This design comes from an exercise in tuning for a short achievable clock period and few clock cycles on the open sky130 flow, not from production work. The RTL was checked by simulation tests, not by an equivalence proof against the original design. Not every run is shown, and edits may drop behaviour that the tests do not exercise. Power is estimated from default activity; no workload was simulated.

**run.sh**
```bash
#!/bin/bash
# synth_recipe.tcl (not shown) runs the flow's synth.tcl, then flattens the netlist and writes it again
# the make line also repeats each setting of config.mk as NAME=value (left out here)
make -C /OpenROAD-flow-scripts/flow DESIGN_CONFIG=/design/flow/config.mk WORK_HOME=/design/flow/orfs CLKGATE_MAP_FILE= SYNTH_SCRIPT=/design/flow/synth_recipe.tcl finish
```
**config.mk**
```make
export PLATFORM = sky130hd
export DESIGN_NAME = SingleCycleMIPS
export DESIGN_NICKNAME = SingleCycleMIPS
export VERILOG_FILES = /design/flow/design.v
export SDC_FILE = /design/flow/constraint.sdc
export NUM_CORES = 8
export LEC_CHECK = 0
export CAP_MARGIN = 20
export CORE_MARGIN = 2
export CORE_UTILIZATION = 35
export SLEW_MARGIN = 20
```
**constraint.sdc**
```tcl
create_clock -name core_clock -period 13.0 [get_ports {clk}]
set_input_delay 2.6000 -clock core_clock [delete_from_list [all_inputs] [get_ports {clk}]]
set_output_delay 2.6000 -clock core_clock [all_outputs]
set_load 0.01 [all_outputs]
```
**design.v**
```verilog
module SingleCycleMIPS(clk,
                       rst_n,
                       IR_addr,
                       IR,
                       ReadDataMem,
                       CEN,
                       WEN,
                       A,
                       Data2Mem,
                       OEN);
input         clk, rst_n;
input  [31:0] IR;
output [31:0] IR_addr;
input  [31:0] ReadDataMem;
output        CEN;
output        WEN;
output  [6:0] A;
output [31:0] Data2Mem;
output        OEN;
wire [5:0] OP;
wire [4:0] RS;
wire [4:0] RT;
wire [4:0] RD;
wire [4:0] SHAMT;
wire [31:0] SHAMT_EXT;
wire [5:0] FUNCT;
wire signed [15:0] IMME;
wire signed [31:0] IMME_EXT;
wire [25:0] ADDR;
wire Jump;
wire JumpReg;
wire StoreRA;
wire Branch;
wire RegDst;
wire RegWrite;
wire MemRead;
wire Mem2Reg;
wire MemWrite;
wire [1:0] ALUSrc;
wire [1:0] ALUOp;
wire [3:0] ALUCtrl;
wire signed [31:0] ALUResult;
wire Zero;
reg signed [31:0] REG [0:31];
reg signed [31:0] n_REG [0:31];
reg  [31:0] IR_addr;
wire [31:0] n_IR_addr;
wire [31:0] IR_addr_plus_4;
wire signed [31:0] ReadData1, ReadData2;
wire [31:0] Data2Mem;
wire [6:0] A;
wire CEN;
wire WEN;
wire OEN;
wire [4:0] WriteRegister;
wire [31:0] WriteData;
integer num;
integer i;
assign OP    = IR[31:26];
assign RS    = IR[25:21];
assign RT    = IR[20:16];
assign RD    = IR[15:11];
assign SHAMT = IR[10:6];
assign FUNCT = IR[5:0];
assign IMME  = IR[15:0];
assign ADDR  = IR[25:0];
assign WriteRegister = (RegDst)? RD : (StoreRA)? 5'b11111 : RT;
assign WriteData     = (Mem2Reg)? ReadDataMem : (StoreRA)? IR_addr_plus_4 : ALUResult;
assign A             = ALUResult[8:2];
Ctrl control(
         .OP(OP),
         .FUNCT(FUNCT),
         .Jump(Jump),
         .JumpReg(JumpReg),
         .StoreRA(StoreRA),
         .Branch(Branch),
         .RegDst(RegDst),
         .RegWrite(RegWrite),
         .MemRead(MemRead),
         .Mem2Reg(Mem2Reg),
         .MemWrite(MemWrite),
         .ALUSrc(ALUSrc),
         .ALUOp(ALUOp),
         .CEN(CEN),
         .OEN(OEN),
         .WEN(WEN)
     );
ALU alu(
        .ReadData1(ReadData1),
        .ReadData2(ReadData2),
        .SHAMT_EXT(SHAMT_EXT),
        .IMME_EXT(IMME_EXT),
        .ALUSrc(ALUSrc),
        .ALUCtrl(ALUCtrl),
        .ALUResult(ALUResult),
        .Zero(Zero)
    );
ALUCtrl alucontrol(
            .ALUOp(ALUOp),
            .FUNCT(FUNCT),
            .ALUCtrl(ALUCtrl)
        );
IRCal PC(
          .IR_addr(IR_addr),
          .ADDR(ADDR),
          .Jump(Jump),
          .JumpReg(JumpReg),
          .ReadData1(ReadData1),
          .IMME_EXT(IMME_EXT),
          .Branch(Branch),
          .Zero(Zero),
          .IR_addr_plus_4(IR_addr_plus_4),
          .n_IR_addr(n_IR_addr)
      );
SignExt sign_extension(
            .IMME(IMME),
            .IMME_EXT(IMME_EXT)
        );
UnsignExt unsign_extension(
              .SHAMT(SHAMT),
              .SHAMT_EXT(SHAMT_EXT)
          );
assign ReadData1 = (OP == 0 && (FUNCT == 0 || FUNCT == 2))? REG[RT] : REG[RS];
assign ReadData2 = REG[RT];
assign Data2Mem  = REG[RT];
always@(posedge clk)begin
    if (rst_n)begin
        if (RegWrite == 1'b1)begin
            REG[WriteRegister] <= WriteData;
        end
        IR_addr <= n_IR_addr;
    end else begin
        for(i = 0; i <= 31; i = i + 1)begin
            REG[i] <= 32'd0;
        end
        IR_addr <= 32'd0;
    end
end
endmodule
    module Ctrl(OP, FUNCT, Jump, JumpReg, StoreRA, Branch, RegDst, RegWrite, MemRead, Mem2Reg, MemWrite, ALUSrc, ALUOp,CEN ,OEN, WEN);
input  wire [5:0] OP;
input  wire [5:0] FUNCT;
output reg  Jump;
output reg  JumpReg;
output reg  StoreRA;
output reg  Branch;
output reg  RegDst;
output reg  RegWrite;
output reg  MemRead;
output reg  Mem2Reg;
output reg  MemWrite;
output reg  [1:0] ALUSrc;
output reg  [1:0] ALUOp;
output reg CEN;
output reg OEN;
output reg WEN;
parameter R_FORMAT = 6'h00;
parameter ADDI     = 6'h08;
parameter BEQ      = 6'h04;
parameter BNE      = 6'h05;
parameter JMP      = 6'h02;
parameter JAL      = 6'h03;
parameter LW       = 6'h23;
parameter SW       = 6'h2B;
always@(*)begin
    case(OP)
        R_FORMAT: begin
            RegDst  = 1'b1;
            Jump    = 1'b0;
            Branch  = 1'b0;
            MemRead = 1'b0;
            Mem2Reg = 1'b0;
            if (FUNCT == 6'h08) begin
                JumpReg  = 1'b1;
                RegWrite = 1'b0;
            end else begin
                JumpReg  = 1'b0;
                RegWrite = 1'b1;
            end
            StoreRA  = 1'b0;
            MemWrite = 1'b0;
            if (FUNCT == 6'h0 || FUNCT == 6'h2)
                ALUSrc = 2'b11;
            else
                ALUSrc = 2'b00;
            ALUOp  = 2'b10;
            CEN    = 1'b1;
            OEN = 1'b0;
            WEN = 1'b1;
        end
        ADDI: begin
            RegDst   = 1'b0;
            Jump     = 1'b0;
            Branch   = 1'b0;
            RegWrite = 1'b1;
            MemRead  = 1'b0;
            Mem2Reg  = 1'b0;
            JumpReg  = 1'b0;
            StoreRA  = 1'b0;
            MemWrite = 1'b0;
            ALUSrc   = 2'b01;
            ALUOp    = 2'b00;
            CEN      = 1'b1;
            OEN = 1'b0;
            WEN = 1'b1;
        end
        BEQ: begin
            RegDst   = 1'b0;
            Jump     = 1'b0;
            Branch   = 1'b1;
            RegWrite = 1'b0;
            MemRead  = 1'b0;
            Mem2Reg  = 1'b0;
            JumpReg  = 1'b0;
            StoreRA  = 1'b0;
            MemWrite = 1'b0;
            ALUSrc   = 2'b00;
            ALUOp    = 2'b01;
            CEN      = 1'b1;
            OEN = 1'b0;
            WEN = 1'b1;
        end
        BNE: begin
            RegDst   = 1'b0;
            Jump     = 1'b0;
            Branch   = 1'b1;
            RegWrite = 1'b0;
            MemRead  = 1'b0;
            Mem2Reg  = 1'b0;
            JumpReg  = 1'b0;
            StoreRA  = 1'b0;
            MemWrite = 1'b0;
            ALUSrc   = 2'b00;
            ALUOp = 2'b11;
            CEN   = 1'b1;
            OEN = 1'b0;
            WEN = 1'b1;
        end
        JMP: begin
            RegDst   = 1'b0;
            Jump     = 1'b1;
            Branch   = 1'b0;
            RegWrite = 1'b0;
            MemRead  = 1'b0;
            Mem2Reg  = 1'b0;
            JumpReg  = 1'b0;
            StoreRA  = 1'b0;
            MemWrite = 1'b0;
            ALUSrc = 2'b00;
            ALUOp  = 2'b00;
            CEN    = 1'b1;
            OEN = 1'b0;
            WEN = 1'b1;
        end
        JAL: begin
            RegDst = 1'b0;
            Jump   = 1'b1;
            Branch = 1'b0;
            RegWrite = 1'b1;
            StoreRA  = 1'b1;
            MemRead  = 1'b0;
            Mem2Reg  = 1'b0;
            JumpReg  = 1'b0;
            MemWrite = 1'b0;
            ALUSrc = 2'b00;
            ALUOp  = 2'b00;
            CEN    = 1'b1;
            OEN = 1'b0;
            WEN = 1'b1;
        end
        LW: begin
            RegDst   = 1'b0;
            Jump     = 1'b0;
            Branch   = 1'b0;
            RegWrite = 1'b1;
            MemRead  = 1'b0;
            Mem2Reg  = 1'b1;
            JumpReg  = 1'b0;
            StoreRA  = 1'b0;
            MemWrite = 1'b0;
            ALUSrc   = 2'b01;
            ALUOp    = 2'b00;
            CEN      = 1'b0;
            OEN      = 1'b0;
            WEN      = 1'b1;
        end
        SW: begin
            RegDst   = 1'b0;
            Jump     = 1'b0;
            Branch   = 1'b0;
            RegWrite = 1'b0;
            MemRead  = 1'b0;
            Mem2Reg  = 1'b0;
            JumpReg  = 1'b0;
            StoreRA  = 1'b0;
            MemWrite = 1'b1;
            ALUSrc   = 2'b01;
            ALUOp    = 2'b00;
            CEN      = 1'b0;
            OEN      = 1'b1;
            WEN      = 1'b0;
        end
        default: begin
            RegDst   = 1'bx;
            Jump     = 1'bx;
            Branch   = 1'bx;
            RegWrite = 1'bx;
            MemRead  = 1'bx;
            Mem2Reg  = 1'bx;
            JumpReg  = 1'bx;
            StoreRA  = 1'bx;
            MemWrite = 1'bx;
            ALUSrc   = 2'bxx;
            ALUOp    = 2'bxx;
            CEN      = 1'bx;
            OEN      = 1'bx;
            WEN      = 1'bx;
        end
    endcase
end
endmodule
    module ALU(ReadData1, ReadData2, SHAMT_EXT, IMME_EXT, ALUSrc, ALUCtrl, ALUResult, Zero);
input wire signed [31:0] ReadData1;
input wire signed [31:0] ReadData2;
input        wire [31:0] SHAMT_EXT;
input wire signed [31:0] IMME_EXT;
input        wire [1:0] ALUSrc;
input wire signed [3:0]  ALUCtrl;
output reg signed [31:0] ALUResult;
output       wire Zero;
reg        signed [31:0] SecondData;
assign Zero = (ReadData1 == SecondData)? ((ALUCtrl[0]) ? 1'b0 : 1'b1) : ((ALUCtrl[0]) ? 1'b1 :1'b0);
always@(*) begin
    case(ALUSrc)
        2'b00:
            SecondData = ReadData2;
        2'b01:
            SecondData = IMME_EXT;
        2'b11:
            SecondData = SHAMT_EXT;
        default:
            SecondData = 32'bX;
    endcase
    case(ALUCtrl)
        4'b0000:
            ALUResult = ReadData1 & SecondData;
        4'b0001:
            ALUResult = ReadData1 | SecondData;
        4'b0010:
            ALUResult = ReadData1 + SecondData;
        4'b0110:
            ALUResult = ReadData1 - SecondData;
        4'b0111:
            if (ReadData1 - SecondData < 0)begin
                ALUResult = 32'd1;
            end else begin
                ALUResult = 32'd0;
            end
        4'b1100:
            ALUResult = ~(ReadData1 | SecondData);
        4'b1111:
            ALUResult = ReadData1 << SecondData;
        4'b1110:
            ALUResult = ReadData1 >> SecondData;
        default:
            ALUResult = 32'bX;
    endcase
end
endmodule
    module ALUCtrl(ALUOp, FUNCT, ALUCtrl);
input wire [1:0] ALUOp;
input wire [5:0] FUNCT;
output reg [3:0] ALUCtrl;
reg        [7:0] Concat;
always@(*) begin
    Concat = {ALUOp,FUNCT};
    casex(Concat)
        8'b00xxxxxx:
            ALUCtrl = 4'b0010;
        8'b01xxxxxx:
            ALUCtrl = 4'b0110;
        8'b10100000:
            ALUCtrl = 4'b0010;
        8'b10100010:
            ALUCtrl = 4'b0110;
        8'b10100100:
            ALUCtrl = 4'b0000;
        8'b10100101:
            ALUCtrl = 4'b0001;
        8'b10101010:
            ALUCtrl = 4'b0111;
        8'b10000000:
            ALUCtrl = 4'b1111;
        8'b10000010:
            ALUCtrl = 4'b1110;
        8'b11xxxxxx: begin
            ALUCtrl = 4'b0111;
        end
        default: begin
            ALUCtrl = 4'bXXXX;
        end
    endcase
end
endmodule
    module IRCal(IR_addr, ADDR, Jump, JumpReg, ReadData1, IMME_EXT, Branch, Zero, IR_addr_plus_4, n_IR_addr);
input wire [31:0] IR_addr;
input wire [25:0] ADDR;
input wire [31:0] ReadData1;
input wire Jump, JumpReg;
input wire [31:0] IMME_EXT;
input wire Branch, Zero;
output wire [31:0] IR_addr_plus_4;  
output wire [31:0] n_IR_addr;
wire [31:0] IMME_EXT_Shift_2;  
wire [31:0] Jump_addr;         
wire [31:0] Branch_addr;       
assign IR_addr_plus_4   = IR_addr + 4;
assign IMME_EXT_Shift_2 = {IMME_EXT[29:0], 2'b00};
assign Jump_addr        = {IR_addr[31:28], ADDR, 2'b00};
assign Branch_addr      = IMME_EXT_Shift_2 + IR_addr_plus_4;
assign n_IR_addr        = (Jump | JumpReg)? ((Jump)? Jump_addr : ReadData1) : ((Branch & Zero)? Branch_addr : IR_addr_plus_4);
endmodule
    module SignExt(IMME, IMME_EXT);
input wire signed [15:0] IMME;
output reg signed [31:0] IMME_EXT;
integer i;
always@(*)begin
    for(i = 0; i <= 31; i = i + 1)begin
        if (i >= 16)begin
            IMME_EXT[i] = IMME[15];
        end else begin
            IMME_EXT[i] = IMME[i];
        end
    end
end
endmodule
    module UnsignExt(SHAMT, SHAMT_EXT);
input wire [4:0] SHAMT;
output reg [31:0] SHAMT_EXT;
integer i;
always@(*)begin
    for(i = 5; i <= 31; i = i + 1) begin
        SHAMT_EXT[i] = 1'b0;
    end
    SHAMT_EXT[4:0] = SHAMT;
end
endmodule
```
run_1/floorplan.png
Pins as bars on the die edge. Tap cells in gray.
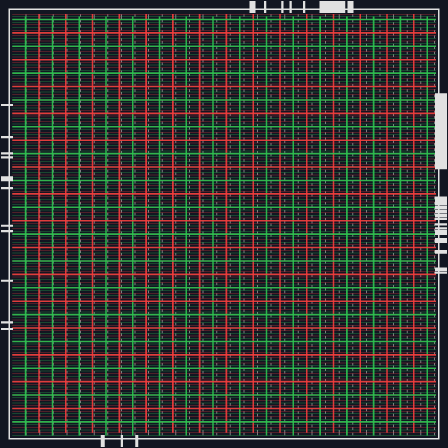
VDD: in red. VSS: in green.
The core has 157 rows. 2,464 tap cells.

run_1/clock_wires.png
The bar under the picture is 100 um long.
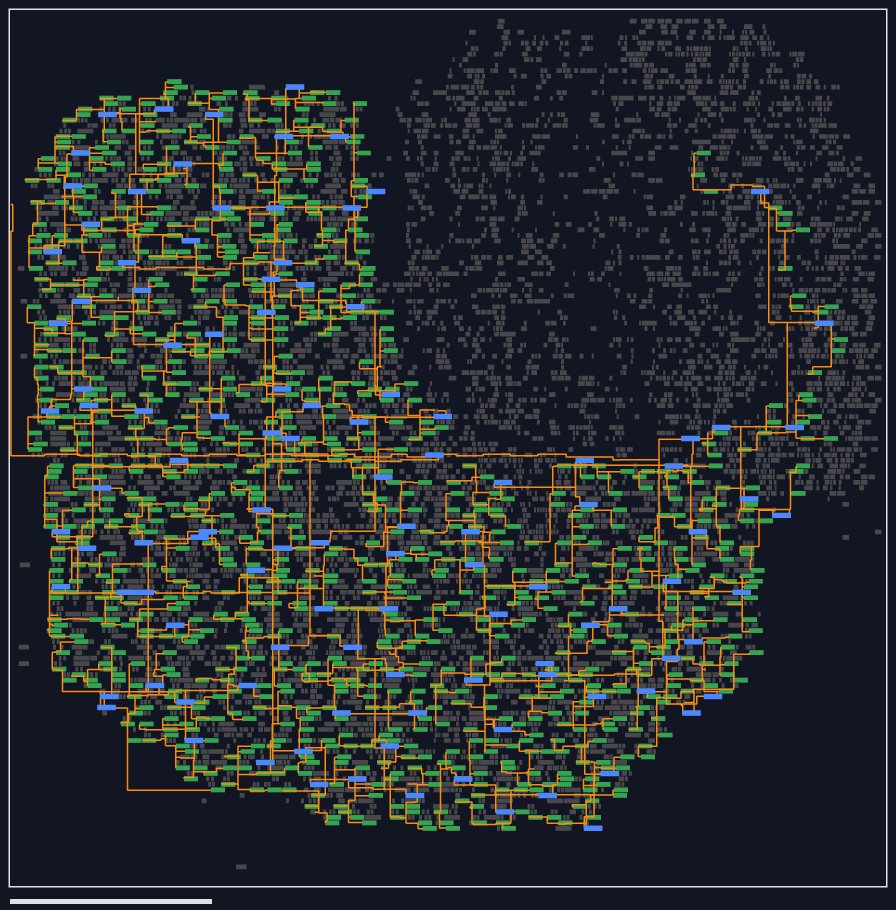
clock wires: in orange, length 14,000 um. flip-flops: in green, count 1,056. clock-net drivers: in blue, count 113.
Position of the flops: all over the die. There are 114 routed clock nets.

run_1/layers.png
Only two layers are drawn.
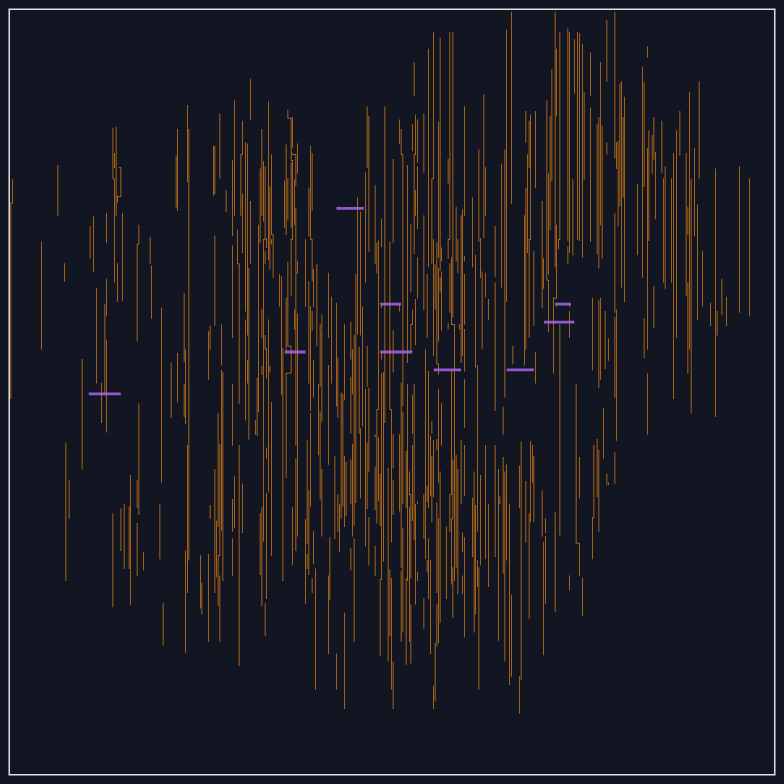
M4: in orange, wire length 23.4 mm. M5: in purple, wire length 118 um.

==> run summary, run 1 <==
Post-Synth Simple-Gate Area=15.0%; Logic inverters=123; initial DRC count=9,738; WHS Endpoint=REG[1][19]; Yosys warning total=6; CP bufs+invs=3; Plain + repair buffers=416; Seq. cell area=0.0211 sq mm; number of synthesized flops with an enable pin=0; sequential cell count=1,056; Post-CTS Setup Bufs=0; Hold WS=0.474 ns; Setup CP Type=input pin to primary output; core area=0.183 sq mm; antenna-violating nets left=0; critical path required time=10.40 ns; Congestion Overflow GR=0; RSZ-0062 raised after global routing=no; #MultiIn Comb=5,506; vias=64,600; clock buffers=157; routability cong.=1.07; Max-cap violations=0; Rows=157; Largest stage delay, worst path=0.71 ns; most frequent cells in the layout=dfxtp_1, o21ai_0, nand3_1; n_taps=2,464; #FFs+latches synth=1,056; Least-Margin Pin Slew=1.23 ns; die height=434 um; Hold Vio Cnt, Final=0; most common cell after layout, fill and taps aside=dfxtp_1; post-synthesis mux area share=19.8%; layout cells sized above 1=13.5%; worst path cell trace=clkdlybuf4s50_1 > nor2_1 > nand4_1 > buf_4 > and2_1 > a21boi_0 > a221oi_2 > ha_1 > or2_2 > a221oi_1 > o21a_1 > nand2_1 > nand2_1 > a221o_1 > a21oi_1 > o211ai_1 > o21ai_0 > a31oi_1 > clkdlybuf4s50_1; multi-input logic area=0.0400 sq mm; Netlist cell types=106; fin util=39.3%; HP Start=REG[1][19]; XOR/XNOR share of the synthesized area=0.988%; Routed WL=328 mm; Biggest Area Class=multi-input combinational cells; Reg2Reg Setup Slack=5.12 ns; Clock transition at path regs=0.06 ns; number of setup violations in the final report=0; sequential portion of the cell area=29.3%; top cell family by delay on the critical path=compound AO/OA/AOI/OAI gates; Avg Cell Area, Syn=8.67 sq um; area grow syn2layout=11.5%; Worst Setup Start Kind=input pin; drc violations=0; Post-Syn Area=0.0647 sq mm; global-route wire length before repair=456 mm; synthesized netlist cell count=7,463; crit path DAT=9.22 ns; clock latency on the worst-skew pair=0.80 ns; Tot GR Track Use=33.6%; main combinational cell family by area after synthesis=compound AO/OA/AOI/OAI gates; cells on worst reg2reg path=22; Post-CTS Resized=0; FILL cells=18,500; largest net degree at the start of global routing=120; Tmin final=11.82 ns; Achievable Freq=84.6 MHz; adder-cell area share of the yosys netlist=2.53%; Final #Nets=7,411; clk sinks=1,056; Crit-path slowest cell=clkdlybuf4s50_1; PortBufs=139; WL/cell=33.6 um; worst r2r dst=REG[18][28]; Compound-Gate Fraction of Synth Area=22.8%; Layout non-clock buf frac=4.97%; vias in the first global route=59,300; max-slew violation count=0; Max-slew headroom=17.3%; outcome=complete, no violations; reg2reg start=REG[7][0]; initial antenna violation count=21; Synth async-reset ratio=0%; Worst Hold Class=flip-flop to flip-flop; H-tree Lvls=3; commonest register cell after synthesis=dfxtp_1
Testbench counts for the RTL of run 1, summed over its fixed seeds: cycles 142,138.
==> run 1: registers in the layout (all words and copies together), names as in the netlist <==
name / count
IR_addr: 32
REG: 1024
==> run 1: metal layers <==
metal | GRT usage [%] | vias to the layer above | part of all wire (%) | routed length (um)
met1 | 44.7 | 31500 | 40 | 130000
li1 | - | 27500 | - | -
met5 | 0 | - | 0.036 | 117
met2 | 48.1 | 4586 | 41 | 135000
met4 | 20.4 | 18 | 7.1 | 23400
met3 | 9.31 | 1013 | 12 | 40400
==> run 1: synth_stat cells (all sizes together), types with 20 or more instances <==
library cell | count | area, sq um
a211oi | 62 | 470
a21o | 69 | 518
a21oi | 493 | 2610
a221oi | 25 | 244
a22o | 27 | 236
a22oi | 290 | 2180
a31oi | 43 | 305
and2 | 31 | 196
and3 | 69 | 432
buf | 242 | 1540
clkbuf | 536 | 2020
dfxtp | 1056 | 21100
ha | 126 | 1580
inv | 119 | 447
mux2 | 44 | 495
mux2i | 562 | 5630
mux4 | 297 | 6690
nand2 | 422 | 1580
nand2b | 20 | 125
nand3 | 900 | 4500
nand4 | 53 | 344
nor2 | 304 | 1140
nor2b | 35 | 219
nor3 | 62 | 310
nor4 | 27 | 209
o211ai | 59 | 443
o21a | 28 | 210
o21ai | 1005 | 5030
o21bai | 26 | 195
o22ai | 24 | 150
o31ai | 55 | 413
or3 | 30 | 188
xnor2 | 51 | 447
xor2 | 22 | 193
==> run 1: how the worst max path moves through the flow <==
stage / startpoint / endpoint / slack (ns) / cells past startpoint
6_report: IR[3] / A[6] / 1.18 / 19
5_1_grt: IR[5] / A[6] / 1.09 / 19
4_1_cts: IR[19] / A[6] / 0.88 / 19
3_5_place_dp: IR[19] / A[6] / 0.91 / 19
3_3_place_gp: IR[19] / A[6] / 1.00 / 19
2_1_floorplan: IR[18] / A[4] / 3.24 / 24
==> run 1: per-stage QoR <==
stage	setup slack [ns]	instances	power (mW)	cell area [sq um]
floorplan	3.24	7463	4.37	64700
global placement	1.00	9562	5.05	68200
detailed placement	0.909	9563	5.05	68200
CTS	0.876	9764	8.36	72000
global route	1.09	9768	8.61	72100
finish	1.18	9777	8.42	72100
==> run 1: where the power goes <==
| group | leakage, nW | internal (mW) | switching, mW |
|---|---|---|---|
| clock network | 1.87 | 1.89 | 1.46 |
| registers | 8.52 | 3.28 | 0.0390 |
| logic | 16.4 | 0.516 | 1.22 |
| total | 26.8 | 5.69 | 2.72 |
run_1/placed.png
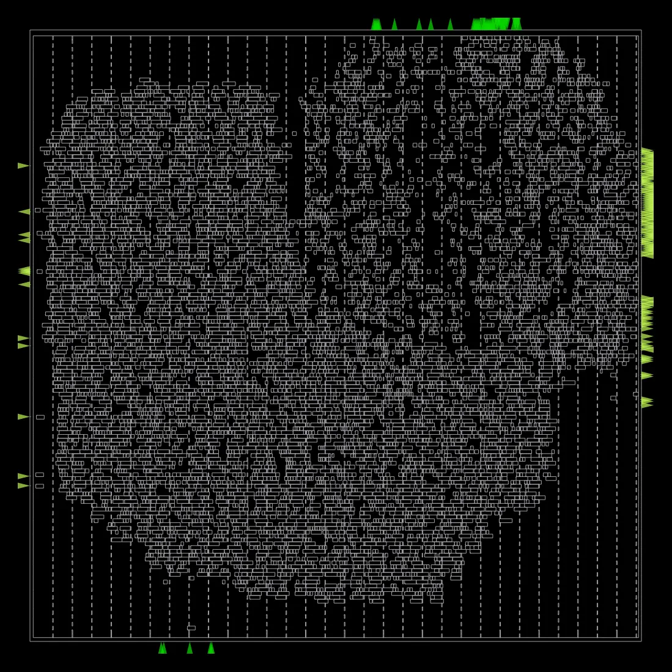

## Run 2: files that changed since run 1, shown whole
removed: run.sh
==> design.v <==
module SingleCycleMIPS(clk,
                       rst_n,
                       IR_addr,
                       IR,
                       ReadDataMem,
                       CEN,
                       WEN,
                       A,
                       Data2Mem,
                       OEN);
input         clk, rst_n;
input  [31:0] IR;
output [31:0] IR_addr;
input  [31:0] ReadDataMem;
output        CEN;
output        WEN;
output  [6:0] A;
output [31:0] Data2Mem;
output        OEN;
localparam NB = 16;              
localparam NBL = 4;              
integer i;
reg rst_q;
always @(posedge clk) rst_q <= rst_n;
reg  [31:0] pc;
reg  [31:0] ir_d, pc_d, pc4_d, ptgt_d;
reg         v_d, ptk_d;
reg  [NB-1:0] bhit_d;
reg         v_e, wr_e, ld_e, br_e, bne_e, jr_e, ctl_e, ptk_e;
reg  [4:0]  dst_e;
reg  [31:0] a_e, b_e, pc_e, pc4_e, tgt_e, ptgt_e;
reg  [6:0]  op_e;                        
reg  [NB-1:0] bhit_e;
reg         wr_w, ld_w;
reg  [4:0]  dst_w;
reg  [31:0] res_w, ld_data_w;
reg  [31:0] REG [0:31];
reg  [31:0] ra_p;                        
reg         cen_r, wen_r, oen_r;
reg  [6:0]  a_r;
reg  [31:0] d2m_r;
reg          bv   [0:NB-1];
reg  [31:0]  btag [0:NB-1];
reg  [31:0]  btgt [0:NB-1];
reg  [1:0]   bctr [0:NB-1];
reg  [NBL-1:0] brep;
reg           u_v, u_tk, u_jr;
reg  [NB-1:0] u_hit;
reg  [31:0]   u_pc, u_tgt;
assign IR_addr  = pc;
assign CEN      = cen_r;
assign WEN      = wen_r;
assign OEN      = oen_r;
assign A        = a_r;
assign Data2Mem = d2m_r;
wire [31:0] pc4 = pc + 32'd4;
reg  [NB-1:0] f_hit;
reg  [NB-1:0] f_tk;
reg  [31:0]   f_tgt;
always @(*) begin
    f_tgt = 32'd0;
    for (i = 0; i < NB; i = i + 1) begin
        f_hit[i] = bv[i] && (btag[i] == pc);
        f_tk[i]  = f_hit[i] && bctr[i][1];
        f_tgt    = f_tgt | ({32{f_tk[i]}} & btgt[i]);
    end
end
wire f_ptk = |f_tk;
wire          alloc = u_v && u_tk && !(|u_hit);
wire [NB-1:0] amask = {NB{alloc}} & ({{(NB-1){1'b0}}, 1'b1} << brep);
wire [31:0] x = a_e;
wire [31:0] y = b_e;
wire        sub = op_e[1] | op_e[4];
wire [31:0] sum = x + (sub ? ~y : y) + {31'd0, sub};
wire [31:0] alu = ({32{op_e[0] | op_e[1]}} & sum)
                | ({32{op_e[2]}} & (x & y))
                | ({32{op_e[3]}} & (x | y))
                | ({32{op_e[4]}} & {31'd0, sum[31]})
                | ({32{op_e[5]}} & (x << y[4:0]))
                | ({32{op_e[6]}} & (x >> y[4:0]));
wire        e_brtk = (x == y) ^ bne_e;
wire        e_tk   = br_e ? e_brtk : ctl_e;
wire [31:0] e_tgt  = jr_e ? x : tgt_e;
wire        mis    = v_e && (br_e ? (e_brtk != ptk_e) : jr_e ? (x != ptgt_e) : 1'b0);
wire [31:0] e_npc  = jr_e ? x : e_brtk ? tgt_e : pc4_e;
wire [5:0]  op = ir_d[31:26];
wire [4:0]  rs = ir_d[25:21];
wire [4:0]  rt = ir_d[20:16];
wire [4:0]  rd = ir_d[15:11];
wire [4:0]  sh = ir_d[10:6];
wire [5:0]  fn = ir_d[5:0];
wire [31:0] simm = {{16{ir_d[15]}}, ir_d[15:0]};
wire is_r   = (op == 6'h00);
wire is_jr  = is_r && (fn == 6'h08);
wire is_sh  = is_r && (fn == 6'h00 || fn == 6'h02);
wire is_alu = is_r && !is_jr;
wire is_addi= (op == 6'h08);
wire is_lw  = (op == 6'h23);
wire is_sw  = (op == 6'h2b);
wire is_beq = (op == 6'h04);
wire is_bne = (op == 6'h05);
wire is_br  = is_beq || is_bne;
wire is_j   = (op == 6'h02);
wire is_jal = (op == 6'h03);
wire is_jmp = is_j || is_jal;
wire is_ctl = is_br || is_jmp || is_jr;
wire        d_wr  = is_alu || is_addi || is_lw || is_jal;
wire [4:0]  d_dst = is_alu ? rd : is_jal ? 5'd31 : rt;
wire [31:0] val_w = ld_w ? ld_data_w : res_w;
wire [31:0] rs_v = (wr_w && dst_w == rs) ? val_w : REG[rs];
wire [31:0] rt_v = (wr_w && dst_w == rt) ? val_w : REG[rt];
wire e_s = v_e && wr_e && (dst_e == rs);
wire e_t = v_e && wr_e && (dst_e == rt);
wire [4:0]  sa   = is_sh ? rt : rs;
wire        e_a  = v_e && wr_e && (dst_e == sa);
wire [31:0] av   = e_a ? (ld_e ? ReadDataMem : alu) : (is_sh ? rt_v : rs_v);
wire [31:0] bv_  = e_t ? (ld_e ? ReadDataMem : alu) : rt_v;
wire        stall = v_d && (is_lw || is_sw) && e_s && !ld_e;
wire [31:0] base = e_s ? ReadDataMem : rs_v;
wire [8:0]  addr = base[8:0] + simm[8:0];
wire        go   = v_d && !mis && !stall;
wire        st_tk = (rs == rt) ? is_beq : (ir_d[15] || is_bne);
wire [31:0] btg  = pc4_d + {simm[29:0], 2'b00};
wire [31:0] jtg  = {pc_d[31:28], ir_d[25:0], 2'b00};
wire        d_rd = go && (ptk_d ? !is_ctl : (is_jmp || is_jr || (is_br && st_tk)));
wire [31:0] d_npc = is_jmp ? jtg : is_br ? btg : is_jr ? ra_p : pc4_d;
wire [31:0] npc = mis ? e_npc : stall ? pc : d_rd ? d_npc : f_ptk ? f_tgt : pc4;
always @(posedge clk) begin
    if (!stall) begin
        ir_d   <= IR;
        pc_d   <= pc;
        pc4_d  <= pc4;
        ptk_d  <= f_ptk;
        ptgt_d <= f_tgt;
    end
    bhit_d <= (stall ? bhit_d : f_hit) & ~amask;
    wr_e   <= d_wr;
    ld_e   <= is_lw;
    br_e   <= is_br;
    bne_e  <= is_bne;
    jr_e   <= is_jr;
    ctl_e  <= is_ctl;
    ptk_e  <= ptk_d || (is_br ? st_tk : (is_jmp || is_jr));
    ptgt_e <= ptk_d ? ptgt_d : ra_p;
    tgt_e  <= is_jmp ? jtg : btg;
    pc_e   <= pc_d;
    pc4_e  <= pc4_d;
    bhit_e <= bhit_d & ~amask;
    dst_e  <= d_dst;
    a_e    <= is_jal ? pc4_d : av;
    b_e    <= is_addi ? simm : is_sh ? {27'd0, sh} : is_jal ? 32'd0 : bv_;
    op_e   <= {is_alu && fn == 6'h02,
               is_alu && fn == 6'h00,
               is_alu && fn == 6'h2a,
               is_alu && fn == 6'h25,
               is_alu && fn == 6'h24,
               is_alu && fn == 6'h22,
               (is_alu && fn == 6'h20) || is_addi || is_jal};
    a_r    <= addr[8:2];
    d2m_r  <= bv_;
    ld_w      <= ld_e;
    dst_w     <= dst_e;
    res_w     <= alu;
    ld_data_w <= ReadDataMem;
    u_tk  <= e_tk;
    u_jr  <= jr_e;
    u_hit <= bhit_e & ~amask;
    u_pc  <= pc_e;
    u_tgt <= e_tgt;
    if (!rst_n) begin
        pc    <= 32'd0;
        v_d   <= 1'b0;
        v_e   <= 1'b0;
        wr_w  <= 1'b0;
        u_v   <= 1'b0;
        cen_r <= 1'b1;
        wen_r <= 1'b1;
        oen_r <= 1'b0;
    end else begin
        pc    <= npc;
        v_d   <= mis ? 1'b0 : stall ? 1'b1 : !d_rd;
        v_e   <= go;
        wr_w  <= v_e && wr_e;
        u_v   <= v_e && ctl_e;
        cen_r <= !(go && (is_lw || is_sw));
        wen_r <= !(go && is_sw);
        oen_r <= go && is_sw;
    end
end
always @(posedge clk) begin
    if (!rst_q) begin
        for (i = 0; i < 32; i = i + 1) REG[i] <= 32'd0;
        for (i = 0; i < NB; i = i + 1) bv[i] <= 1'b0;
        brep <= {NBL{1'b0}};
        ra_p <= 32'd0;
    end else begin
        if (wr_w) REG[dst_w] <= val_w;
        if (v_d && is_jal) ra_p <= pc4_d;
        if (u_v) begin
            for (i = 0; i < NB; i = i + 1) begin
                if (u_hit[i]) begin
                    bctr[i] <= u_tk ? (bctr[i] == 2'd3 ? 2'd3 : bctr[i] + 2'd1)
                                    : (bctr[i] == 2'd0 ? 2'd0 : bctr[i] - 2'd1);
                    if (u_jr) btgt[i] <= u_tgt;
                end
            end
            if (alloc) begin
                bv[brep]   <= 1'b1;
                btag[brep] <= u_pc;
                btgt[brep] <= u_tgt;
                bctr[brep] <= 2'd2;
                brep       <= brep + 1'b1;
            end
        end
    end
end
endmodule
==> flow/run.sh <==
#!/bin/bash
set -euo pipefail
export SETUP_SLACK_MARGIN=9.5
bash standard.sh finish > flow.log 2>&1
==> standard.sh <==
#!/bin/bash
# synth_recipe.tcl (not shown) runs the flow's synth.tcl, then flattens the netlist and writes it again
# the make line also repeats each setting of config.mk as NAME=value (left out here)
make -C /OpenROAD-flow-scripts/flow DESIGN_CONFIG=/design/flow/config.mk WORK_HOME=/design/flow/orfs CLKGATE_MAP_FILE= SYNTH_SCRIPT=/design/flow/synth_recipe.tcl "${@:-finish}"
==> config.mk <==
export PLATFORM = sky130hd
export DESIGN_NAME = SingleCycleMIPS
export DESIGN_NICKNAME = SingleCycleMIPS
export VERILOG_FILES = /design/flow/design.v
export SDC_FILE = /design/flow/constraint.sdc
export NUM_CORES = 8
export LEC_CHECK = 0
export ABC_CLOCK_PERIOD_IN_PS = 3000
export CAP_MARGIN = 20
export CORE_MARGIN = 2
export CORE_UTILIZATION = 35
export SLEW_MARGIN = 20
run_2/placed.png
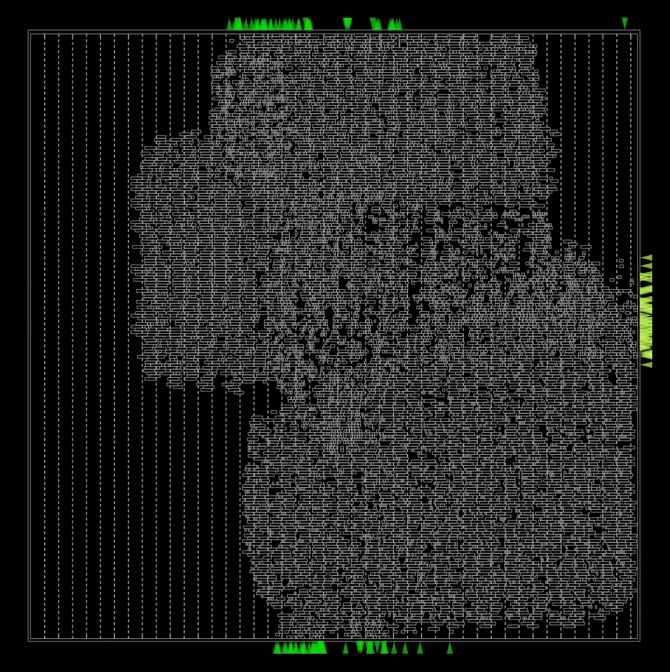
n_taps: 4,773
Rows: 220

==> run summary, run 2 <==
Lkg Pwr=55.0 nW; Yosys warning total=1; largest net degree at the start of global routing=92; max-slew violation count=0; Synth area leader=edfxtp_1; synthesized netlist cell count=9,281; clock latency on the worst-skew pair=0.91 ns; synth top area cells=edfxtp_1, mux4_2, dfxtp_1; Post-Syn Area=0.126 sq mm; Largest stage delay, worst path=0.33 ns; Hold Vio Cnt, Final=0; Netlist cell types=98; Least-Margin Pin Slew=1.29 ns; share of the synthesized area in the top cell type=51.7%; drc violations=0; number of synthesized flops with an enable pin=2,175; Clock transition at path regs=0.07 ns; multi-input logic area=0.0493 sq mm; #FFs+latches synth=2,741; Max-slew headroom=14.2%; global-route wire length before repair=722 mm; most frequent cells in the layout=edfxtp_1, nor2_1, mux4_2; post-synth net total=9,487; Worst Hold Class=flip-flop to flip-flop; PortBufs=139; Synth async-reset ratio=0%; core area=0.359 sq mm; Tmin final=4.21 ns; outcome=complete, no violations; CP bufs+invs=3; vias in the first global route=89,100; Setup CP Type=flip-flop to primary output; routability cong.=0.926; die height=605 um; Post-synth top cells=edfxtp_1, nor2_1, mux4_2; RSZ-0062 raised after global routing=yes; number of setup violations in the final report=0; commonest register cell after synthesis=edfxtp_1; Hold WS=0.284 ns; largest registers=REG x1024, btag x512, btgt x512; Largest Register=REG; H-tree Lvls=5; worst path cell trace=buf_12 > buf_16 > buf_6; Achievable Freq=237 MHz; Final #Nets=10,200; area grow syn2layout=23.1%; Crit-path slowest cell=dfxtp_2; critical path required time=10.40 ns; Seq. cell area=0.0770 sq mm; initial DRC count=15,200; crit path DAT=1.61 ns; clk sinks=2,741
Testbench counts for the RTL of run 2, summed over its fixed seeds: cycles 157,043.
run_2/layers.png
Only two layers are drawn.
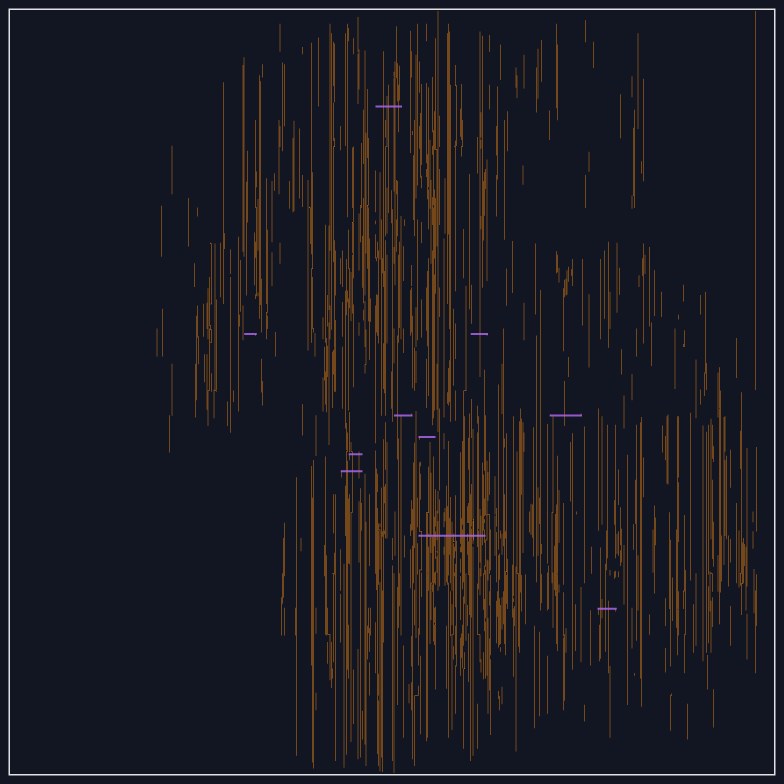
M4: in orange, wire length 42.1 mm. M5: in purple, wire length 179 um.
Tot GR Track Use: 28.4%
WL/cell: 35.8 um
Routed WL: 536 mm
vias: 93,300

-- run 2: report_power, final --
| part | total (mW) | internal [mW] | switching, mW |
|---|---|---|---|
| logic | 2.43 | 1.02 | 1.41 |
| clock network | 8.42 | 4.84 | 3.59 |
| registers | 9.94 | 9.67 | 0.273 |
-- run 2: logic make-up (layout without fill, tap and decap cells) --
group | Yosys count | count (layout) | share of synthesized area [%]
flops | 2741 | 2741 | 60.6
fa+ha+maj | 140 | 140 | 1.40
other cells | 0 | 32 | 0
buf+inv | 921 | 1812 | 3.08
compound gates | 1240 | 1240 | 6.67
xor+xnor | 650 | 650 | 4.51
mux | 931 | 936 | 14.4
simple gates | 2658 | 2660 | 9.38
-- run 2: path summary, 6_finish.rpt --
path / slack (ns) / cells after the start / to / from
worst min register to register: 0.28 / 0 / u_pc[30] / pc_e[30]
worst max-delay path: 8.79 / 3 / IR_addr[0] / pc[0]
worst max register to register: 9.00 / 19 / b_e[29] / op_e[1]
worst min-delay path: 0.28 / 0 / u_pc[30] / pc_e[30]
-- run 2: cell type report --
class | count | area share, %
Antenna cell | 32 | 0.0514
Clock buffer | 406 | 5.36
Clock inverter | 120 | 0.707
Inverter | 201 | 0.531
Multi-Input combinational cell | 5626 | 31.7
Sequential cell | 2741 | 49.5
Tap cell | 4773 | 3.84
Timing Repair Buffer | 1084 | 8.38
Timing Repair inverter | 1 | 0.00563
-- run 2: repair_timing --
item | CTS | global route
buffers inserted | 452 | 115
setup endpoints to repair | 829 | 806
pin swaps | 180 | 208
resized for setup | 1244 | 356
gates cloned | 71 | 7
-- run 2: stage by stage --
step                      util [%]  worst slack [ns]  std cells  power [mW]  cell area [sq um]
final                         43.3              8.79      15000        20.8             156000
after global routing          43.3              8.78      15000        21.2             156000
after CTS                     42.6              8.78      14800        20.6             153000
after detailed placement      37.3              7.69      13800        12.0             134000
after global placement        37.3              7.56      13800        12.0             134000
after floorplan                  -              8.86       9281        11.2             127000
-- run 2: metal layers --
metal	global-route usage, %	part of all wire (%)
met1	36.5	35
met2	42.4	43
met3	7.96	14
met4	17.6	7.9
met5	0.118	0.033
run_2/floorplan.png
Pins as bars on the die edge. Tap cells in gray.
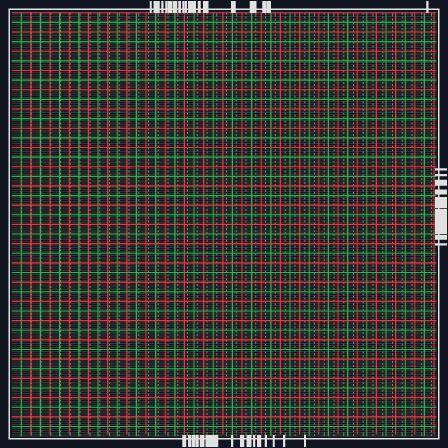

--- run 3 (changed files replaced; the others as in run 2) ---
==> design.v <==
module SingleCycleMIPS(clk,
                       rst_n,
                       IR_addr,
                       IR,
                       ReadDataMem,
                       CEN,
                       WEN,
                       A,
                       Data2Mem,
                       OEN);
input         clk, rst_n;
input  [31:0] IR;
output [31:0] IR_addr;
input  [31:0] ReadDataMem;
output        CEN;
output        WEN;
output  [6:0] A;
output [31:0] Data2Mem;
output        OEN;
integer i;
reg rst_q;
always @(posedge clk) rst_q <= rst_n;
reg  [31:0] pc;
reg  [31:0] pco;                         
reg  [31:0] ir_d, pc_d, pc4_d, ptgt_d;
reg         v_d, ptk_d;
reg  [15:0] bhit_d;
reg         v_e, wr_e, ld_e, br_e, bne_e, jr_e, ptk_e, bst_e, bsm_e;
reg  [5:0]  bix_e;
reg  [4:0]  dst_e;
reg  [31:0] a_e, b_e, bs_e, pc_e, pc4_e, tgt_e, ptgt_e;
reg  [15:0] bhit_e;
reg  [6:0]  op_e;                        
reg         wr_w, ld_w;
reg  [4:0]  dst_w;
reg  [31:0] res_w, ld_data_w;
reg  [31:0] REG [0:31];
reg  [31:0] zf;                          
reg  [31:0] ra_p;                        
reg  [1:0]  bht [0:63];                  
reg          bv   [0:15];
reg  [31:0]  btag [0:15];
reg  [31:0]  btgt [0:15];
reg  [1:0]   bctr [0:15];
reg  [3:0]   brep;
reg          u_v, u_tk, u_jr;
reg  [15:0]  u_hit;
reg  [31:0]  u_pc, u_tgt;
reg         cen_r, wen_r, oen_r;
reg  [6:0]  a_r;
reg  [31:0] d2m_r;
assign IR_addr  = pco;
assign CEN      = cen_r;
assign WEN      = wen_r;
assign OEN      = oen_r;
assign A        = a_r;
assign Data2Mem = d2m_r;
wire [31:0] pc4  = pc + 32'd4;
reg  [15:0] f_hit, f_bt;
reg  [31:0] b_tgt;
always @(*) begin
    b_tgt = 32'd0;
    for (i = 0; i < 16; i = i + 1) begin
        f_hit[i] = bv[i] && (btag[i] == pc);
        f_bt[i]  = f_hit[i] && bctr[i][1];
        b_tgt    = b_tgt | ({32{f_bt[i]}} & btgt[i]);
    end
end
wire        b_tk = |f_bt;
wire        alloc = u_v && u_tk && !(|u_hit);
wire [15:0] amask = {16{alloc}} & (16'd1 << brep);
wire        dec_jmp  = (IR[31:27] == 5'b00001);
wire        dec_jr31 = (IR[31:26] == 6'h00) && (IR[5:0] == 6'h08) && (IR[25:21] == 5'd31);
wire        dec_tk   = dec_jmp || dec_jr31;
wire [31:0] dec_tgt  = dec_jmp ? {pc[31:28], IR[25:0], 2'b00} : ra_p;
wire        f_tk     = b_tk || dec_tk;
wire [31:0] x = a_e;
wire [31:0] y = b_e;
wire        sub = op_e[1] | op_e[4];
wire [31:0] sum = x + bs_e + {31'd0, sub};    
wire [31:0] shl = x << y[4:0];
wire [31:0] shr = x >> y[4:0];
wire [31:0] alu = ({32{op_e[0] | op_e[1]}} & sum)
                | ({32{op_e[2]}} & (x & y))
                | ({32{op_e[3]}} & (x | y))
                | ({32{op_e[4]}} & {31'd0, sum[31]})
                | ({32{op_e[5]}} & shl)
                | ({32{op_e[6]}} & shr);
wire        ez_as = ~|((x ^ bs_e) ^ {x[30:0] | bs_e[30:0], sub});
wire        e_z   = op_e[4] ? !sum[31] : ez_as;
wire        e_rz  = ld_e ? (ReadDataMem == 32'd0) :
                    ((op_e[0] | op_e[1]) & ez_as) | (op_e[4] & !sum[31]) |
                    (op_e[2] & ((x & y) == 32'd0)) | (op_e[3] & ((x | y) == 32'd0)) |
                    (op_e[5] & (shl == 32'd0)) | (op_e[6] & (shr == 32'd0));
wire        e_brtk = (x == y) ^ bne_e;
wire        mis    = v_e && (br_e ? (e_brtk != ptk_e) : jr_e ? (!ptk_e || x != ptgt_e) : 1'b0);
wire [31:0] e_npc  = jr_e ? x : e_brtk ? tgt_e : pc4_e;
wire [5:0]  op = ir_d[31:26];
wire [4:0]  rs = ir_d[25:21];
wire [4:0]  rt = ir_d[20:16];
wire [4:0]  rd = ir_d[15:11];
wire [4:0]  sh = ir_d[10:6];
wire [5:0]  fn = ir_d[5:0];
wire [31:0] simm = {{16{ir_d[15]}}, ir_d[15:0]};
wire is_r   = (op == 6'h00);
wire is_jr  = is_r && (fn == 6'h08);
wire is_sh  = is_r && (fn == 6'h00 || fn == 6'h02);
wire is_alu = is_r && !is_jr;
wire is_addi= (op == 6'h08);
wire is_lw  = (op == 6'h23);
wire is_sw  = (op == 6'h2b);
wire is_beq = (op == 6'h04);
wire is_bne = (op == 6'h05);
wire is_br  = is_beq || is_bne;
wire is_j   = (op == 6'h02);
wire is_jal = (op == 6'h03);
wire is_jmp = is_j || is_jal;
wire        d_wr  = is_alu || is_addi || is_lw || is_jal;
wire [4:0]  d_dst = is_alu ? rd : is_jal ? 5'd31 : rt;
wire [31:0] val_w = ld_w ? ld_data_w : res_w;
wire [31:0] rs_v = (wr_w && dst_w == rs) ? val_w : REG[rs];
wire [31:0] rt_v = (wr_w && dst_w == rt) ? val_w : REG[rt];
wire e_s = v_e && wr_e && (dst_e == rs);
wire e_t = v_e && wr_e && (dst_e == rt);
wire [4:0]  sa   = is_sh ? rt : rs;
wire        e_a  = v_e && wr_e && (dst_e == sa);
wire [31:0] ra_v = is_sh ? rt_v : rs_v;
wire [31:0] av   = ({32{e_a && (op_e[0] | op_e[1])}} & sum)
                 | ({32{e_a && op_e[2]}} & (x & y))
                 | ({32{e_a && op_e[3]}} & (x | y))
                 | ({32{e_a && op_e[4]}} & {31'd0, sum[31]})
                 | ({32{e_a && op_e[5]}} & shl)
                 | ({32{e_a && op_e[6]}} & shr)
                 | ({32{e_a && ld_e}} & ReadDataMem)
                 | ({32{!e_a}} & ra_v);
wire [31:0] bv_  = ({32{e_t && (op_e[0] | op_e[1])}} & sum)
                 | ({32{e_t && op_e[2]}} & (x & y))
                 | ({32{e_t && op_e[3]}} & (x | y))
                 | ({32{e_t && op_e[4]}} & {31'd0, sum[31]})
                 | ({32{e_t && op_e[5]}} & shl)
                 | ({32{e_t && op_e[6]}} & shr)
                 | ({32{e_t && ld_e}} & ReadDataMem)
                 | ({32{!e_t}} & rt_v);
wire        stall = v_d && (is_lw || is_sw) && e_s && !ld_e;
wire [31:0] base = e_s ? ReadDataMem : rs_v;
wire [8:0]  addr = base[8:0] + simm[8:0];
wire        oth_z = e_s ? zf[rt] : zf[rs];
wire        d_res = is_br && (e_s != e_t) && !ld_e && (op_e[0] | op_e[1] | op_e[4]) && oth_z;
wire        known = |bhit_d;
wire        st_tk = (rs == rt) ? is_beq : ((ir_d[15] || is_bne) ^ bht[pc_d[7:2]][1]);
wire        p_tk  = known ? ptk_d : st_tk;
wire        go   = v_d && !mis && !stall;
wire [31:0] btg  = pc4_d + {simm[29:0], 2'b00};
wire [31:0] jtg  = {pc_d[31:28], ir_d[25:0], 2'b00};
wire        tk1  = d_res ? !is_bne : p_tk;
wire        tk0  = d_res ?  is_bne : p_tk;
wire        rd1  = go && (is_br ? (tk1 != ptk_d) : is_jmp ? !ptk_d : is_jr ? 1'b0 : ptk_d);
wire        rd0  = go && (is_br ? (tk0 != ptk_d) : is_jmp ? !ptk_d : is_jr ? 1'b0 : ptk_d);
wire [31:0] dn1  = is_jmp ? jtg : (is_br && tk1) ? btg : pc4_d;
wire [31:0] dn0  = is_jmp ? jtg : (is_br && tk0) ? btg : pc4_d;
wire        fu1  = !(mis || stall || rd1);
wire        fu0  = !(mis || stall || rd0);
wire [31:0] o1   = mis ? e_npc : stall ? pc : dn1;
wire [31:0] o0   = mis ? e_npc : stall ? pc : dn0;
wire [31:0] oo1  = mis ? e_npc : stall ? pco : dn1;
wire [31:0] oo0  = mis ? e_npc : stall ? pco : dn0;
wire        d_tk = e_z ? tk1 : tk0;
wire        d_rd = e_z ? rd1 : rd0;
wire [31:0] npc, npo;
nsel n_pc (.z(e_z), .dk(dec_tk), .dt(dec_tgt), .bk(b_tk), .bt(b_tgt), .p4(pc4),
           .u1(fu1), .o1(o1), .u0(fu0), .o0(o0), .y(npc));
nsel n_po (.z(e_z), .dk(dec_tk), .dt(dec_tgt), .bk(b_tk), .bt(b_tgt), .p4(pc4),
           .u1(fu1), .o1(oo1), .u0(fu0), .o0(oo0), .y(npo));
always @(posedge clk) begin
    if (!stall) begin
        ir_d   <= IR;
        pc_d   <= pc;
        pc4_d  <= pc4;
        ptk_d  <= f_tk;
        ptgt_d <= b_tk ? b_tgt : ra_p;
    end
    bhit_d <= (stall ? bhit_d : f_hit) & ~amask;
    wr_e   <= d_wr;
    ld_e   <= is_lw;
    br_e   <= is_br;
    bne_e  <= is_bne;
    jr_e   <= is_jr;
    ptk_e  <= is_br ? d_tk : (ptk_d || is_jmp);
    pc_e   <= pc_d;
    bhit_e <= bhit_d & ~amask;
    bst_e  <= (rs == rt) ? 1'b1 : (ir_d[15] || is_bne);    
    bix_e  <= pc_d[7:2];
    bsm_e  <= (rs == rt);
    ptgt_e <= ptgt_d;
    tgt_e  <= btg;
    pc4_e  <= pc4_d;
    dst_e  <= d_dst;
    a_e    <= is_jal ? pc4_d : av;
    b_e    <= is_addi ? simm : is_sh ? {27'd0, sh} : is_jal ? 32'd0 : bv_;
    bs_e   <= is_addi ? simm : is_jal ? 32'd0 : (is_alu && (fn == 6'h22 || fn == 6'h2a)) ? ~bv_ : bv_;
    op_e   <= {is_alu && fn == 6'h02,
               is_alu && fn == 6'h00,
               is_alu && fn == 6'h2a,
               is_alu && fn == 6'h25,
               is_alu && fn == 6'h24,
               is_alu && fn == 6'h22,
               (is_alu && fn == 6'h20) || is_addi || is_jal};
    a_r    <= addr[8:2];
    d2m_r  <= bv_;
    ld_w      <= ld_e;
    dst_w     <= dst_e;
    res_w     <= alu;
    ld_data_w <= ReadDataMem;
    u_tk  <= br_e ? e_brtk : 1'b1;
    u_jr  <= jr_e;
    u_hit <= bhit_e & ~amask;
    u_pc  <= pc_e;
    u_tgt <= jr_e ? x : tgt_e;
    if (!rst_n) begin
        pc    <= 32'd0;
        pco   <= 32'd0;
        v_d   <= 1'b0;
        v_e   <= 1'b0;
        wr_w  <= 1'b0;
        u_v   <= 1'b0;
        cen_r <= 1'b1;
        wen_r <= 1'b1;
        oen_r <= 1'b0;
    end else begin
        pc    <= npc;
        pco   <= npo;
        v_d   <= mis ? 1'b0 : stall ? 1'b1 : !d_rd;
        v_e   <= go;
        wr_w  <= v_e && wr_e;
        u_v   <= v_e && (br_e || jr_e);
        cen_r <= !(go && (is_lw || is_sw));
        wen_r <= !(go && is_sw);
        oen_r <= go && is_sw;
    end
end
always @(posedge clk) begin
    if (!rst_q) begin
        for (i = 0; i < 32; i = i + 1) REG[i] <= 32'd0;
        for (i = 0; i < 64; i = i + 1) bht[i] <= 2'd1;
        for (i = 0; i < 16; i = i + 1) bv[i] <= 1'b0;
        brep <= 4'd0;
        zf   <= 32'hffffffff;
        ra_p <= 32'd0;
    end else begin
        if (wr_w) REG[dst_w] <= val_w;
        if (v_e && wr_e) zf[dst_e] <= e_rz;
        if (v_d && is_jal) ra_p <= pc4_d;
        if (u_v) begin
            for (i = 0; i < 16; i = i + 1) begin
                if (u_hit[i]) begin
                    bctr[i] <= u_tk ? (bctr[i] == 2'd3 ? 2'd3 : bctr[i] + 2'd1)
                                    : (bctr[i] == 2'd0 ? 2'd0 : bctr[i] - 2'd1);
                    if (u_jr) btgt[i] <= u_tgt;
                end
            end
            if (alloc) begin
                bv[brep]   <= 1'b1;
                btag[brep] <= u_pc;
                btgt[brep] <= u_tgt;
                bctr[brep] <= 2'd2;
                brep       <= brep + 4'd1;
            end
        end
        if (v_e && br_e && !bsm_e) begin
            if (e_brtk == bst_e) bht[bix_e] <= (bht[bix_e] == 2'd0) ? 2'd0 : bht[bix_e] - 2'd1;
            else                 bht[bix_e] <= (bht[bix_e] == 2'd3) ? 2'd3 : bht[bix_e] + 2'd1;
        end
    end
end
endmodule
module nsel (z, dk, dt, bk, bt, p4, u1, o1, u0, o0, y);
input         z, dk, bk, u1, u0;
input  [31:0] dt, bt, p4, o1, o0;
output [31:0] y;
wire [31:0] e1 = u1 ? (bk ? bt : p4) : o1;
wire [31:0] e0 = u0 ? (bk ? bt : p4) : o0;
wire [31:0] y1 = (u1 && !bk && dk) ? dt : e1;
wire [31:0] y0 = (u0 && !bk && dk) ? dt : e0;
assign y = z ? y1 : y0;
endmodule
==> flow/run.sh <==
#!/bin/bash
set -euo pipefail
export SETUP_SLACK_MARGIN=9.2
export BUFFER_PORTS_ARGS="-buffer_cell sky130_fd_sc_hd__buf_8"
bash standard.sh finish > flow.log 2>&1
==> config.mk <==
export PLATFORM = sky130hd
export DESIGN_NAME = SingleCycleMIPS
export DESIGN_NICKNAME = SingleCycleMIPS
export VERILOG_FILES = /design/flow/design.v
export SDC_FILE = /design/flow/constraint.sdc
export NUM_CORES = 8
export LEC_CHECK = 0
export ABC_CLOCK_PERIOD_IN_PS = 1000
export CAP_MARGIN = 20
export CORE_MARGIN = 2
export CORE_UTILIZATION = 35
export SLEW_MARGIN = 20
export SYNTH_HIERARCHICAL = 1
export SYNTH_MINIMUM_KEEP_SIZE = 0
run_3/floorplan.png
Pins as bars on the die edge. Tap cells in gray.
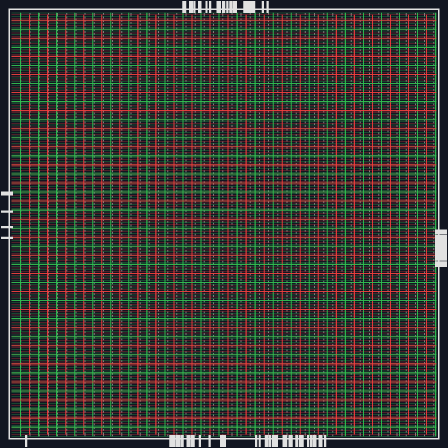
VSS: in green. VDD: in red.
5,428 tap cells. 235 met1 rails follow the rows. The core has 234 rows. 46 straps on met5. 47 straps on met4.

run_3/clock_wires.png
The bar under the picture is 200 um long.
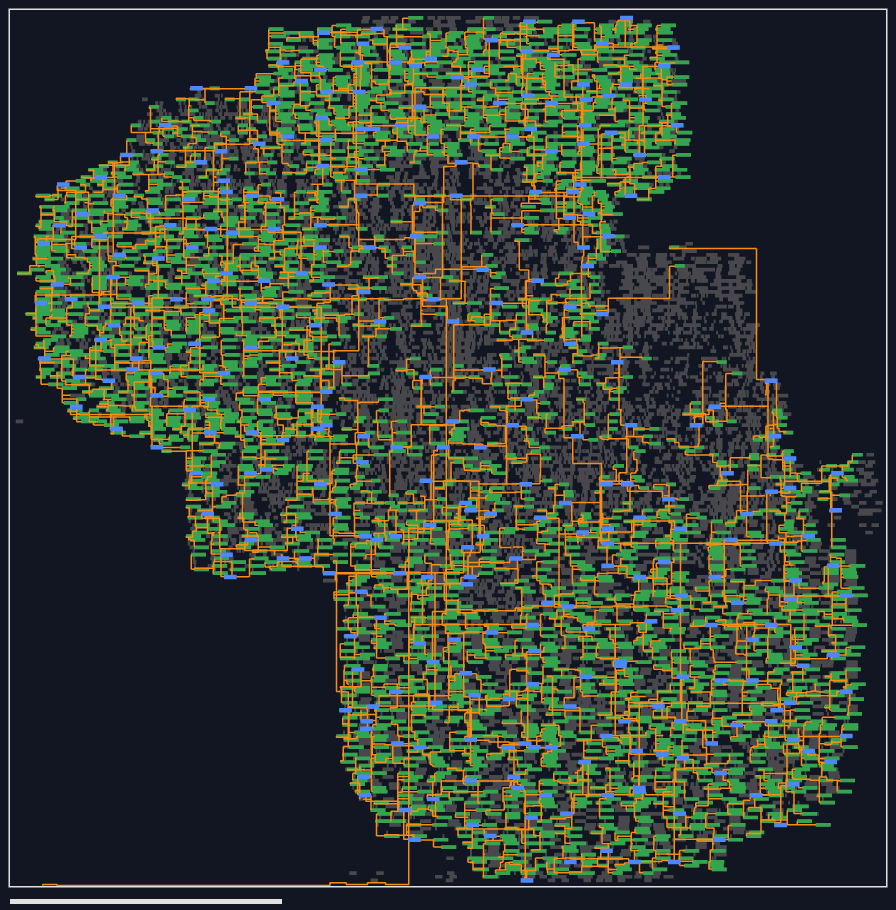
flip-flops: in green, count 2,970. clock-net drivers: in blue, count 326. clock wires: in orange, length 38.6 mm.
There are 327 routed clock nets.

==> run summary, run 3 <==
outcome=complete, no violations; Clock transition at path regs=0.06 ns; Max-slew headroom=15.9%; final cell count without fillers=17,300; Max-cap violations=0; Highest Signal Layer=met5; Achievable Freq=220 MHz; cells on worst reg2reg path=20; Largest stage delay, worst path=0.51 ns; Final Power=23.1 mW; PortBufs=139; number of setup violations in the final report=0; largest net degree at the start of global routing=102; Avg Cell Area, Syn=12.8 sq um; Post-synth top cells=edfxtp_1, nor2_1, nand2_1; placed inst area=0.152 sq mm; vias=105,000; initial DRC count=15,900; Routed WL=583 mm; die height=644 um; Yosys warning total=7; fin util=42.6%; worst r2r dst=pco[13]; critical path required time=13.85 ns; H-tree Lvls=5; WL/cell=33.8 um; clk sinks=2,970; largest registers=REG x1024, btag x512, btgt x512; synth top area cells=edfxtp_1, mux4_2, dfxtp_1; #FFs+latches synth=2,970; Least-Margin Pin Slew=1.25 ns; register area share after synthesis=57.6%; max-slew violation count=0; root buf cell=clkbuf_16; Worst Hold Class=flip-flop to flip-flop; Post-Syn Area=0.143 sq mm; routability cong.=0.972; core area=0.407 sq mm; clock latency on the worst-skew pair=1.00 ns; Setup CP Type=flip-flop to flip-flop; Reg2Reg Setup Slack=8.46 ns; Synth area leader=edfxtp_1; Rows=234; most frequent cells in the layout=edfxtp_1, nor2_1, nand2_1; synthesized netlist cell count=11,200; Hold Vio Cnt, Final=0; maximum VDD drop=0.000125 V; Placed Cells incl. Taps=16,100; metal1 wirelength=214 mm; global-route wire length before repair=795 mm; Tot GR Track Use=27.1%; area grow syn2layout=21.0%; post-route cell area=0.173 sq mm; Lkg Pwr=60.2 nW; commonest register cell after synthesis=edfxtp_1; met2 WL=253 mm; initial antenna violation count=37; Congestion Overflow GR=0; Min-Delay Path Depth=0; Netlist cell types=91; most common cell in the netlist=edfxtp_1; Synth async-reset ratio=0%; post-synth net total=11,400; CP Launch Point=ir_d[21]; number of synthesized flops with an enable pin=2,303; Tmin final=4.54 ns; Largest Register=REG; most common cell after layout, fill and taps aside=edfxtp_1; vias in the first global route=99,700; Largest register FFs=1,024; Worst Setup Start Kind=flip-flop; Final #Nets=11,800; WHS Endpoint=u_pc[12]; RSZ-0062 raised after global routing=yes; FILL cells=36,700; P per Cell Area=133 mW/mm^2; crit path DAT=5.38 ns; share of the synthesized area in the top cell type=48.3%; met3 wire length=71.1 mm; layout cells sized above 1=26.1%; Crit-path slowest cell=or4_4; antenna-violating nets left=0; worst path cell trace=xnor2_1 > nand3_2 > or4_4 > buf_12 > mux2_4 > mux2i_2 > a221oi_2 > a21oi_2 > a211o_4 > buf_6 > a21oi_4 > buf_12 > or3_4 > nand3_4 > buf_6 > mux2i_4 > buf_6 > buf_12 > o21ai_2 > and2_1
Testbench counts for the RTL of run 3, summed over its fixed seeds: cycles 151,181.
[run 3: cell type report]
cell class	instances	area (sq um)	share of cell area, %
multi-input combinational	7031	60000	34.6
timing repair buffer	961	12000	6.91
antenna	31	77.6	0.0448
clock inverter	137	1390	0.802
inverter	250	998	0.576
tap	5428	6790	3.92
timing repair inverter	1	8.76	0.00506
clock buffer	460	9160	5.29
sequential	2970	82900	47.8
[run 3: cell families (layout without fill, tap and decap cells)]
| logic type | Yosys count | in the layout | synth area share [%] |
|---|---|---|---|
| multiplexers | 1091 | 1093 | 14.3 |
| flip-flops | 2970 | 2970 | 57.6 |
| adder cells (fa/ha/maj) | 177 | 179 | 1.56 |
| buffers and inverters | 1170 | 1809 | 3.28 |
| AND/OR/NAND/NOR | 3228 | 3235 | 10.1 |
| other | 0 | 31 | 0 |
| XOR/XNOR | 694 | 694 | 4.25 |
| AO/OA/AOI/OAI | 1830 | 1830 | 8.85 |
[run 3: worst max-delay path by stage]
stage	to	slack, ns	cells after the start
floorplan	pc[0]	8.61	21
global placement	pco[0]	6.80	18
detailed placement	pco[19]	6.79	18
CTS	pc[25]	8.50	19
global route	pc[20]	8.38	20
finish	pco[13]	8.46	20
[run 3: power by group]
group / switching, mW / total (mW) / internal, mW
clock: 4.05 / 9.33 / 5.28
sequential: 0.278 / 10.7 / 10.4
combinational: 1.82 / 3.07 / 1.25
total: 6.15 / 23.1 / 17.0
[run 3: per-module statistics from Yosys (local to each module, per instance)]
module / times used / cells
SingleCycleMIPS: 1 / 10900
nsel: 2 / 150
[run 3: routing by layer]
metal | up-vias | GRT usage (%)
met5 | - | 0
met4 | 22 | 17.8
met1 | 53400 | 34.8
li1 | 42800 | -
met3 | 1671 | 7.09
met2 | 7433 | 40.4
[run 3: worst max-delay path: cells and delay by family, from the launching register on]
family	cells	cell delay (ns)
AND/OR/NAND/NOR	5	1.02
AO/OA/AOI/OAI	5	1.01
buffers and inverters	6	0.91
multiplexers	3	0.81
flip-flops	1	0.43
XOR/XNOR	1	0.19
[run 3: metrics by stage]
step                setup WS (ns)  hold slack (ns)
global route                 8.38            0.326
CTS                          8.50            0.324
global placement             6.80            0.310
floorplan                    8.61            0.310
detailed placement           6.79            0.312
finish                       8.46            0.317
[run 3: what timing repair did]
action,in CTS,in global routing
resized for setup,821,312
setup buffers,269,149
gates cloned,62,14
setup endpoints to repair,1194,533
pin swaps,122,153
hold endpoints to repair,0,0
run_3/util_map.png
The bar under the picture is 200 um long. The die is cut into 32 by 32 equal tiles; white is low, dark blue is high, 0 to 100% covered.
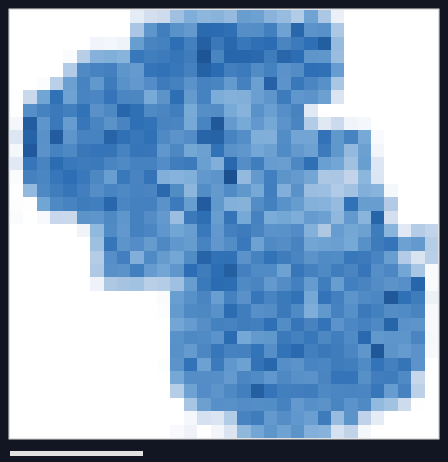

## Run 4: files that changed since run 3, shown whole
==> design.v <==
module SingleCycleMIPS(clk,
                       rst_n,
                       IR_addr,
                       IR,
                       ReadDataMem,
                       CEN,
                       WEN,
                       A,
                       Data2Mem,
                       OEN);
input         clk, rst_n;
input  [31:0] IR;
output [31:0] IR_addr;
input  [31:0] ReadDataMem;
output        CEN;
output        WEN;
output  [6:0] A;
output [31:0] Data2Mem;
output        OEN;
integer i;
reg rst_q;
always @(posedge clk) rst_q <= rst_n;
reg  [31:0] pc;
reg  [31:0] pco;                         
reg  [31:0] ir_d, pc_d, pc4_d, ptgt_d;
reg         v_d, ptk_d, fb_d;
reg  [7:0] bhit_d;
reg         es_d, et_d, ws_d, wt_d;
reg         zs_d, zt_d;                  
reg  [31:0] rsr_d, rtr_d, lw_val;
reg         wls_d, wlt_d;
reg         dis_d;                       
reg         v_e, wr_e, ld_e, br_e, bne_e, jr_e, ptk_e, btk_e, bst_e, bsm_e;
reg  [5:0]  bix_e;
reg  [4:0]  dst_e;
reg  [31:0] a_e, b_e, bs_e, pc_e, pc4_e, tgt_e;
reg  [7:0] bhit_e;
reg  [6:0]  op_e;                        
reg         wr_w, ld_w;
reg  [4:0]  dst_w;
reg  [31:0] res_w, ld_data_w;
reg  [31:0] REG [0:31];
reg  [31:0] zf;                          
reg  [31:0] ra_p;                        
reg  [1:0]  bht [0:63];                  
reg          bv   [0:7];
reg  [31:0]  btag [0:7];
reg  [31:0]  btgt [0:7];
reg  [1:0]   bctr [0:7];
reg  [2:0]   brep;
reg          u_v, u_tk, u_jr;
reg  [7:0]  u_hit;
reg  [31:0]  u_pc, u_tgt;
reg         cen_r, wen_r, oen_r;
reg  [6:0]  a_r;
reg  [31:0] d2m_r;
assign IR_addr  = pco;
assign CEN      = cen_r;
assign WEN      = wen_r;
assign OEN      = oen_r;
assign A        = a_r;
assign Data2Mem = d2m_r;
wire [31:0] pc4  = pc + 32'd4;
reg  [7:0] f_hit, f_bt;
reg  [31:0] b_tgt;
always @(*) begin
    b_tgt = 32'd0;
    for (i = 0; i < 8; i = i + 1) begin
        f_hit[i] = bv[i] && (btag[i] == pc);
        f_bt[i]  = f_hit[i] && bctr[i][1];
        b_tgt    = b_tgt | ({32{f_bt[i]}} & btgt[i]);
    end
end
wire        b_tk = |f_bt;
wire        alloc = u_v && u_tk && !(|u_hit);
wire [7:0] amask = {8{alloc}} & (8'd1 << brep);
wire        dec_tk, dec_tj, dec_fb;
wire [31:0] dec_tgt;
fdec f_dec (.ir(IR), .pc4(pc4), .pc_hi(pc[31:28]), .ra(ra_p), .dis(bht[pc[7:2]][1]),
            .tk(dec_tk), .tj(dec_tj), .fb(dec_fb), .tgt(dec_tgt));
wire        f_tk     = b_tk || dec_tk;
wire [31:0] x = a_e;
wire [31:0] y = b_e;
wire        sub = op_e[1] | op_e[4];
wire [31:0] sum = x + bs_e + {31'd0, sub};    
wire [31:0] shl = x << y[4:0];
wire [31:0] shr = x >> y[4:0];
wire [31:0] alu = ({32{op_e[0] | op_e[1]}} & sum)
                | ({32{op_e[2]}} & (x & y))
                | ({32{op_e[3]}} & (x | y))
                | ({32{op_e[4]}} & {31'd0, sum[31]})
                | ({32{op_e[5]}} & shl)
                | ({32{op_e[6]}} & shr);
wire        ez_as = ~|((x ^ bs_e) ^ {x[30:0] | bs_e[30:0], sub});
wire        e_z   = op_e[4] ? !sum[31] : ez_as;
wire        e_rz  = ld_e ? (ReadDataMem == 32'd0) : ((op_e[0] | op_e[1]) & ez_as);
wire        e_brtk = btk_e;          
wire        mis    = v_e && br_e && (e_brtk != ptk_e);
wire [31:0] e_npc  = e_brtk ? tgt_e : pc4_e;
wire [5:0]  op = ir_d[31:26];
wire [4:0]  rs = ir_d[25:21];
wire [4:0]  rt = ir_d[20:16];
wire [4:0]  rd = ir_d[15:11];
wire [4:0]  sh = ir_d[10:6];
wire [5:0]  fn = ir_d[5:0];
wire [31:0] simm = {{16{ir_d[15]}}, ir_d[15:0]};
wire is_r   = (op == 6'h00);
wire is_jr  = is_r && (fn == 6'h08);
wire is_sh  = is_r && (fn == 6'h00 || fn == 6'h02);
wire is_alu = is_r && !is_jr;
wire is_addi= (op == 6'h08);
wire is_lw  = (op == 6'h23);
wire is_sw  = (op == 6'h2b);
wire is_beq = (op == 6'h04);
wire is_bne = (op == 6'h05);
wire is_br  = is_beq || is_bne;
wire is_j   = (op == 6'h02);
wire is_jal = (op == 6'h03);
wire is_jmp = is_j || is_jal;
wire        d_wr  = is_alu || is_addi || is_lw || is_jal;
wire [4:0]  d_dst = is_alu ? rd : is_jal ? 5'd31 : rt;
wire [31:0] val_w = ld_w ? ld_data_w : res_w;
wire [31:0] rs_v = ws_d ? val_w : wls_d ? lw_val : rsr_d;
wire [31:0] rt_v = wt_d ? val_w : wlt_d ? lw_val : rtr_d;
wire e_s = es_d;
wire e_t = et_d;
wire [4:0]  sa   = is_sh ? rt : rs;
wire        e_a  = is_sh ? e_t : e_s;
wire [31:0] ra_v = is_sh ? rt_v : rs_v;
wire [31:0] av   = ({32{e_a && (op_e[0] | op_e[1])}} & sum)
                 | ({32{e_a && op_e[2]}} & (x & y))
                 | ({32{e_a && op_e[3]}} & (x | y))
                 | ({32{e_a && op_e[4]}} & {31'd0, sum[31]})
                 | ({32{e_a && op_e[5]}} & shl)
                 | ({32{e_a && op_e[6]}} & shr)
                 | ({32{e_a && ld_e}} & ReadDataMem)
                 | ({32{!e_a}} & ra_v);
wire [31:0] bv_  = ({32{e_t && (op_e[0] | op_e[1])}} & sum)
                 | ({32{e_t && op_e[2]}} & (x & y))
                 | ({32{e_t && op_e[3]}} & (x | y))
                 | ({32{e_t && op_e[4]}} & {31'd0, sum[31]})
                 | ({32{e_t && op_e[5]}} & shl)
                 | ({32{e_t && op_e[6]}} & shr)
                 | ({32{e_t && ld_e}} & ReadDataMem)
                 | ({32{!e_t}} & rt_v);
wire        oth_z = e_s ? zt_d : zs_d;
wire        d_res = is_br && (e_s != e_t) && !ld_e && (op_e[0] | op_e[1] | op_e[4]) && oth_z;
wire        stall = v_d && ((is_lw || is_sw) && e_s && !ld_e ||
                            is_br && (e_s || e_t) && !d_res ||
                            is_jr && e_s);
wire [31:0] base = e_s ? ReadDataMem : rs_v;
wire [8:0]  addr = base[8:0] + simm[8:0];
wire        known = |bhit_d;
wire        st_tk = (rs == rt) ? is_beq : ((ir_d[15] || is_bne) ^ dis_d);
wire        p_tk  = (known || fb_d) ? ptk_d : st_tk;
wire        go   = v_d && !mis && !stall;
wire [31:0] btg  = pc4_d + {simm[29:0], 2'b00};
wire [31:0] jtg  = {pc_d[31:28], ir_d[25:0], 2'b00};
wire        tk1  = d_res ? !is_bne : p_tk;
wire        tk0  = d_res ?  is_bne : p_tk;
wire        jr_ok = ptk_d && (rs_v == ptgt_d);    
wire        rd1  = go && (is_br ? (tk1 != ptk_d) : is_jmp ? !ptk_d : is_jr ? !jr_ok : ptk_d);
wire        rd0  = go && (is_br ? (tk0 != ptk_d) : is_jmp ? !ptk_d : is_jr ? !jr_ok : ptk_d);
wire [31:0] dn1  = is_jmp ? jtg : (is_br && tk1) ? btg : is_jr ? rs_v : pc4_d;
wire [31:0] dn0  = is_jmp ? jtg : (is_br && tk0) ? btg : is_jr ? rs_v : pc4_d;
wire        fu1  = !(mis || stall || rd1);
wire        fu0  = !(mis || stall || rd0);
wire [31:0] o1   = mis ? e_npc : stall ? pc : dn1;
wire [31:0] o0   = mis ? e_npc : stall ? pc : dn0;
wire [31:0] oo1  = mis ? e_npc : stall ? pco : dn1;
wire [31:0] oo0  = mis ? e_npc : stall ? pco : dn0;
wire        d_tk = e_z ? tk1 : tk0;
wire        d_rd = e_z ? rd1 : rd0;
wire [31:0] npc, npo;
wire [31:0] e1   = fu1 ? (b_tk ? b_tgt : pc4) : o1;
wire [31:0] e0   = fu0 ? (b_tk ? b_tgt : pc4) : o0;
wire [31:0] eo1  = fu1 ? (b_tk ? b_tgt : pc4) : oo1;
wire [31:0] eo0  = fu0 ? (b_tk ? b_tgt : pc4) : oo0;
wire [31:0] r_pc = rst_n ? (e_z ? e1 : e0) : 32'd0;
wire [31:0] r_po = rst_n ? (e_z ? eo1 : eo0) : 32'd0;
wire        f_en = rst_n && !b_tk && (e_z ? fu1 : fu0);
nfin n_pc (.k(dec_tk), .kj(dec_tj), .en(f_en), .t(dec_tgt), .r(r_pc), .y(npc));
nfin n_po (.k(dec_tk), .kj(dec_tj), .en(f_en), .t(dec_tgt), .r(r_po), .y(npo));
always @(posedge clk) begin
    pc  <= npc;
    pco <= npo;
    if (!stall) begin
        ir_d   <= IR;
        pc_d   <= pc;
        pc4_d  <= pc4;
        ptk_d  <= f_tk;
        fb_d   <= dec_fb;
        dis_d  <= bht[pc[7:2]][1];
        ptgt_d <= b_tk ? b_tgt : ra_p;
    end
    bhit_d <= (stall ? bhit_d : f_hit) & ~amask;
    es_d   <= go && d_wr && (d_dst == IR[25:21]);
    et_d   <= go && d_wr && (d_dst == IR[20:16]);
    ws_d   <= v_e && wr_e && (dst_e == (stall ? rs : IR[25:21]));
    wt_d   <= v_e && wr_e && (dst_e == (stall ? rt : IR[20:16]));
    wls_d  <= wr_w && (dst_w == (stall ? rs : IR[25:21]));
    wlt_d  <= wr_w && (dst_w == (stall ? rt : IR[20:16]));
    rsr_d  <= stall ? REG[rs] : REG[IR[25:21]];
    rtr_d  <= stall ? REG[rt] : REG[IR[20:16]];
    lw_val <= val_w;
    zs_d   <= (v_e && wr_e && (dst_e == (stall ? rs : IR[25:21]))) ? e_rz : stall ? zf[rs] : zf[IR[25:21]];
    zt_d   <= (v_e && wr_e && (dst_e == (stall ? rt : IR[20:16]))) ? e_rz : stall ? zf[rt] : zf[IR[20:16]];
    wr_e   <= d_wr;
    ld_e   <= is_lw;
    br_e   <= is_br;
    bne_e  <= is_bne;
    jr_e   <= is_jr;
    ptk_e  <= is_br ? d_tk : (ptk_d || is_jmp);
    btk_e  <= d_res ? d_tk : ((rs_v == rt_v) ^ is_bne);
    pc_e   <= pc_d;
    bhit_e <= bhit_d & ~amask;
    bst_e  <= (rs == rt) ? 1'b1 : (ir_d[15] || is_bne);    
    bix_e  <= pc_d[7:2];
    bsm_e  <= (rs == rt);
    tgt_e  <= btg;
    pc4_e  <= pc4_d;
    dst_e  <= d_dst;
    a_e    <= is_jal ? pc4_d : av;
    b_e    <= is_addi ? simm : is_sh ? {27'd0, sh} : is_jal ? 32'd0 : bv_;
    bs_e   <= is_addi ? simm : is_jal ? 32'd0 : (is_alu && (fn == 6'h22 || fn == 6'h2a)) ? ~bv_ : bv_;
    op_e   <= {is_alu && fn == 6'h02,
               is_alu && fn == 6'h00,
               is_alu && fn == 6'h2a,
               is_alu && fn == 6'h25,
               is_alu && fn == 6'h24,
               is_alu && fn == 6'h22,
               (is_alu && fn == 6'h20) || is_addi || is_jal};
    a_r    <= addr[8:2];
    d2m_r  <= bv_;
    ld_w      <= ld_e;
    dst_w     <= dst_e;
    res_w     <= alu;
    ld_data_w <= ReadDataMem;
    u_tk  <= br_e ? e_brtk : 1'b1;
    u_jr  <= jr_e;
    u_hit <= bhit_e & ~amask;
    u_pc  <= pc_e;
    u_tgt <= jr_e ? x : tgt_e;
    if (!rst_n) begin
        v_d   <= 1'b0;
        v_e   <= 1'b0;
        wr_w  <= 1'b0;
        u_v   <= 1'b0;
        cen_r <= 1'b1;
        wen_r <= 1'b1;
        oen_r <= 1'b0;
    end else begin
        v_d   <= mis ? 1'b0 : stall ? 1'b1 : !d_rd;
        v_e   <= go;
        wr_w  <= v_e && wr_e;
        u_v   <= v_e && (br_e || jr_e);
        cen_r <= !(go && (is_lw || is_sw));
        wen_r <= !(go && is_sw);
        oen_r <= go && is_sw;
    end
end
always @(posedge clk) begin
    if (!rst_q) begin
        for (i = 0; i < 32; i = i + 1) REG[i] <= 32'd0;
        for (i = 0; i < 64; i = i + 1) bht[i] <= 2'd1;
        for (i = 0; i < 8; i = i + 1) bv[i] <= 1'b0;
        brep <= 3'd0;
        zf   <= 32'hffffffff;
        ra_p <= 32'd0;
    end else begin
        if (wr_w) REG[dst_w] <= val_w;
        if (v_e && wr_e) zf[dst_e] <= e_rz;
        if (v_d && is_jal) ra_p <= pc4_d;
        if (u_v) begin
            for (i = 0; i < 8; i = i + 1) begin
                if (u_hit[i]) begin
                    bctr[i] <= u_tk ? (bctr[i] == 2'd3 ? 2'd3 : bctr[i] + 2'd1)
                                    : (bctr[i] == 2'd0 ? 2'd0 : bctr[i] - 2'd1);
                    if (u_jr) btgt[i] <= u_tgt;
                end
            end
            if (alloc) begin
                bv[brep]   <= 1'b1;
                btag[brep] <= u_pc;
                btgt[brep] <= u_tgt;
                bctr[brep] <= 2'd2;
                brep       <= brep + 3'd1;
            end
        end
        if (v_e && br_e && !bsm_e) begin
            if (e_brtk == bst_e) bht[bix_e] <= (bht[bix_e] == 2'd0) ? 2'd0 : bht[bix_e] - 2'd1;
            else                 bht[bix_e] <= (bht[bix_e] == 2'd3) ? 2'd3 : bht[bix_e] + 2'd1;
        end
    end
end
endmodule
module fdec (ir, pc4, pc_hi, ra, dis, tk, tj, fb, tgt);
input  [31:0] ir, pc4, ra;
input  [3:0]  pc_hi;
input         dis;
output        tk, tj, fb;
output [31:0] tgt;
wire [5:0]  op   = ir[31:26];
wire        jmp  = (op == 6'h02) || (op == 6'h03);
wire        jr31 = (op == 6'h00) && (ir[5:0] == 6'h08) && (ir[25:21] == 5'd31);
wire        beq  = (op == 6'h04);
wire        br   = beq || (op == 6'h05);
wire [7:0]  lo   = {1'b0, pc4[8:2]} + {1'b0, ir[6:0]};
wire        blk  = ((ir[15:7] == 9'h000) && !lo[7]) || ((ir[15:7] == 9'h1ff) && lo[7]);
wire        gtk  = (ir[25:21] == ir[20:16]) ? beq : ((ir[15] || !beq) ^ dis);
assign fb  = br && blk;
assign tj  = jmp || jr31;
assign tk  = tj || (fb && gtk);
assign tgt = br ? {pc4[31:9], lo[6:0], pc4[1:0]} : jmp ? {pc_hi, ir[25:0], 2'b00} : ra;
endmodule
module nfin (k, kj, en, t, r, y);
input         k, kj, en;
input  [31:0] t, r;
output [31:0] y;
assign y[31:9] = (kj && en) ? t[31:9] : r[31:9];
assign y[8:0]  = (k && en) ? t[8:0] : r[8:0];
endmodule
run_4/util_map.png
The bar under the picture is 200 um long. The die is cut into 32 by 32 equal tiles; white is low, dark blue is high, 0 to 100% covered.
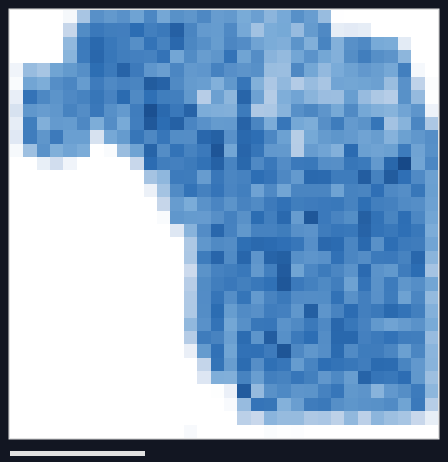
The mean over all tiles is 40%. 7.2% of the tiles are over 75% full. The emptiest ninth of the die: bottom left. 31% of the tiles are nearly empty. The densest ninth of the die: right middle.
Initial Util: 35.1%
core area: 0.395 sq mm
fin util: 42.6%

run_4/floorplan.png
Pins as bars on the die edge. Tap cells in gray.
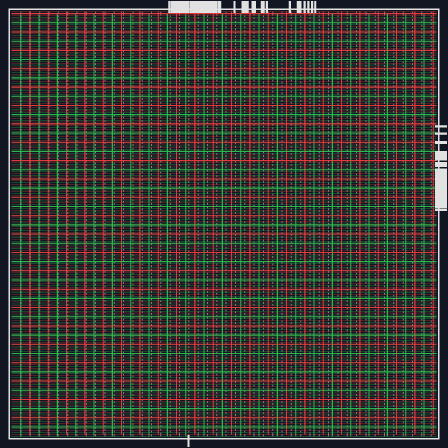
VSS: in green. VDD: in red.
46 straps on met5. The core has 231 rows. 5,242 tap cells.
die height: 634 um
maximum VDD drop: 0.000128 V
Die Width: 634 um

==> run summary, run 4 <==
number of setup violations in the final report=0; top cell family by delay on the critical path=flip-flops; routability cong.=1.00; Achievable Freq=245 MHz; root buf cell=clkbuf_16; Largest stage delay, worst path=0.42 ns; drc violations=0; PortBufs=139; Congestion Overflow GR=0; Setup CP Type=flip-flop to primary output; Least-Margin Pin Slew=1.28 ns; Avg Cell Area, Syn=12.7 sq um; CP bufs+invs=1; Via density=6.54; Largest register FFs=1,024; Hold Vio Cnt, Final=0; Lkg Pwr=59.0 nW; most common cell in the netlist=edfxtp_1; FILL cells=35,800; vias in the first global route=103,000; crit path DAT=1.48 ns; CTS tree=built; worst path cell trace=buf_8; Max-slew headroom=14.6%; Yosys warning total=7; Rows=231; Worst setup EP type=primary output; CP max FO=2; critical path required time=10.40 ns; RSZ-0062 raised after global routing=yes; register area share after synthesis=48.7%; clock latency on the worst-skew pair=0.99 ns; Largest Register=REG; Tmin final=4.08 ns; synth top area cells=edfxtp_1, mux4_2, dfxtp_1; die area=0.402 sq mm; Synth async-reset ratio=0%; initial DRC count=17,800; layout cells sized above 1=32.3%; final worst path period share=31.4%; Final #Nets=11,400; H-tree Lvls=5; Reg2Reg Setup Slack=9.01 ns; post-synth net total=11,100; clock skew=0.116 ns; Max clock buf depth=4; max-slew violation count=0; commonest register cell after synthesis=edfxtp_1; vias=109,000; Post-Syn Area=0.139 sq mm; #FFs+latches synth=2,477; cts hold-fix bufs=0; Tot GR Track Use=29.3%; largest net degree at the start of global routing=134; most common cell after layout, fill and taps aside=edfxtp_1; largest registers=REG x1024, btag x256, btgt x256; Crit-path slowest cell=dfxtp_4; area grow syn2layout=21.4%; CTS Buf Count=288; Clock transition at path regs=0.06 ns; clk sinks=2,477; Ports=140; outcome=complete, no violations; Worst Hold Class=flip-flop to flip-flop; drt first pass iters=8; WL/cell=36.8 um; antenna-violating nets left=0; Netlist cell types=112; most frequent cells in the layout=edfxtp_1, nor2_1, mux4_2; Synth area leader=edfxtp_1; number of synthesized flops with an enable pin=1,793; share of the synthesized area in the top cell type=38.8%; Post-DP HPWL=348 mm; Max-cap violations=0; Worst Setup Start Kind=flip-flop; total negative slack=0 ns; Routed WL=615 mm; P per Cell Area=127 mW/mm^2; initial antenna violation count=46; global-route wire length before repair=827 mm; synthesized netlist cell count=10,900; Post-synth top cells=edfxtp_1, nor2_1, mux4_2
Testbench counts for the RTL of run 4, summed over its fixed seeds: cycles 148,273.
==> run 4: layer usage <==
layer	track usage [%]	vias to the layer above	share of wire, %
met5	0	-	0.022
met4	19.6	22	8.2
met3	10.0	2057	15
met2	41.9	9490	42
met1	37.5	55100	35
li1	-	42600	-
==> run 4: final timing paths <==
| check | start | endpoint | cells past startpoint |
|---|---|---|---|
| max reg2reg | ld_w | pco[9] | 16 |
| max | pco[19] | IR_addr[19] | 1 |
| min reg2reg | pc_e[9] | u_pc[9] | 0 |
| min | pc_e[9] | u_pc[9] | 0 |
==> run 4: area by class of cell <==
class | instances | area, sq um | share of cell area [%]
well taps | 5242 | 6560 | 3.89
diodes | 54 | 135 | 0.0802
flip-flops and latches | 2477 | 67800 | 40.3
repair buffers | 940 | 12600 | 7.48
multi-input cells | 7227 | 70400 | 41.8
repair inverters | 3 | 26.3 | 0.0156
inverters | 232 | 963 | 0.572
clock buffers | 397 | 8160 | 4.84
clock inverters | 136 | 1770 | 1.05
==> run 4: timing repair <==
item,in CTS,in global routing
pin swaps,96,94
setup endpoints to repair,709,371
cloned,86,40
setup buffers,252,142
resized for setup,803,374
==> run 4: power by group <==
part,switching [mW],internal [mW],leakage [nW]
logic,2.01,1.58,30.6
clock network,3.62,5.10,4.85
registers,0.383,8.73,23.6
==> run 4: Yosys stat by module (local to each module, per instance) <==
module,times used,cells inside
fdec,1,171
nfin,2,36
SingleCycleMIPS,1,10600
==> run 4: logic make-up (layout without fill, tap and decap cells) <==
family / count (synthesis) / after routing / share of synthesized area (%)
XOR/XNOR: 495 / 495 / 3.12
AO/OA/AOI/OAI: 1598 / 1599 / 7.61
buffers and inverters: 1203 / 1708 / 3.42
flip-flops: 2477 / 2477 / 48.7
multiplexers: 1863 / 1865 / 26.2
adder cells (fa/ha/maj): 121 / 122 / 1.11
other: 0 / 54 / 0
AND/OR/NAND/NOR: 3132 / 3146 / 9.84
==> run 4: per-stage QoR <==
step	hold slack [ns]	cell area, sq um	power [mW]	cells	setup WS [ns]
after floorplan	0.310	140000	11.0	10900	8.41
after global placement	0.310	147000	12.2	15600	6.48
after detailed placement	0.312	147000	12.2	15600	6.50
after CTS	0.313	165000	21.1	16500	8.90
after global routing	0.321	168000	21.8	16700	8.87
final	0.314	168000	21.4	16700	8.92
run_4/placed.png
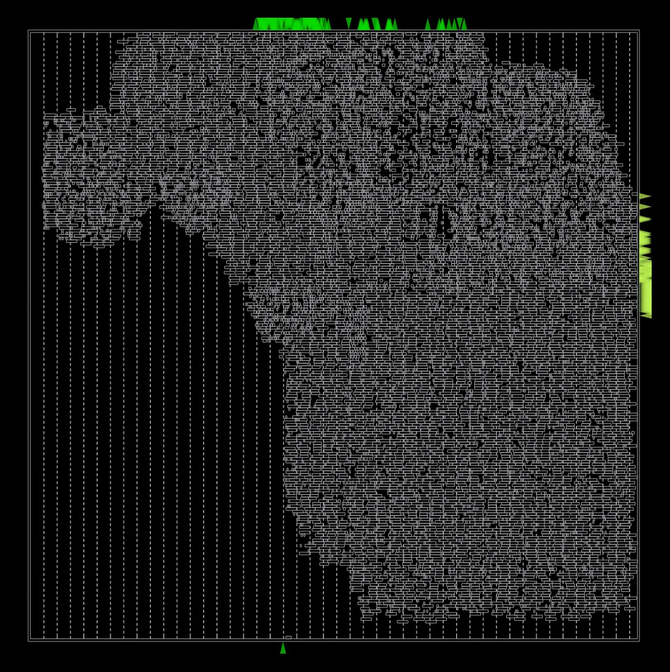

==> run 5: a larger rewrite; changed files in full <==
==> design.v <==
module SingleCycleMIPS(clk,
                       rst_n,
                       IR_addr,
                       IR,
                       ReadDataMem,
                       CEN,
                       WEN,
                       A,
                       Data2Mem,
                       OEN);
input         clk, rst_n;
input  [31:0] IR;
output [31:0] IR_addr;
input  [31:0] ReadDataMem;
output        CEN;
output        WEN;
output  [6:0] A;
output [31:0] Data2Mem;
output        OEN;
integer i;
reg rst_q;
always @(posedge clk) rst_q <= rst_n;
reg  [31:0] pc;
reg  [31:0] pco;                         
reg  [31:0] ir_d, pc_d, pc4_d, ptgt_d;
reg         v_d, ptk_d, fb_d;
reg  [7:0]  bhit_d;                      
reg         es_d, et_d, ws_d, wt_d;
reg         zs_d, zt_d;                  
reg  [31:0] rsr_d, rtr_d, lw_val;
reg         wls_d, wlt_d;
reg         v_e, wr_e, ld_e, br_e, bne_e, jr_e, ptk_e, btk_e;
reg         sltz_e, sltok_e;             
reg  [4:0]  dst_e, rs_e, rt_e;
reg  [31:0] a_e, b_e, bs_e, pc_e, pc4_e, tgt_e;
reg  [7:0]  bhit_e;
reg  [6:0]  op_e;                        
reg         wr_w, ld_w;
reg  [4:0]  dst_w;
reg  [31:0] res_w, ld_data_w;
reg  [31:0] REG [0:31];
reg  [31:0] zf;                          
reg  [31:0] ra_p;                        
reg          bv   [0:7];
reg  [31:0]  btag [0:7];
reg  [31:0]  btgt [0:7];
reg  [1:0]   bctr [0:7];
reg  [11:0]  bsrc [0:7];                 
reg  [2:0]   brep;
reg          u_v, u_tk, u_jr;
reg  [11:0]  u_src;
reg  [7:0]   u_hit;
reg  [31:0]  u_pc, u_tgt;
reg         cen_r, wen_r, oen_r;
reg  [6:0]  a_r;
reg  [31:0] d2m_r;
assign IR_addr  = pco;
assign CEN      = cen_r;
assign WEN      = wen_r;
assign OEN      = oen_r;
assign A        = a_r;
assign Data2Mem = d2m_r;
wire [31:0] pc4  = pc + 32'd4;
reg  [7:0]  f_hit, f_bt;
reg  [31:0] b_tgt;
always @(*) begin
    b_tgt = 32'd0;
    for (i = 0; i < 8; i = i + 1) begin
        f_hit[i] = bv[i] && (btag[i] == pc);
        f_bt[i]  = f_hit[i] && bctr[i][1];
        b_tgt    = b_tgt | ({32{f_hit[i]}} & btgt[i]);
    end
end
wire        alloc = u_v && u_tk && !(|u_hit);
wire [7:0]  amask = {8{alloc}} & (8'd1 << brep);    
wire        dec_tk, dec_tj, dec_fb;
wire        b_res, b_out;
wire [31:0] dec_tgt;
fdec f_dec (.ir(IR), .pc4(pc4), .pc_hi(pc[31:28]), .ra(ra_p),
            .bres(b_res), .bout(b_out),
            .tk(dec_tk), .tj(dec_tj), .fb(dec_fb), .tgt(dec_tgt));
wire [31:0] x = a_e;
wire [31:0] y = b_e;
wire        sub = op_e[1] | op_e[4];
wire [31:0] sum = x + bs_e + {31'd0, sub};    
wire [31:0] shl = x << y[4:0];
wire [31:0] shr = x >> y[4:0];
wire [31:0] alu = ({32{op_e[0] | op_e[1]}} & sum)
                | ({32{op_e[2]}} & (x & y))
                | ({32{op_e[3]}} & (x | y))
                | ({32{op_e[4]}} & {31'd0, sum[31]})
                | ({32{op_e[5]}} & shl)
                | ({32{op_e[6]}} & shr);
wire        ez_as;
zero32 z_as (.a((x ^ bs_e) ^ {x[30:0] | bs_e[30:0], sub}), .z(ez_as));
wire        e_z   = op_e[4] ? sltz_e : ez_as;
wire        m_z;
zero32 z_m (.a(ReadDataMem), .z(m_z));
wire        e_rz  = ld_e ? m_z : ((op_e[0] | op_e[1]) & ez_as);
wire        e_brtk = btk_e;          
wire        mis    = v_e && br_e && (e_brtk != ptk_e);
wire [31:0] e_npc  = e_brtk ? tgt_e : pc4_e;
wire [5:0]  op = ir_d[31:26];
wire [4:0]  rs = ir_d[25:21];
wire [4:0]  rt = ir_d[20:16];
wire [4:0]  rd = ir_d[15:11];
wire [4:0]  sh = ir_d[10:6];
wire [5:0]  fn = ir_d[5:0];
wire [31:0] simm = {{16{ir_d[15]}}, ir_d[15:0]};
wire is_r   = (op == 6'h00);
wire is_jr  = is_r && (fn == 6'h08);
wire is_sh  = is_r && (fn == 6'h00 || fn == 6'h02);
wire is_alu = is_r && !is_jr;
wire is_addi= (op == 6'h08);
wire is_lw  = (op == 6'h23);
wire is_sw  = (op == 6'h2b);
wire is_beq = (op == 6'h04);
wire is_bne = (op == 6'h05);
wire is_br  = is_beq || is_bne;
wire is_j   = (op == 6'h02);
wire is_jal = (op == 6'h03);
wire is_jmp = is_j || is_jal;
wire        d_wr  = is_alu || is_addi || is_lw || is_jal;
wire [4:0]  d_dst = is_alu ? rd : is_jal ? 5'd31 : rt;
wire [31:0] val_w = ld_w ? ld_data_w : res_w;
wire [31:0] rs_v = ws_d ? val_w : wls_d ? lw_val : rsr_d;
wire [31:0] rt_v = wt_d ? val_w : wlt_d ? lw_val : rtr_d;
wire e_s = es_d;
wire e_t = et_d;
wire        d_zok = v_d && is_addi && (rs == rt) && !e_s;
wire        dz_m, dz_a, dz_l, dz_r;
zt32 z_dm (.x(ld_data_w), .imm(ir_d[15:0]), .z(dz_m));
zt32 z_da (.x(res_w), .imm(ir_d[15:0]), .z(dz_a));
zt32 z_dl (.x(lw_val), .imm(ir_d[15:0]), .z(dz_l));
zt32 z_dr (.x(rsr_d), .imm(ir_d[15:0]), .z(dz_r));
wire        dz    = ws_d ? (ld_w ? dz_m : dz_a) : wls_d ? dz_l : dz_r;
reg  [7:0]  e_res, e_bne;
reg         ms_i, mt_i;
always @(*) begin
    for (i = 0; i < 8; i = i + 1) begin
        ms_i     = (bsrc[i][9:5] == rt);      
        mt_i     = (bsrc[i][4:0] == rt);
        e_res[i] = bsrc[i][11] && (ms_i != mt_i);
        e_bne[i] = bsrc[i][10];
    end
end
assign      b_res = d_zok && |(f_hit & e_res);
assign      b_out = dz ^ |(f_hit & e_bne);
wire        b_tk  = b_res ? b_out : |f_bt;
wire        f_tk     = b_tk || dec_tk;
wire        e_a  = is_sh ? e_t : e_s;
wire [31:0] ra_v = is_sh ? rt_v : rs_v;
wire [31:0] av   = ({32{e_a && (op_e[0] | op_e[1])}} & sum)
                 | ({32{e_a && op_e[2]}} & (x & y))
                 | ({32{e_a && op_e[3]}} & (x | y))
                 | ({32{e_a && op_e[4]}} & {31'd0, sum[31]})
                 | ({32{e_a && op_e[5]}} & shl)
                 | ({32{e_a && op_e[6]}} & shr)
                 | ({32{e_a && ld_e}} & ReadDataMem)
                 | ({32{!e_a}} & ra_v);
wire [31:0] bv_  = ({32{e_t && (op_e[0] | op_e[1])}} & sum)
                 | ({32{e_t && op_e[2]}} & (x & y))
                 | ({32{e_t && op_e[3]}} & (x | y))
                 | ({32{e_t && op_e[4]}} & {31'd0, sum[31]})
                 | ({32{e_t && op_e[5]}} & shl)
                 | ({32{e_t && op_e[6]}} & shr)
                 | ({32{e_t && ld_e}} & ReadDataMem)
                 | ({32{!e_t}} & rt_v);
wire        oth_z = e_s ? zt_d : zs_d;
wire        d_res = is_br && (e_s != e_t) && !ld_e && (op_e[0] | op_e[1] | (op_e[4] & sltok_e)) && oth_z;
wire        stall = v_d && ((is_lw || is_sw) && e_s && !ld_e ||
                            is_br && (e_s || e_t) && !d_res ||
                            is_jr && e_s);
wire [31:0] base = e_s ? ReadDataMem : rs_v;
wire [31:0] d_df;                                           
ks_add #(32) a_df (.a(base), .b(~(e_t ? ReadDataMem : rt_v)), .cin(1'b1), .s(d_df), .cout());
wire [8:0]  addr = base[8:0] + simm[8:0];
wire        st_eq;
zero32 z_st (.a(rs_v ^ rt_v), .z(st_eq));
wire        known = |bhit_d;
wire        st_tk = (rs == rt) ? is_beq : (ir_d[15] || is_bne);
wire        p_tk  = (known || fb_d) ? ptk_d : st_tk;
wire        go   = v_d && !mis && !stall;
wire [31:0] btg  = pc4_d + {simm[29:0], 2'b00};
wire [31:0] jtg  = {pc_d[31:28], ir_d[25:0], 2'b00};
wire        tk1  = d_res ? !is_bne : p_tk;
wire        tk0  = d_res ?  is_bne : p_tk;
wire        jq_m, jq_a, jq_l, jq_r;
zero32 z_jm (.a(ld_data_w ^ ptgt_d), .z(jq_m));
zero32 z_ja (.a(res_w ^ ptgt_d), .z(jq_a));
zero32 z_jl (.a(lw_val ^ ptgt_d), .z(jq_l));
zero32 z_jr (.a(rsr_d ^ ptgt_d), .z(jq_r));
wire        jr_ok = ptk_d && (ws_d ? (ld_w ? jq_m : jq_a) : wls_d ? jq_l : jq_r);
wire        rd1  = go && (is_br ? (tk1 != ptk_d) : is_jmp ? !ptk_d : is_jr ? !jr_ok : ptk_d);
wire        rd0  = go && (is_br ? (tk0 != ptk_d) : is_jmp ? !ptk_d : is_jr ? !jr_ok : ptk_d);
wire [31:0] dn1  = is_jmp ? jtg : (is_br && tk1) ? btg : is_jr ? rs_v : pc4_d;
wire [31:0] dn0  = is_jmp ? jtg : (is_br && tk0) ? btg : is_jr ? rs_v : pc4_d;
wire        fu1  = !(mis || stall || rd1);
wire        fu0  = !(mis || stall || rd0);
wire [31:0] o1   = mis ? e_npc : stall ? pc : dn1;
wire [31:0] o0   = mis ? e_npc : stall ? pc : dn0;
wire [31:0] oo1  = mis ? e_npc : stall ? pco : dn1;
wire [31:0] oo0  = mis ? e_npc : stall ? pco : dn0;
wire        d_tk = e_z ? tk1 : tk0;
wire        d_rd = e_z ? rd1 : rd0;
wire [31:0] npc, npo;
wire        f_u  = rst_n && (e_z ? fu1 : fu0);
wire [31:0] r_pc = rst_n ? (e_z ? o1 : o0) : 32'd0;
wire [31:0] r_po = rst_n ? (e_z ? oo1 : oo0) : 32'd0;
nfin n_pc (.u(f_u), .b(b_tk), .bt(b_tgt), .k(dec_tk), .kj(dec_tj), .t(dec_tgt), .p4(pc4), .o(r_pc), .y(npc));
nfin n_po (.u(f_u), .b(b_tk), .bt(b_tgt), .k(dec_tk), .kj(dec_tj), .t(dec_tgt), .p4(pc4), .o(r_po), .y(npo));
always @(posedge clk) begin
    pc  <= npc;
    pco <= npo;
    if (!stall) begin
        ir_d   <= IR;
        pc_d   <= pc;
        pc4_d  <= pc4;
        ptk_d  <= f_tk;
        fb_d   <= dec_fb;
        ptgt_d <= (|f_hit) ? b_tgt : ra_p;    
    end
    bhit_d <= (stall ? bhit_d : f_hit) & ~amask;
    es_d   <= go && d_wr && (d_dst == IR[25:21]);
    et_d   <= go && d_wr && (d_dst == IR[20:16]);
    ws_d   <= v_e && wr_e && (dst_e == (stall ? rs : IR[25:21]));
    wt_d   <= v_e && wr_e && (dst_e == (stall ? rt : IR[20:16]));
    wls_d  <= wr_w && (dst_w == (stall ? rs : IR[25:21]));
    wlt_d  <= wr_w && (dst_w == (stall ? rt : IR[20:16]));
    rsr_d  <= stall ? REG[rs] : REG[IR[25:21]];
    rtr_d  <= stall ? REG[rt] : REG[IR[20:16]];
    lw_val <= val_w;
    zs_d   <= (v_e && wr_e && (dst_e == (stall ? rs : IR[25:21]))) ? e_rz : stall ? zf[rs] : zf[IR[25:21]];
    zt_d   <= (v_e && wr_e && (dst_e == (stall ? rt : IR[20:16]))) ? e_rz : stall ? zf[rt] : zf[IR[20:16]];
    wr_e   <= d_wr;
    ld_e   <= is_lw;
    br_e   <= is_br;
    bne_e  <= is_bne;
    jr_e   <= is_jr;
    ptk_e  <= is_br ? d_tk : (ptk_d || is_jmp);
    btk_e  <= d_res ? d_tk : (st_eq ^ is_bne);
    sltz_e <= !d_df[31];
    sltok_e<= !(e_s && !ld_e) && !(e_t && !ld_e);
    pc_e   <= pc_d;
    bhit_e <= bhit_d & ~amask;
    tgt_e  <= btg;
    pc4_e  <= pc4_d;
    dst_e  <= d_dst;
    rs_e   <= rs;
    rt_e   <= rt;
    a_e    <= is_jal ? pc4_d : av;
    b_e    <= is_addi ? simm : is_sh ? {27'd0, sh} : is_jal ? 32'd0 : bv_;
    bs_e   <= is_addi ? simm : is_jal ? 32'd0 : (is_alu && (fn == 6'h22 || fn == 6'h2a)) ? ~bv_ : bv_;
    op_e   <= {is_alu && fn == 6'h02,
               is_alu && fn == 6'h00,
               is_alu && fn == 6'h2a,
               is_alu && fn == 6'h25,
               is_alu && fn == 6'h24,
               is_alu && fn == 6'h22,
               (is_alu && fn == 6'h20) || is_addi || is_jal};
    a_r    <= addr[8:2];
    d2m_r  <= bv_;
    ld_w      <= ld_e;
    dst_w     <= dst_e;
    res_w     <= alu;
    ld_data_w <= ReadDataMem;
    u_tk  <= br_e ? e_brtk : 1'b1;
    u_jr  <= jr_e;
    u_src <= {br_e, bne_e, rs_e, rt_e};
    u_hit <= bhit_e & ~amask;
    u_pc  <= pc_e;
    u_tgt <= jr_e ? x : tgt_e;
    if (!rst_n) begin
        v_d   <= 1'b0;
        v_e   <= 1'b0;
        wr_w  <= 1'b0;
        u_v   <= 1'b0;
        cen_r <= 1'b1;
        wen_r <= 1'b1;
        oen_r <= 1'b0;
    end else begin
        v_d   <= mis ? 1'b0 : stall ? 1'b1 : !d_rd;
        v_e   <= go;
        wr_w  <= v_e && wr_e;
        u_v   <= v_e && (br_e || jr_e);
        cen_r <= !(go && (is_lw || is_sw));
        wen_r <= !(go && is_sw);
        oen_r <= go && is_sw;
    end
end
always @(posedge clk) begin
    if (!rst_q) begin
        for (i = 0; i < 32; i = i + 1) REG[i] <= 32'd0;
        for (i = 0; i < 8; i = i + 1) bv[i] <= 1'b0;
        brep <= 3'd0;
        zf   <= 32'hffffffff;
        ra_p <= 32'd0;
    end else begin
        if (wr_w) REG[dst_w] <= val_w;
        if (v_e && wr_e) zf[dst_e] <= e_rz;
        if (v_d && is_jal) ra_p <= pc4_d;
        if (u_v) begin
            for (i = 0; i < 8; i = i + 1) begin
                if (u_hit[i]) begin
                    bctr[i] <= u_tk ? (bctr[i] == 2'd3 ? 2'd3 : bctr[i] + 2'd1)
                                    : (bctr[i] == 2'd0 ? 2'd0 : bctr[i] - 2'd1);
                    if (u_jr) btgt[i] <= u_tgt;
                end
            end
            if (alloc) begin
                bv[brep]   <= 1'b1;
                btag[brep] <= u_pc;
                btgt[brep] <= u_tgt;
                bctr[brep] <= 2'd2;
                bsrc[brep] <= u_src;
                brep       <= brep + 3'd1;
            end
        end
    end
end
endmodule
module fdec (ir, pc4, pc_hi, ra, bres, bout, tk, tj, fb, tgt);
input  [31:0] ir, pc4, ra;
input  [3:0]  pc_hi;
input         bres, bout;    
output        tk, tj, fb;
output [31:0] tgt;
wire [5:0]  op   = ir[31:26];
wire        jmp  = op[1] && !op[5];                      
wire        br   = op[2];                                
wire        beq  = !op[0];
wire        jr   = !op[5] && !op[3] && !op[2] && !op[1] &&   
                   ir[3] && !ir[5];                      
wire [7:0]  lo   = {1'b0, pc4[8:2]} + {1'b0, ir[6:0]};
wire        blk  = ((ir[15:7] == 9'h000) && !lo[7]) || ((ir[15:7] == 9'h1ff) && lo[7]);
wire        gtk  = bres ? bout : (ir[25:21] == ir[20:16]) ? beq : (ir[15] || !beq);
assign fb  = br && blk;
assign tj  = jmp || jr;
assign tk  = tj || (fb && gtk);
assign tgt = br ? {pc4[31:9], lo[6:0], pc4[1:0]} : jmp ? {pc_hi, ir[25:0], 2'b00} : ra;
endmodule
module nfin (u, b, bt, k, kj, t, p4, o, y);
input         u, b, k, kj;
input  [31:0] bt, t, p4, o;
output [31:0] y;
assign y[31:9] = u ? (b ? bt[31:9] : kj ? t[31:9] : p4[31:9]) : o[31:9];
assign y[8:0]  = u ? (b ? bt[8:0]  : k  ? t[8:0]  : p4[8:0])  : o[8:0];
endmodule
module zero32 (a, z);
input  [31:0] a;
output        z;
assign z = ~|a;
endmodule
module zt32 (x, imm, z);
input  [31:0] x;
input  [15:0] imm;
output        z;
wire [16:0] s   = {imm[15], imm};
wire [16:0] lo  = (x[16:0] ^ s) ^ {x[15:0] | s[15:0], 1'b0};
wire        up1 = ~|x[31:17];                       
wire        up0 = ~|(x[31:17] ^ x[30:16]);          
assign z = ~|lo && (imm[15] ? up1 : up0);
endmodule
module ks_add #(parameter W = 32) (a, b, cin, s, cout);
input  [W-1:0] a, b;
input          cin;
output [W-1:0] s;
output         cout;
localparam L = (W > 16) ? 5 : (W > 8) ? 4 : (W > 4) ? 3 : (W > 2) ? 2 : 1;    
wire [W-1:0] p = a ^ b;
wire [W-1:0] gp [0:L];
wire [W-1:0] pp [0:L];
assign gp[0] = (a & b) | {{(W-1){1'b0}}, p[0] & cin};
assign pp[0] = p;
genvar l, k;
generate
    for (l = 0; l < L; l = l + 1) begin : lvl
        for (k = 0; k < W; k = k + 1) begin : bt
            if (k >= (1 << l)) begin : comb
                assign gp[l+1][k] = gp[l][k] | (pp[l][k] & gp[l][k - (1 << l)]);
                assign pp[l+1][k] = pp[l][k] & pp[l][k - (1 << l)];
            end else begin : thru
                assign gp[l+1][k] = gp[l][k];
                assign pp[l+1][k] = pp[l][k];
            end
        end
    end
endgenerate
assign s    = p ^ {gp[L][W-2:0], cin};
assign cout = gp[L][W-1];
endmodule
==> config.mk <==
export PLATFORM = sky130hd
export DESIGN_NAME = SingleCycleMIPS
export DESIGN_NICKNAME = SingleCycleMIPS
export VERILOG_FILES = /design/flow/design.v
export SDC_FILE = /design/flow/constraint.sdc
export NUM_CORES = 8
export LEC_CHECK = 0
export ABC_CLOCK_PERIOD_IN_PS = 1000
export CAP_MARGIN = 20
export CORE_MARGIN = 2
export CORE_UTILIZATION = 40
export SLEW_MARGIN = 20
export SYNTH_HIERARCHICAL = 1
export SYNTH_MINIMUM_KEEP_SIZE = 0
run_5/placed.png
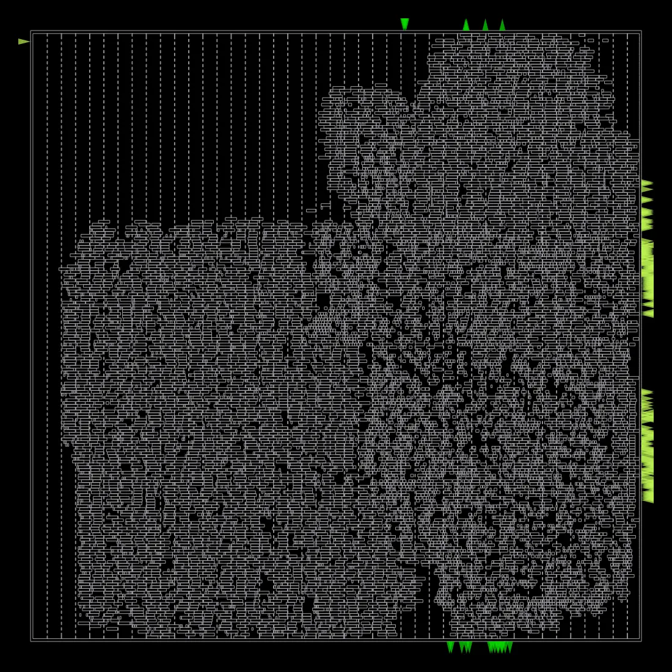
final cell count without fillers: 16,000
FILL cells: 30,100
n_taps: 4,599
sequential cell count: 2,467
sequential portion of the cell area: 40.6%

==> run summary, run 5 <==
outcome=complete, no violations; core area=0.349 sq mm; number of setup violations in the final report=0; dpl ws=6.35 ns; CP Launch Point=ld_data_w[1]; antenna-violating nets left=0; Crit-path slowest cell=dfxtp_1; total negative slack=0 ns; Worst setup EP type=flip-flop; CTS Buf Count=282; Congestion Overflow GR=0; WL/cell=38.7 um; critical path required time=13.80 ns; logic gate share of total power=19.3%; HP Start=pc_d[25]; clk sinks=2,467; Final #Nets=11,500; vias in the first global route=103,000; largest registers=REG x1024, btag x256, btgt x256; Hold Vio Cnt, Final=0; CP max FO=5; H-tree Lvls=5; Rows=217; Lkg Pwr=59.3 nW; most common cell after layout, fill and taps aside=edfxtp_1; Worst Hold Class=flip-flop to flip-flop; clock latency on the worst-skew pair=0.95 ns; Tot GR Track Use=33.6%; Net Sw Frac=29.2%; final worst setup slack=8.86 ns; Via density=6.75; area grow syn2layout=18.5%; Routed WL=620 mm; die height=596 um; cts hold-fix bufs=0; CTS tree=built; final worst path period share=31.9%; global-route wire length before repair=836 mm; worst path cell trace=inv_1 > ha_1 > xnor2_1 > nor4_1 > nand4_1 > a21oi_2 > mux2i_2 > a21oi_4 > xnor2_2 > inv_1 > nor2b_2 > a21oi_2 > buf_6 > a31o_4 > mux2_4 > a221o_1; clock skew=0.0989 ns; Die Width=596 um; fin util=47.6%; Clock transition at path regs=0.06 ns; maximum VDD drop=0.000107 V; vias=108,000; Post-DP HPWL=360 mm; max-slew violation count=0; Pint=15.5 mW; drc violations=0; initial DRC count=17,200; synthesized netlist cell count=10,900; Least-Margin Pin Slew=1.31 ns; Max clock buf depth=4; top cell family by delay on the critical path=compound AO/OA/AOI/OAI gates; root buf cell=clkbuf_16; routability cong.=1.00; P_sw=6.39 mW; sequential power share=42.8%; Achievable Freq=241 MHz; layout cells sized above 1=30.4%; CP bufs+invs=3; crit path DAT=4.94 ns
Testbench counts for the RTL of run 5, summed over its fixed seeds: cycles 145,965.
run_5/clock_wires.png
The bar under the picture is 200 um long.
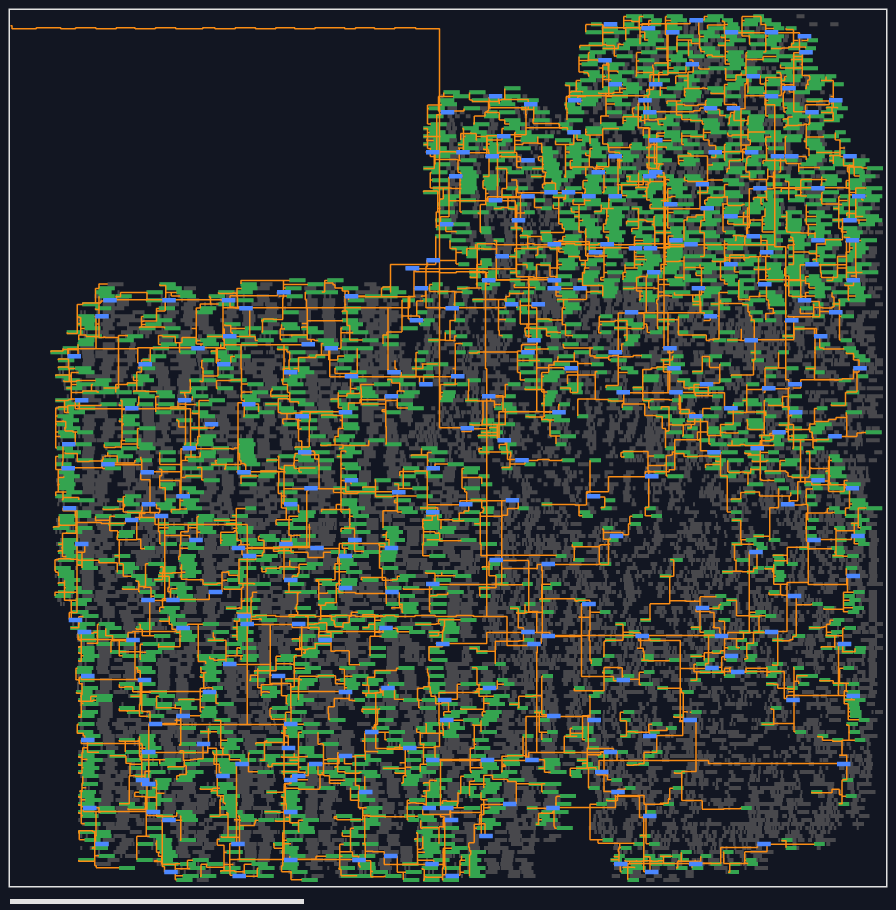
clock-net drivers: in blue, count 282. flip-flops: in green, count 2,467. clock wires: in orange, length 34.0 mm.
Position of the flops: all over the die. There are 283 routed clock nets.

[run 5: area by class of cell]
type                    count  area [sq um]
inverters                 370          1420
flip-flops and latches   2467         67400
repair buffers            816         10600
clock buffers             393          8010
diodes                     42           105
multi-input cells        7206         71400
clock inverters           124          1370
well taps                4599          5750
fillers                 30100        183000
[run 5: path summary, 6_finish.rpt]
| path | to | slack [ns] | depth (start not counted) |
|---|---|---|---|
| setup / recovery | pc[4] | 8.86 | 16 |
| hold / removal | pc_e[25] | 0.29 | 0 |
| setup reg to reg | pc[4] | 8.86 | 16 |
| hold reg to reg | pc_e[25] | 0.29 | 0 |
[run 5: routing by layer]
metal	global-route usage [%]	up-vias	share of wire, %
li1	-	42200	-
met1	42.4	54400	34
met2	49.5	9263	43
met3	11.5	2200	15
met4	21.1	42	7.9
met5	0	-	0.11
[run 5: stage by stage]
| step | hold WS, ns | instances | instance area, sq um |
|---|---|---|---|
| after floorplan | 0.310 | 10900 | 141000 |
| after global placement | 0.310 | 15100 | 148000 |
| after detailed placement | 0.312 | 15100 | 148000 |
| after CTS | 0.302 | 15900 | 164000 |
| after global routing | 0.314 | 16000 | 166000 |
| final | 0.289 | 16000 | 166000 |
[run 5: repair_timing]
item                                    CTS  global route
buffers inserted                        188            87
pin swaps                               114            97
endpoints found under the setup margin  922           296
gates resized for setup                 748           245
gates cloned                             61            25
[run 5: power by group through the flow]
stage | clock (mW) | combinational (mW) | sequential, mW
3_5_place_dp | 0 | 3.56 | 9.49
5_1_grt | 8.59 | 4.32 | 9.37
4_1_cts | 8.28 | 3.93 | 9.33
6_report | 8.28 | 4.21 | 9.36
2_1_floorplan | 0 | 2.31 | 9.21
3_3_place_gp | 0 | 3.54 | 9.47
run_5/util_map.png
The bar under the picture is 200 um long. The die is cut into 30 by 30 equal tiles; white is low, dark blue is high, 0 to 100% covered.
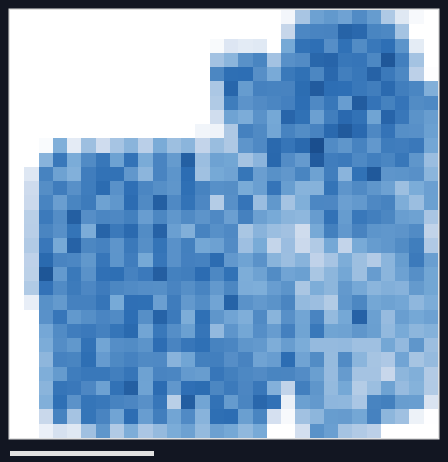

==> run 6: too many edits to list; what changed since run 5 <==
design.v: 391 -> 391 lines; modules unchanged: 4
  SingleCycleMIPS: edited, 321 -> 331 lines
  removed: zt32
run_6/util_map.png
The bar under the picture is 200 um long. The die is cut into 30 by 30 equal tiles; white is low, dark blue is high, 0 to 100% covered.
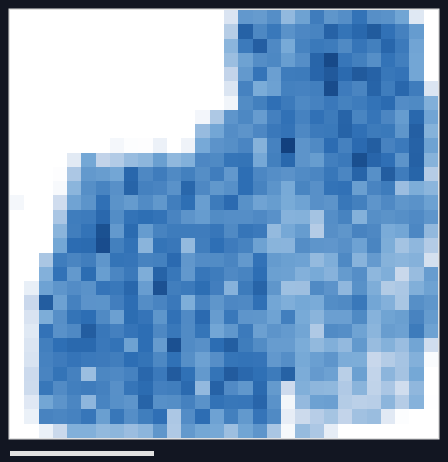
The emptiest ninth of the die: top left. The mean over all tiles is 46%. 22% of the tiles are nearly empty. The fullest tile reaches 94%.
Initial Util: 40.1%
core area: 0.349 sq mm
fin util: 48.0%

==> run summary, run 6 <==
Max-cap violations=0; Max-slew headroom=18.0%; initial antenna violation count=21; placed inst area=0.148 sq mm; Worst Setup Start Kind=flip-flop; CTS Buf Count=281; H-tree Lvls=5; metal1 wirelength=203 mm; die height=595 um; Avg Cell Area, Syn=13.0 sq um; antenna-violating nets left=0; Via density=6.74; Routed WL=595 mm; Lkg Pwr=59.8 nW; synthesized netlist cell count=10,700; clock skew=0.108 ns; die area=0.354 sq mm; Hold WS=0.278 ns; vias in the first global route=103,000; top cell family by delay on the critical path=flip-flops; Post-DP HPWL=348 mm; Final #Nets=11,300; met3 wire length=84.2 mm; WL/cell=37.5 um; final worst path period share=31.4%; Least-Margin Pin Slew=1.23 ns; CP bufs+invs=1; Largest Register=REG; RSZ-0062 raised after global routing=yes; met2 WL=257 mm; worst path cell trace=buf_8; Yosys warning total=8; initial DRC count=17,200; Setup CP Type=flip-flop to primary output; root buf cell=clkbuf_16; Achievable Freq=245 MHz; CP max FO=2; Hold Vio Cnt, Final=0; P per Cell Area=132 mW/mm^2; max-slew violation count=0; Clock transition at path regs=0.06 ns; Crit-path slowest cell=dfxtp_4; PortBufs=139; largest registers=REG x1024, btag x256, btgt x256; vias=107,000; largest net degree at the start of global routing=149; Highest Signal Layer=met5; Congestion Overflow GR=0; most common cell after layout, fill and taps aside=edfxtp_1; Worst Hold Class=flip-flop to flip-flop; Worst setup EP type=primary output; Final Power=22.0 mW; Largest register FFs=1,024; maximum VDD drop=0.000125 V; layout cells sized above 1=31.1%; drc violations=0; Tot GR Track Use=32.5%; Max clock buf depth=4; FILL cells=29,800; most frequent cells in the layout=edfxtp_1, mux4_2, nor2_1; cts hold-fix bufs=0; post-synth net total=11,000; area grow syn2layout=19.7%; Tmin final=4.08 ns; Ports=140; clock latency on the worst-skew pair=0.95 ns; critical path required time=10.40 ns; drt first pass iters=6; outcome=complete, no violations; Seq. cell area=0.0680 sq mm; routability cong.=0.958; total negative slack=0 ns; crit path DAT=1.48 ns; CTS tree=built; post-route cell area=0.167 sq mm; Largest stage delay, worst path=0.44 ns; clk sinks=2,503
Testbench counts for the RTL of run 6, summed over its fixed seeds: cycles 145,321.
run_6/placed.png
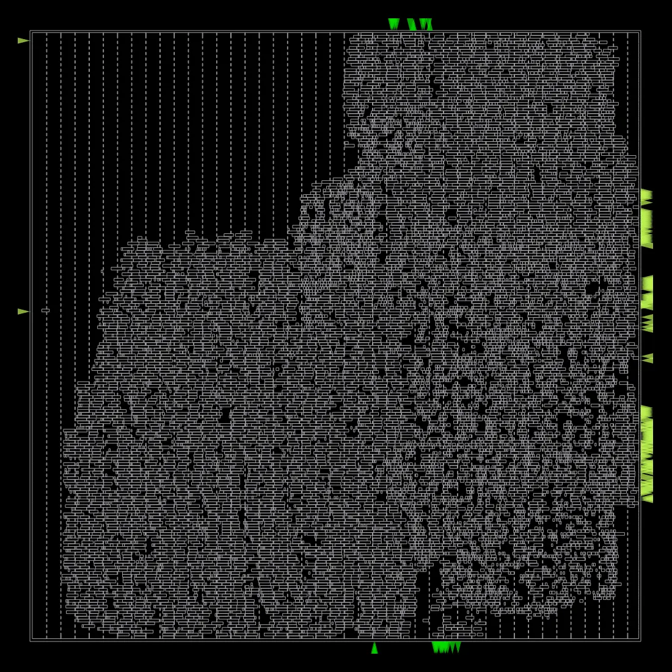
sequential cell count: 2,503
sequential portion of the cell area: 40.7%
final cell count without fillers: 15,900
Rows: 217

-- run 6: worst paths after layout --
kind | slack [ns] | from | to | depth (start not counted)
max | 8.92 | pco[24] | IR_addr[24] | 1
min | 0.28 | pc_e[23] | u_pc[23] | 0
max reg2reg | 8.96 | pc[0] | pco[1] | 15
min reg2reg | 0.28 | pc_e[23] | u_pc[23] | 0
-- run 6: what timing repair did --
item | CTS | global route
resized for setup | 629 | 285
setup buffers | 183 | 135
pin swaps | 111 | 92
setup endpoints to repair | 636 | 366
cloned | 108 | 26
-- run 6: power by group --
part / internal [mW] / switching, mW
Sequential: 8.94 / 0.528
Clock: 4.75 / 3.57
Combinational: 1.90 / 2.30
-- run 6: cell type report --
class | count | share of cell area (%)
Antenna cell | 8 | 0.0120
Clock buffer | 375 | 4.76
Clock inverter | 142 | 0.950
Inverter | 182 | 0.461
Multi-Input combinational cell | 7152 | 42.3
Sequential cell | 2503 | 40.7
Tap cell | 4599 | 3.44
Timing Repair Buffer | 893 | 7.31
Timing Repair inverter | 7 | 0.0561
-- run 6: stage by stage --
stage / std cells / worst slack, ns
floorplan: 10700 / 8.46
global placement: 14900 / 6.43
detailed placement: 14900 / 6.37
CTS: 15700 / 8.91
global route: 15900 / 8.88
finish: 15900 / 8.92
-- run 6: per-layer routing --
layer  global-route usage, %  vias up
met2                    48.4     8959
met1                    39.9    53700
met3                    10.7     2267
met5                       0        -
li1                        -    41900
met4                    22.3       10

## Gallery

Signal wires by layer.
Only two layers are drawn.
picture 1
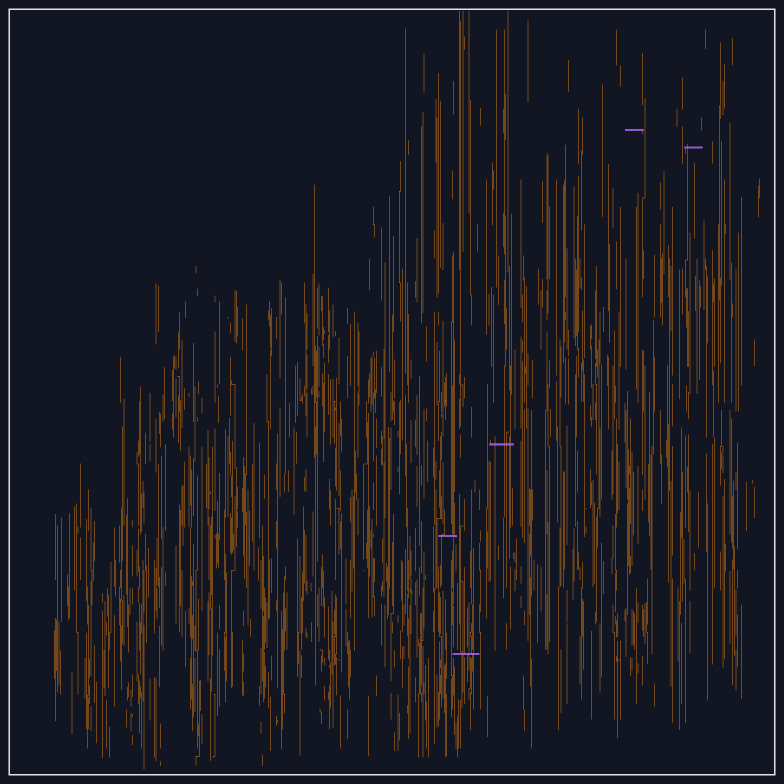
picture 2
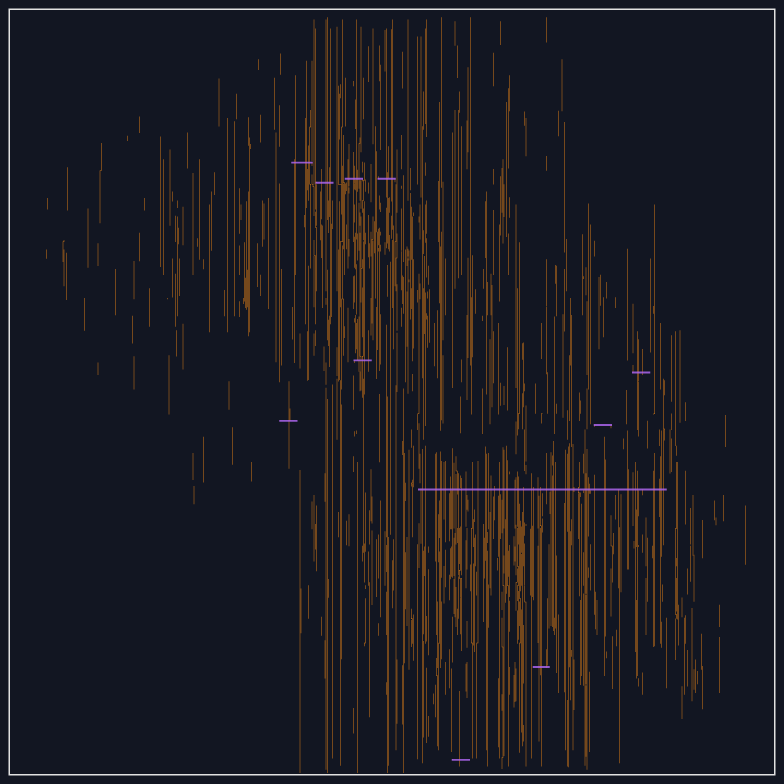
picture 3
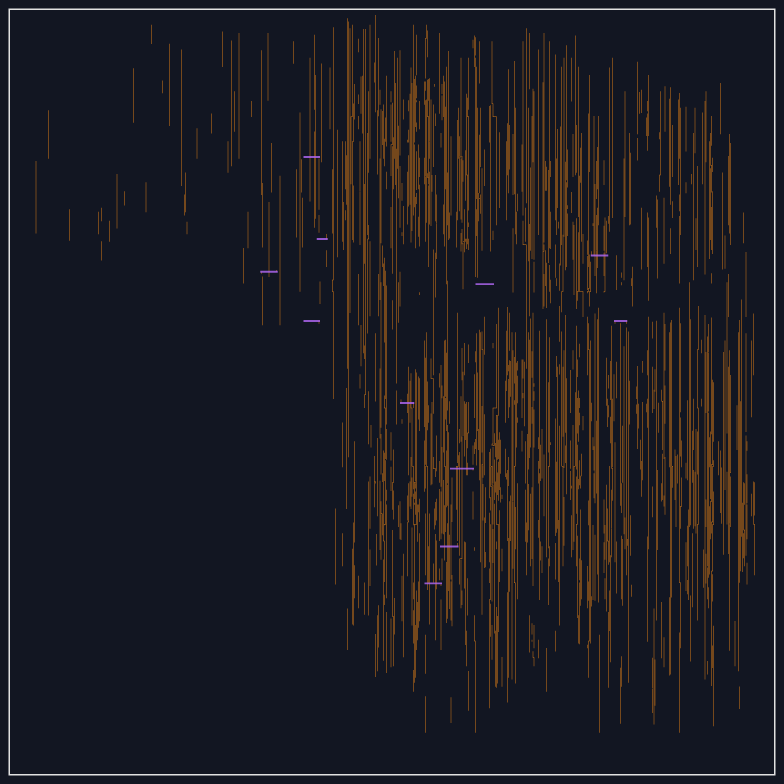
- picture 3 = run 4
- picture 1 = run 6
- picture 2 = run 3


==> screenshots <==
Clock wires, drivers and flops.
The bar under the picture is 200 um long.
image #1
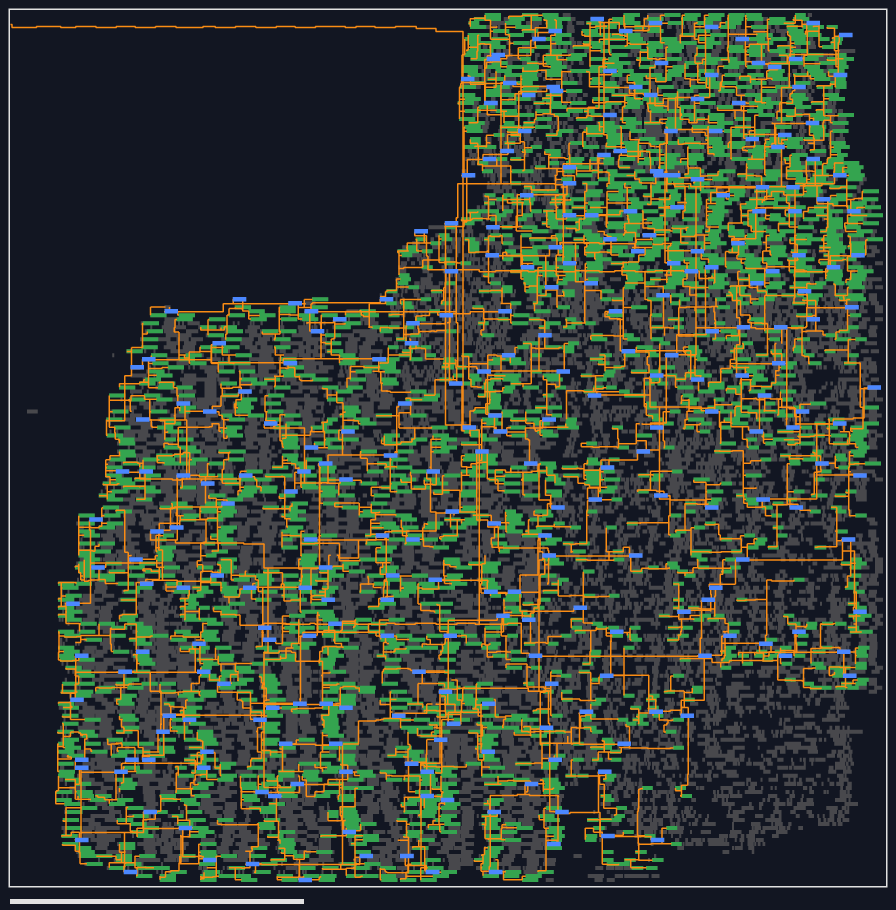
image #2
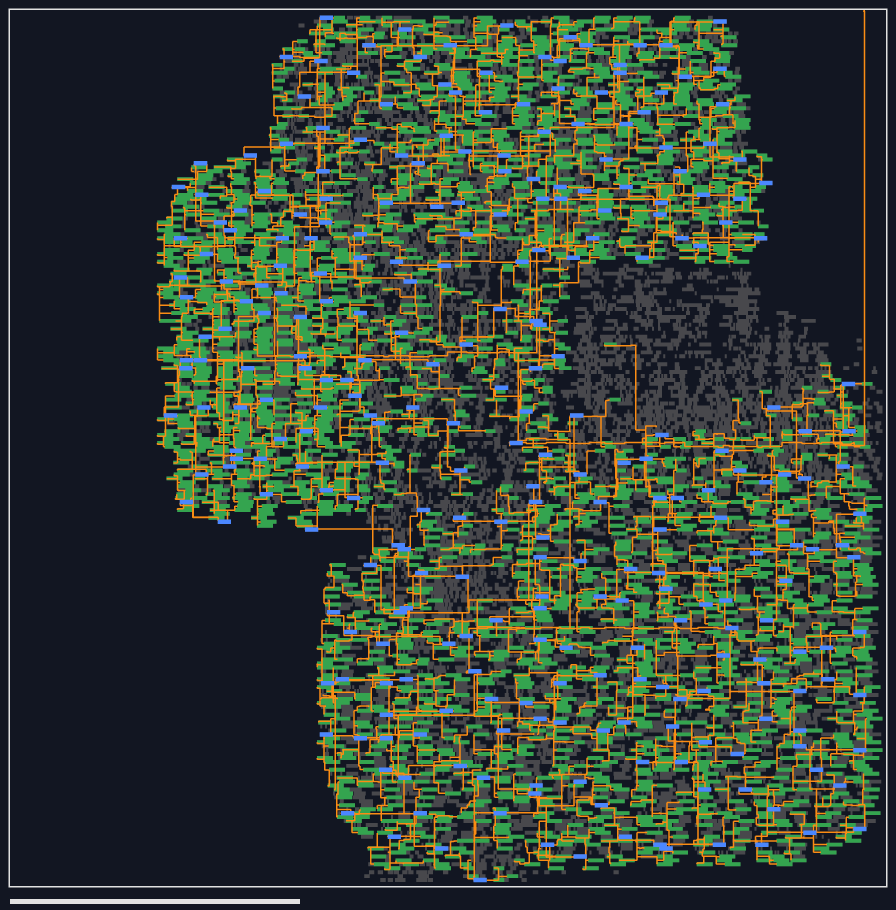
image #3
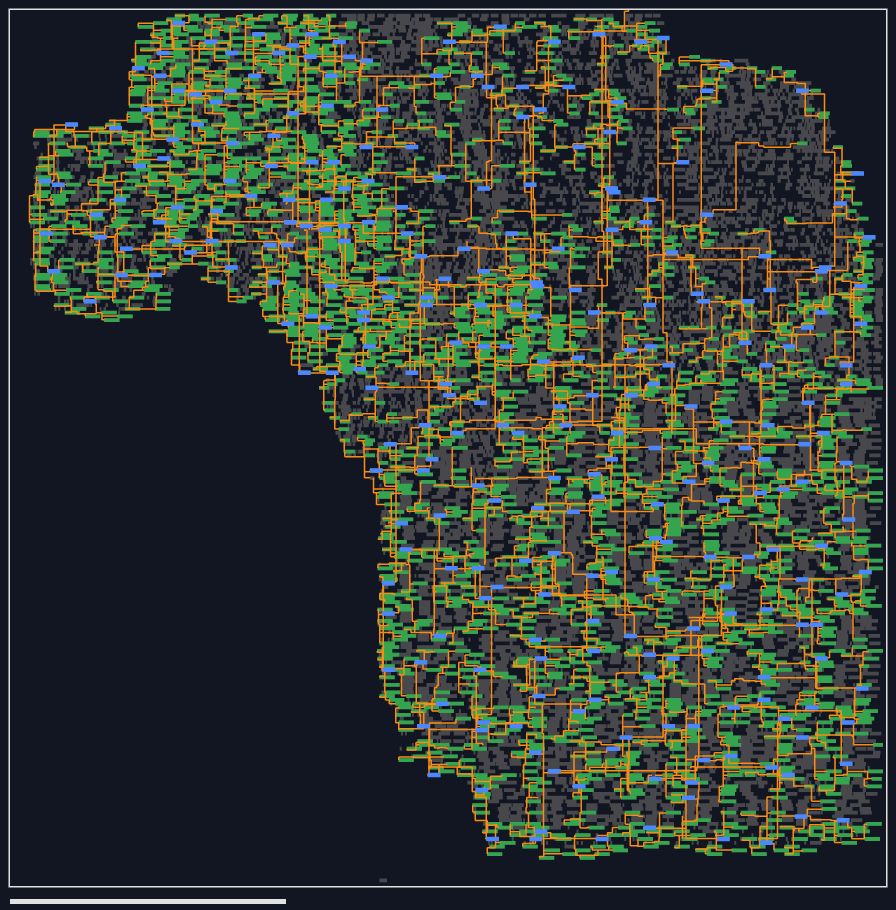
| from | picture |
|---|---|
| run 2 | image #2 |
| run 4 | image #3 |
| run 6 | image #1 |

Key to image #1:
clock wires: in orange, length 33.6 mm. flip-flops: in green, count 2,503. clock-net drivers: in blue, count 281.
There are 282 routed clock nets. Position of the flops: all over the die.

port drivers added, routing unchanged:
Ports are ideal in the flow. The routed layouts listed here were re-timed in OpenROAD.
Step 1 sets driving cells, clkbuf_16 on the clock port and buf_2 on the other inputs (assumed; they add their load-dependent delay and slew).
Step 2, shift: input delay + t, output delay - t, t = (earliest + latest rising clock arrival at the registers) / 2. This alone moves slack from input paths to output paths.
Slacks: ideal ports / drivers / drivers and shift; pairs: ideal ports / drivers.
| run | t (ns) | setup slack, ns | latest minus earliest clock arrival (ns) |
|---|---|---|---|
| run 1 | 0.824 | 1.181 / 1.103 / 1.103 | 0.101 / 0.101 |
| run 2 | 0.985 | 8.789 / 8.679 / 8.058 | 0.084 / 0.084 |
| run 3 | 1.065 | 8.465 / 8.465 / 7.538 | 0.105 / 0.105 |
| run 4 | 1.030 | 8.917 / 8.649 / 7.619 | 0.122 / 0.122 |
| run 5 | 1.004 | 8.857 / 8.570 / 7.566 | 0.101 / 0.100 |
| run 6 | 0.997 | 8.922 / 8.596 / 7.599 | 0.110 / 0.110 |
After both steps setup and hold are still met in every run listed. The setup slack of run 6, which loses most, moves by -0.326 ns with the drivers and by -1.323 ns with both steps.
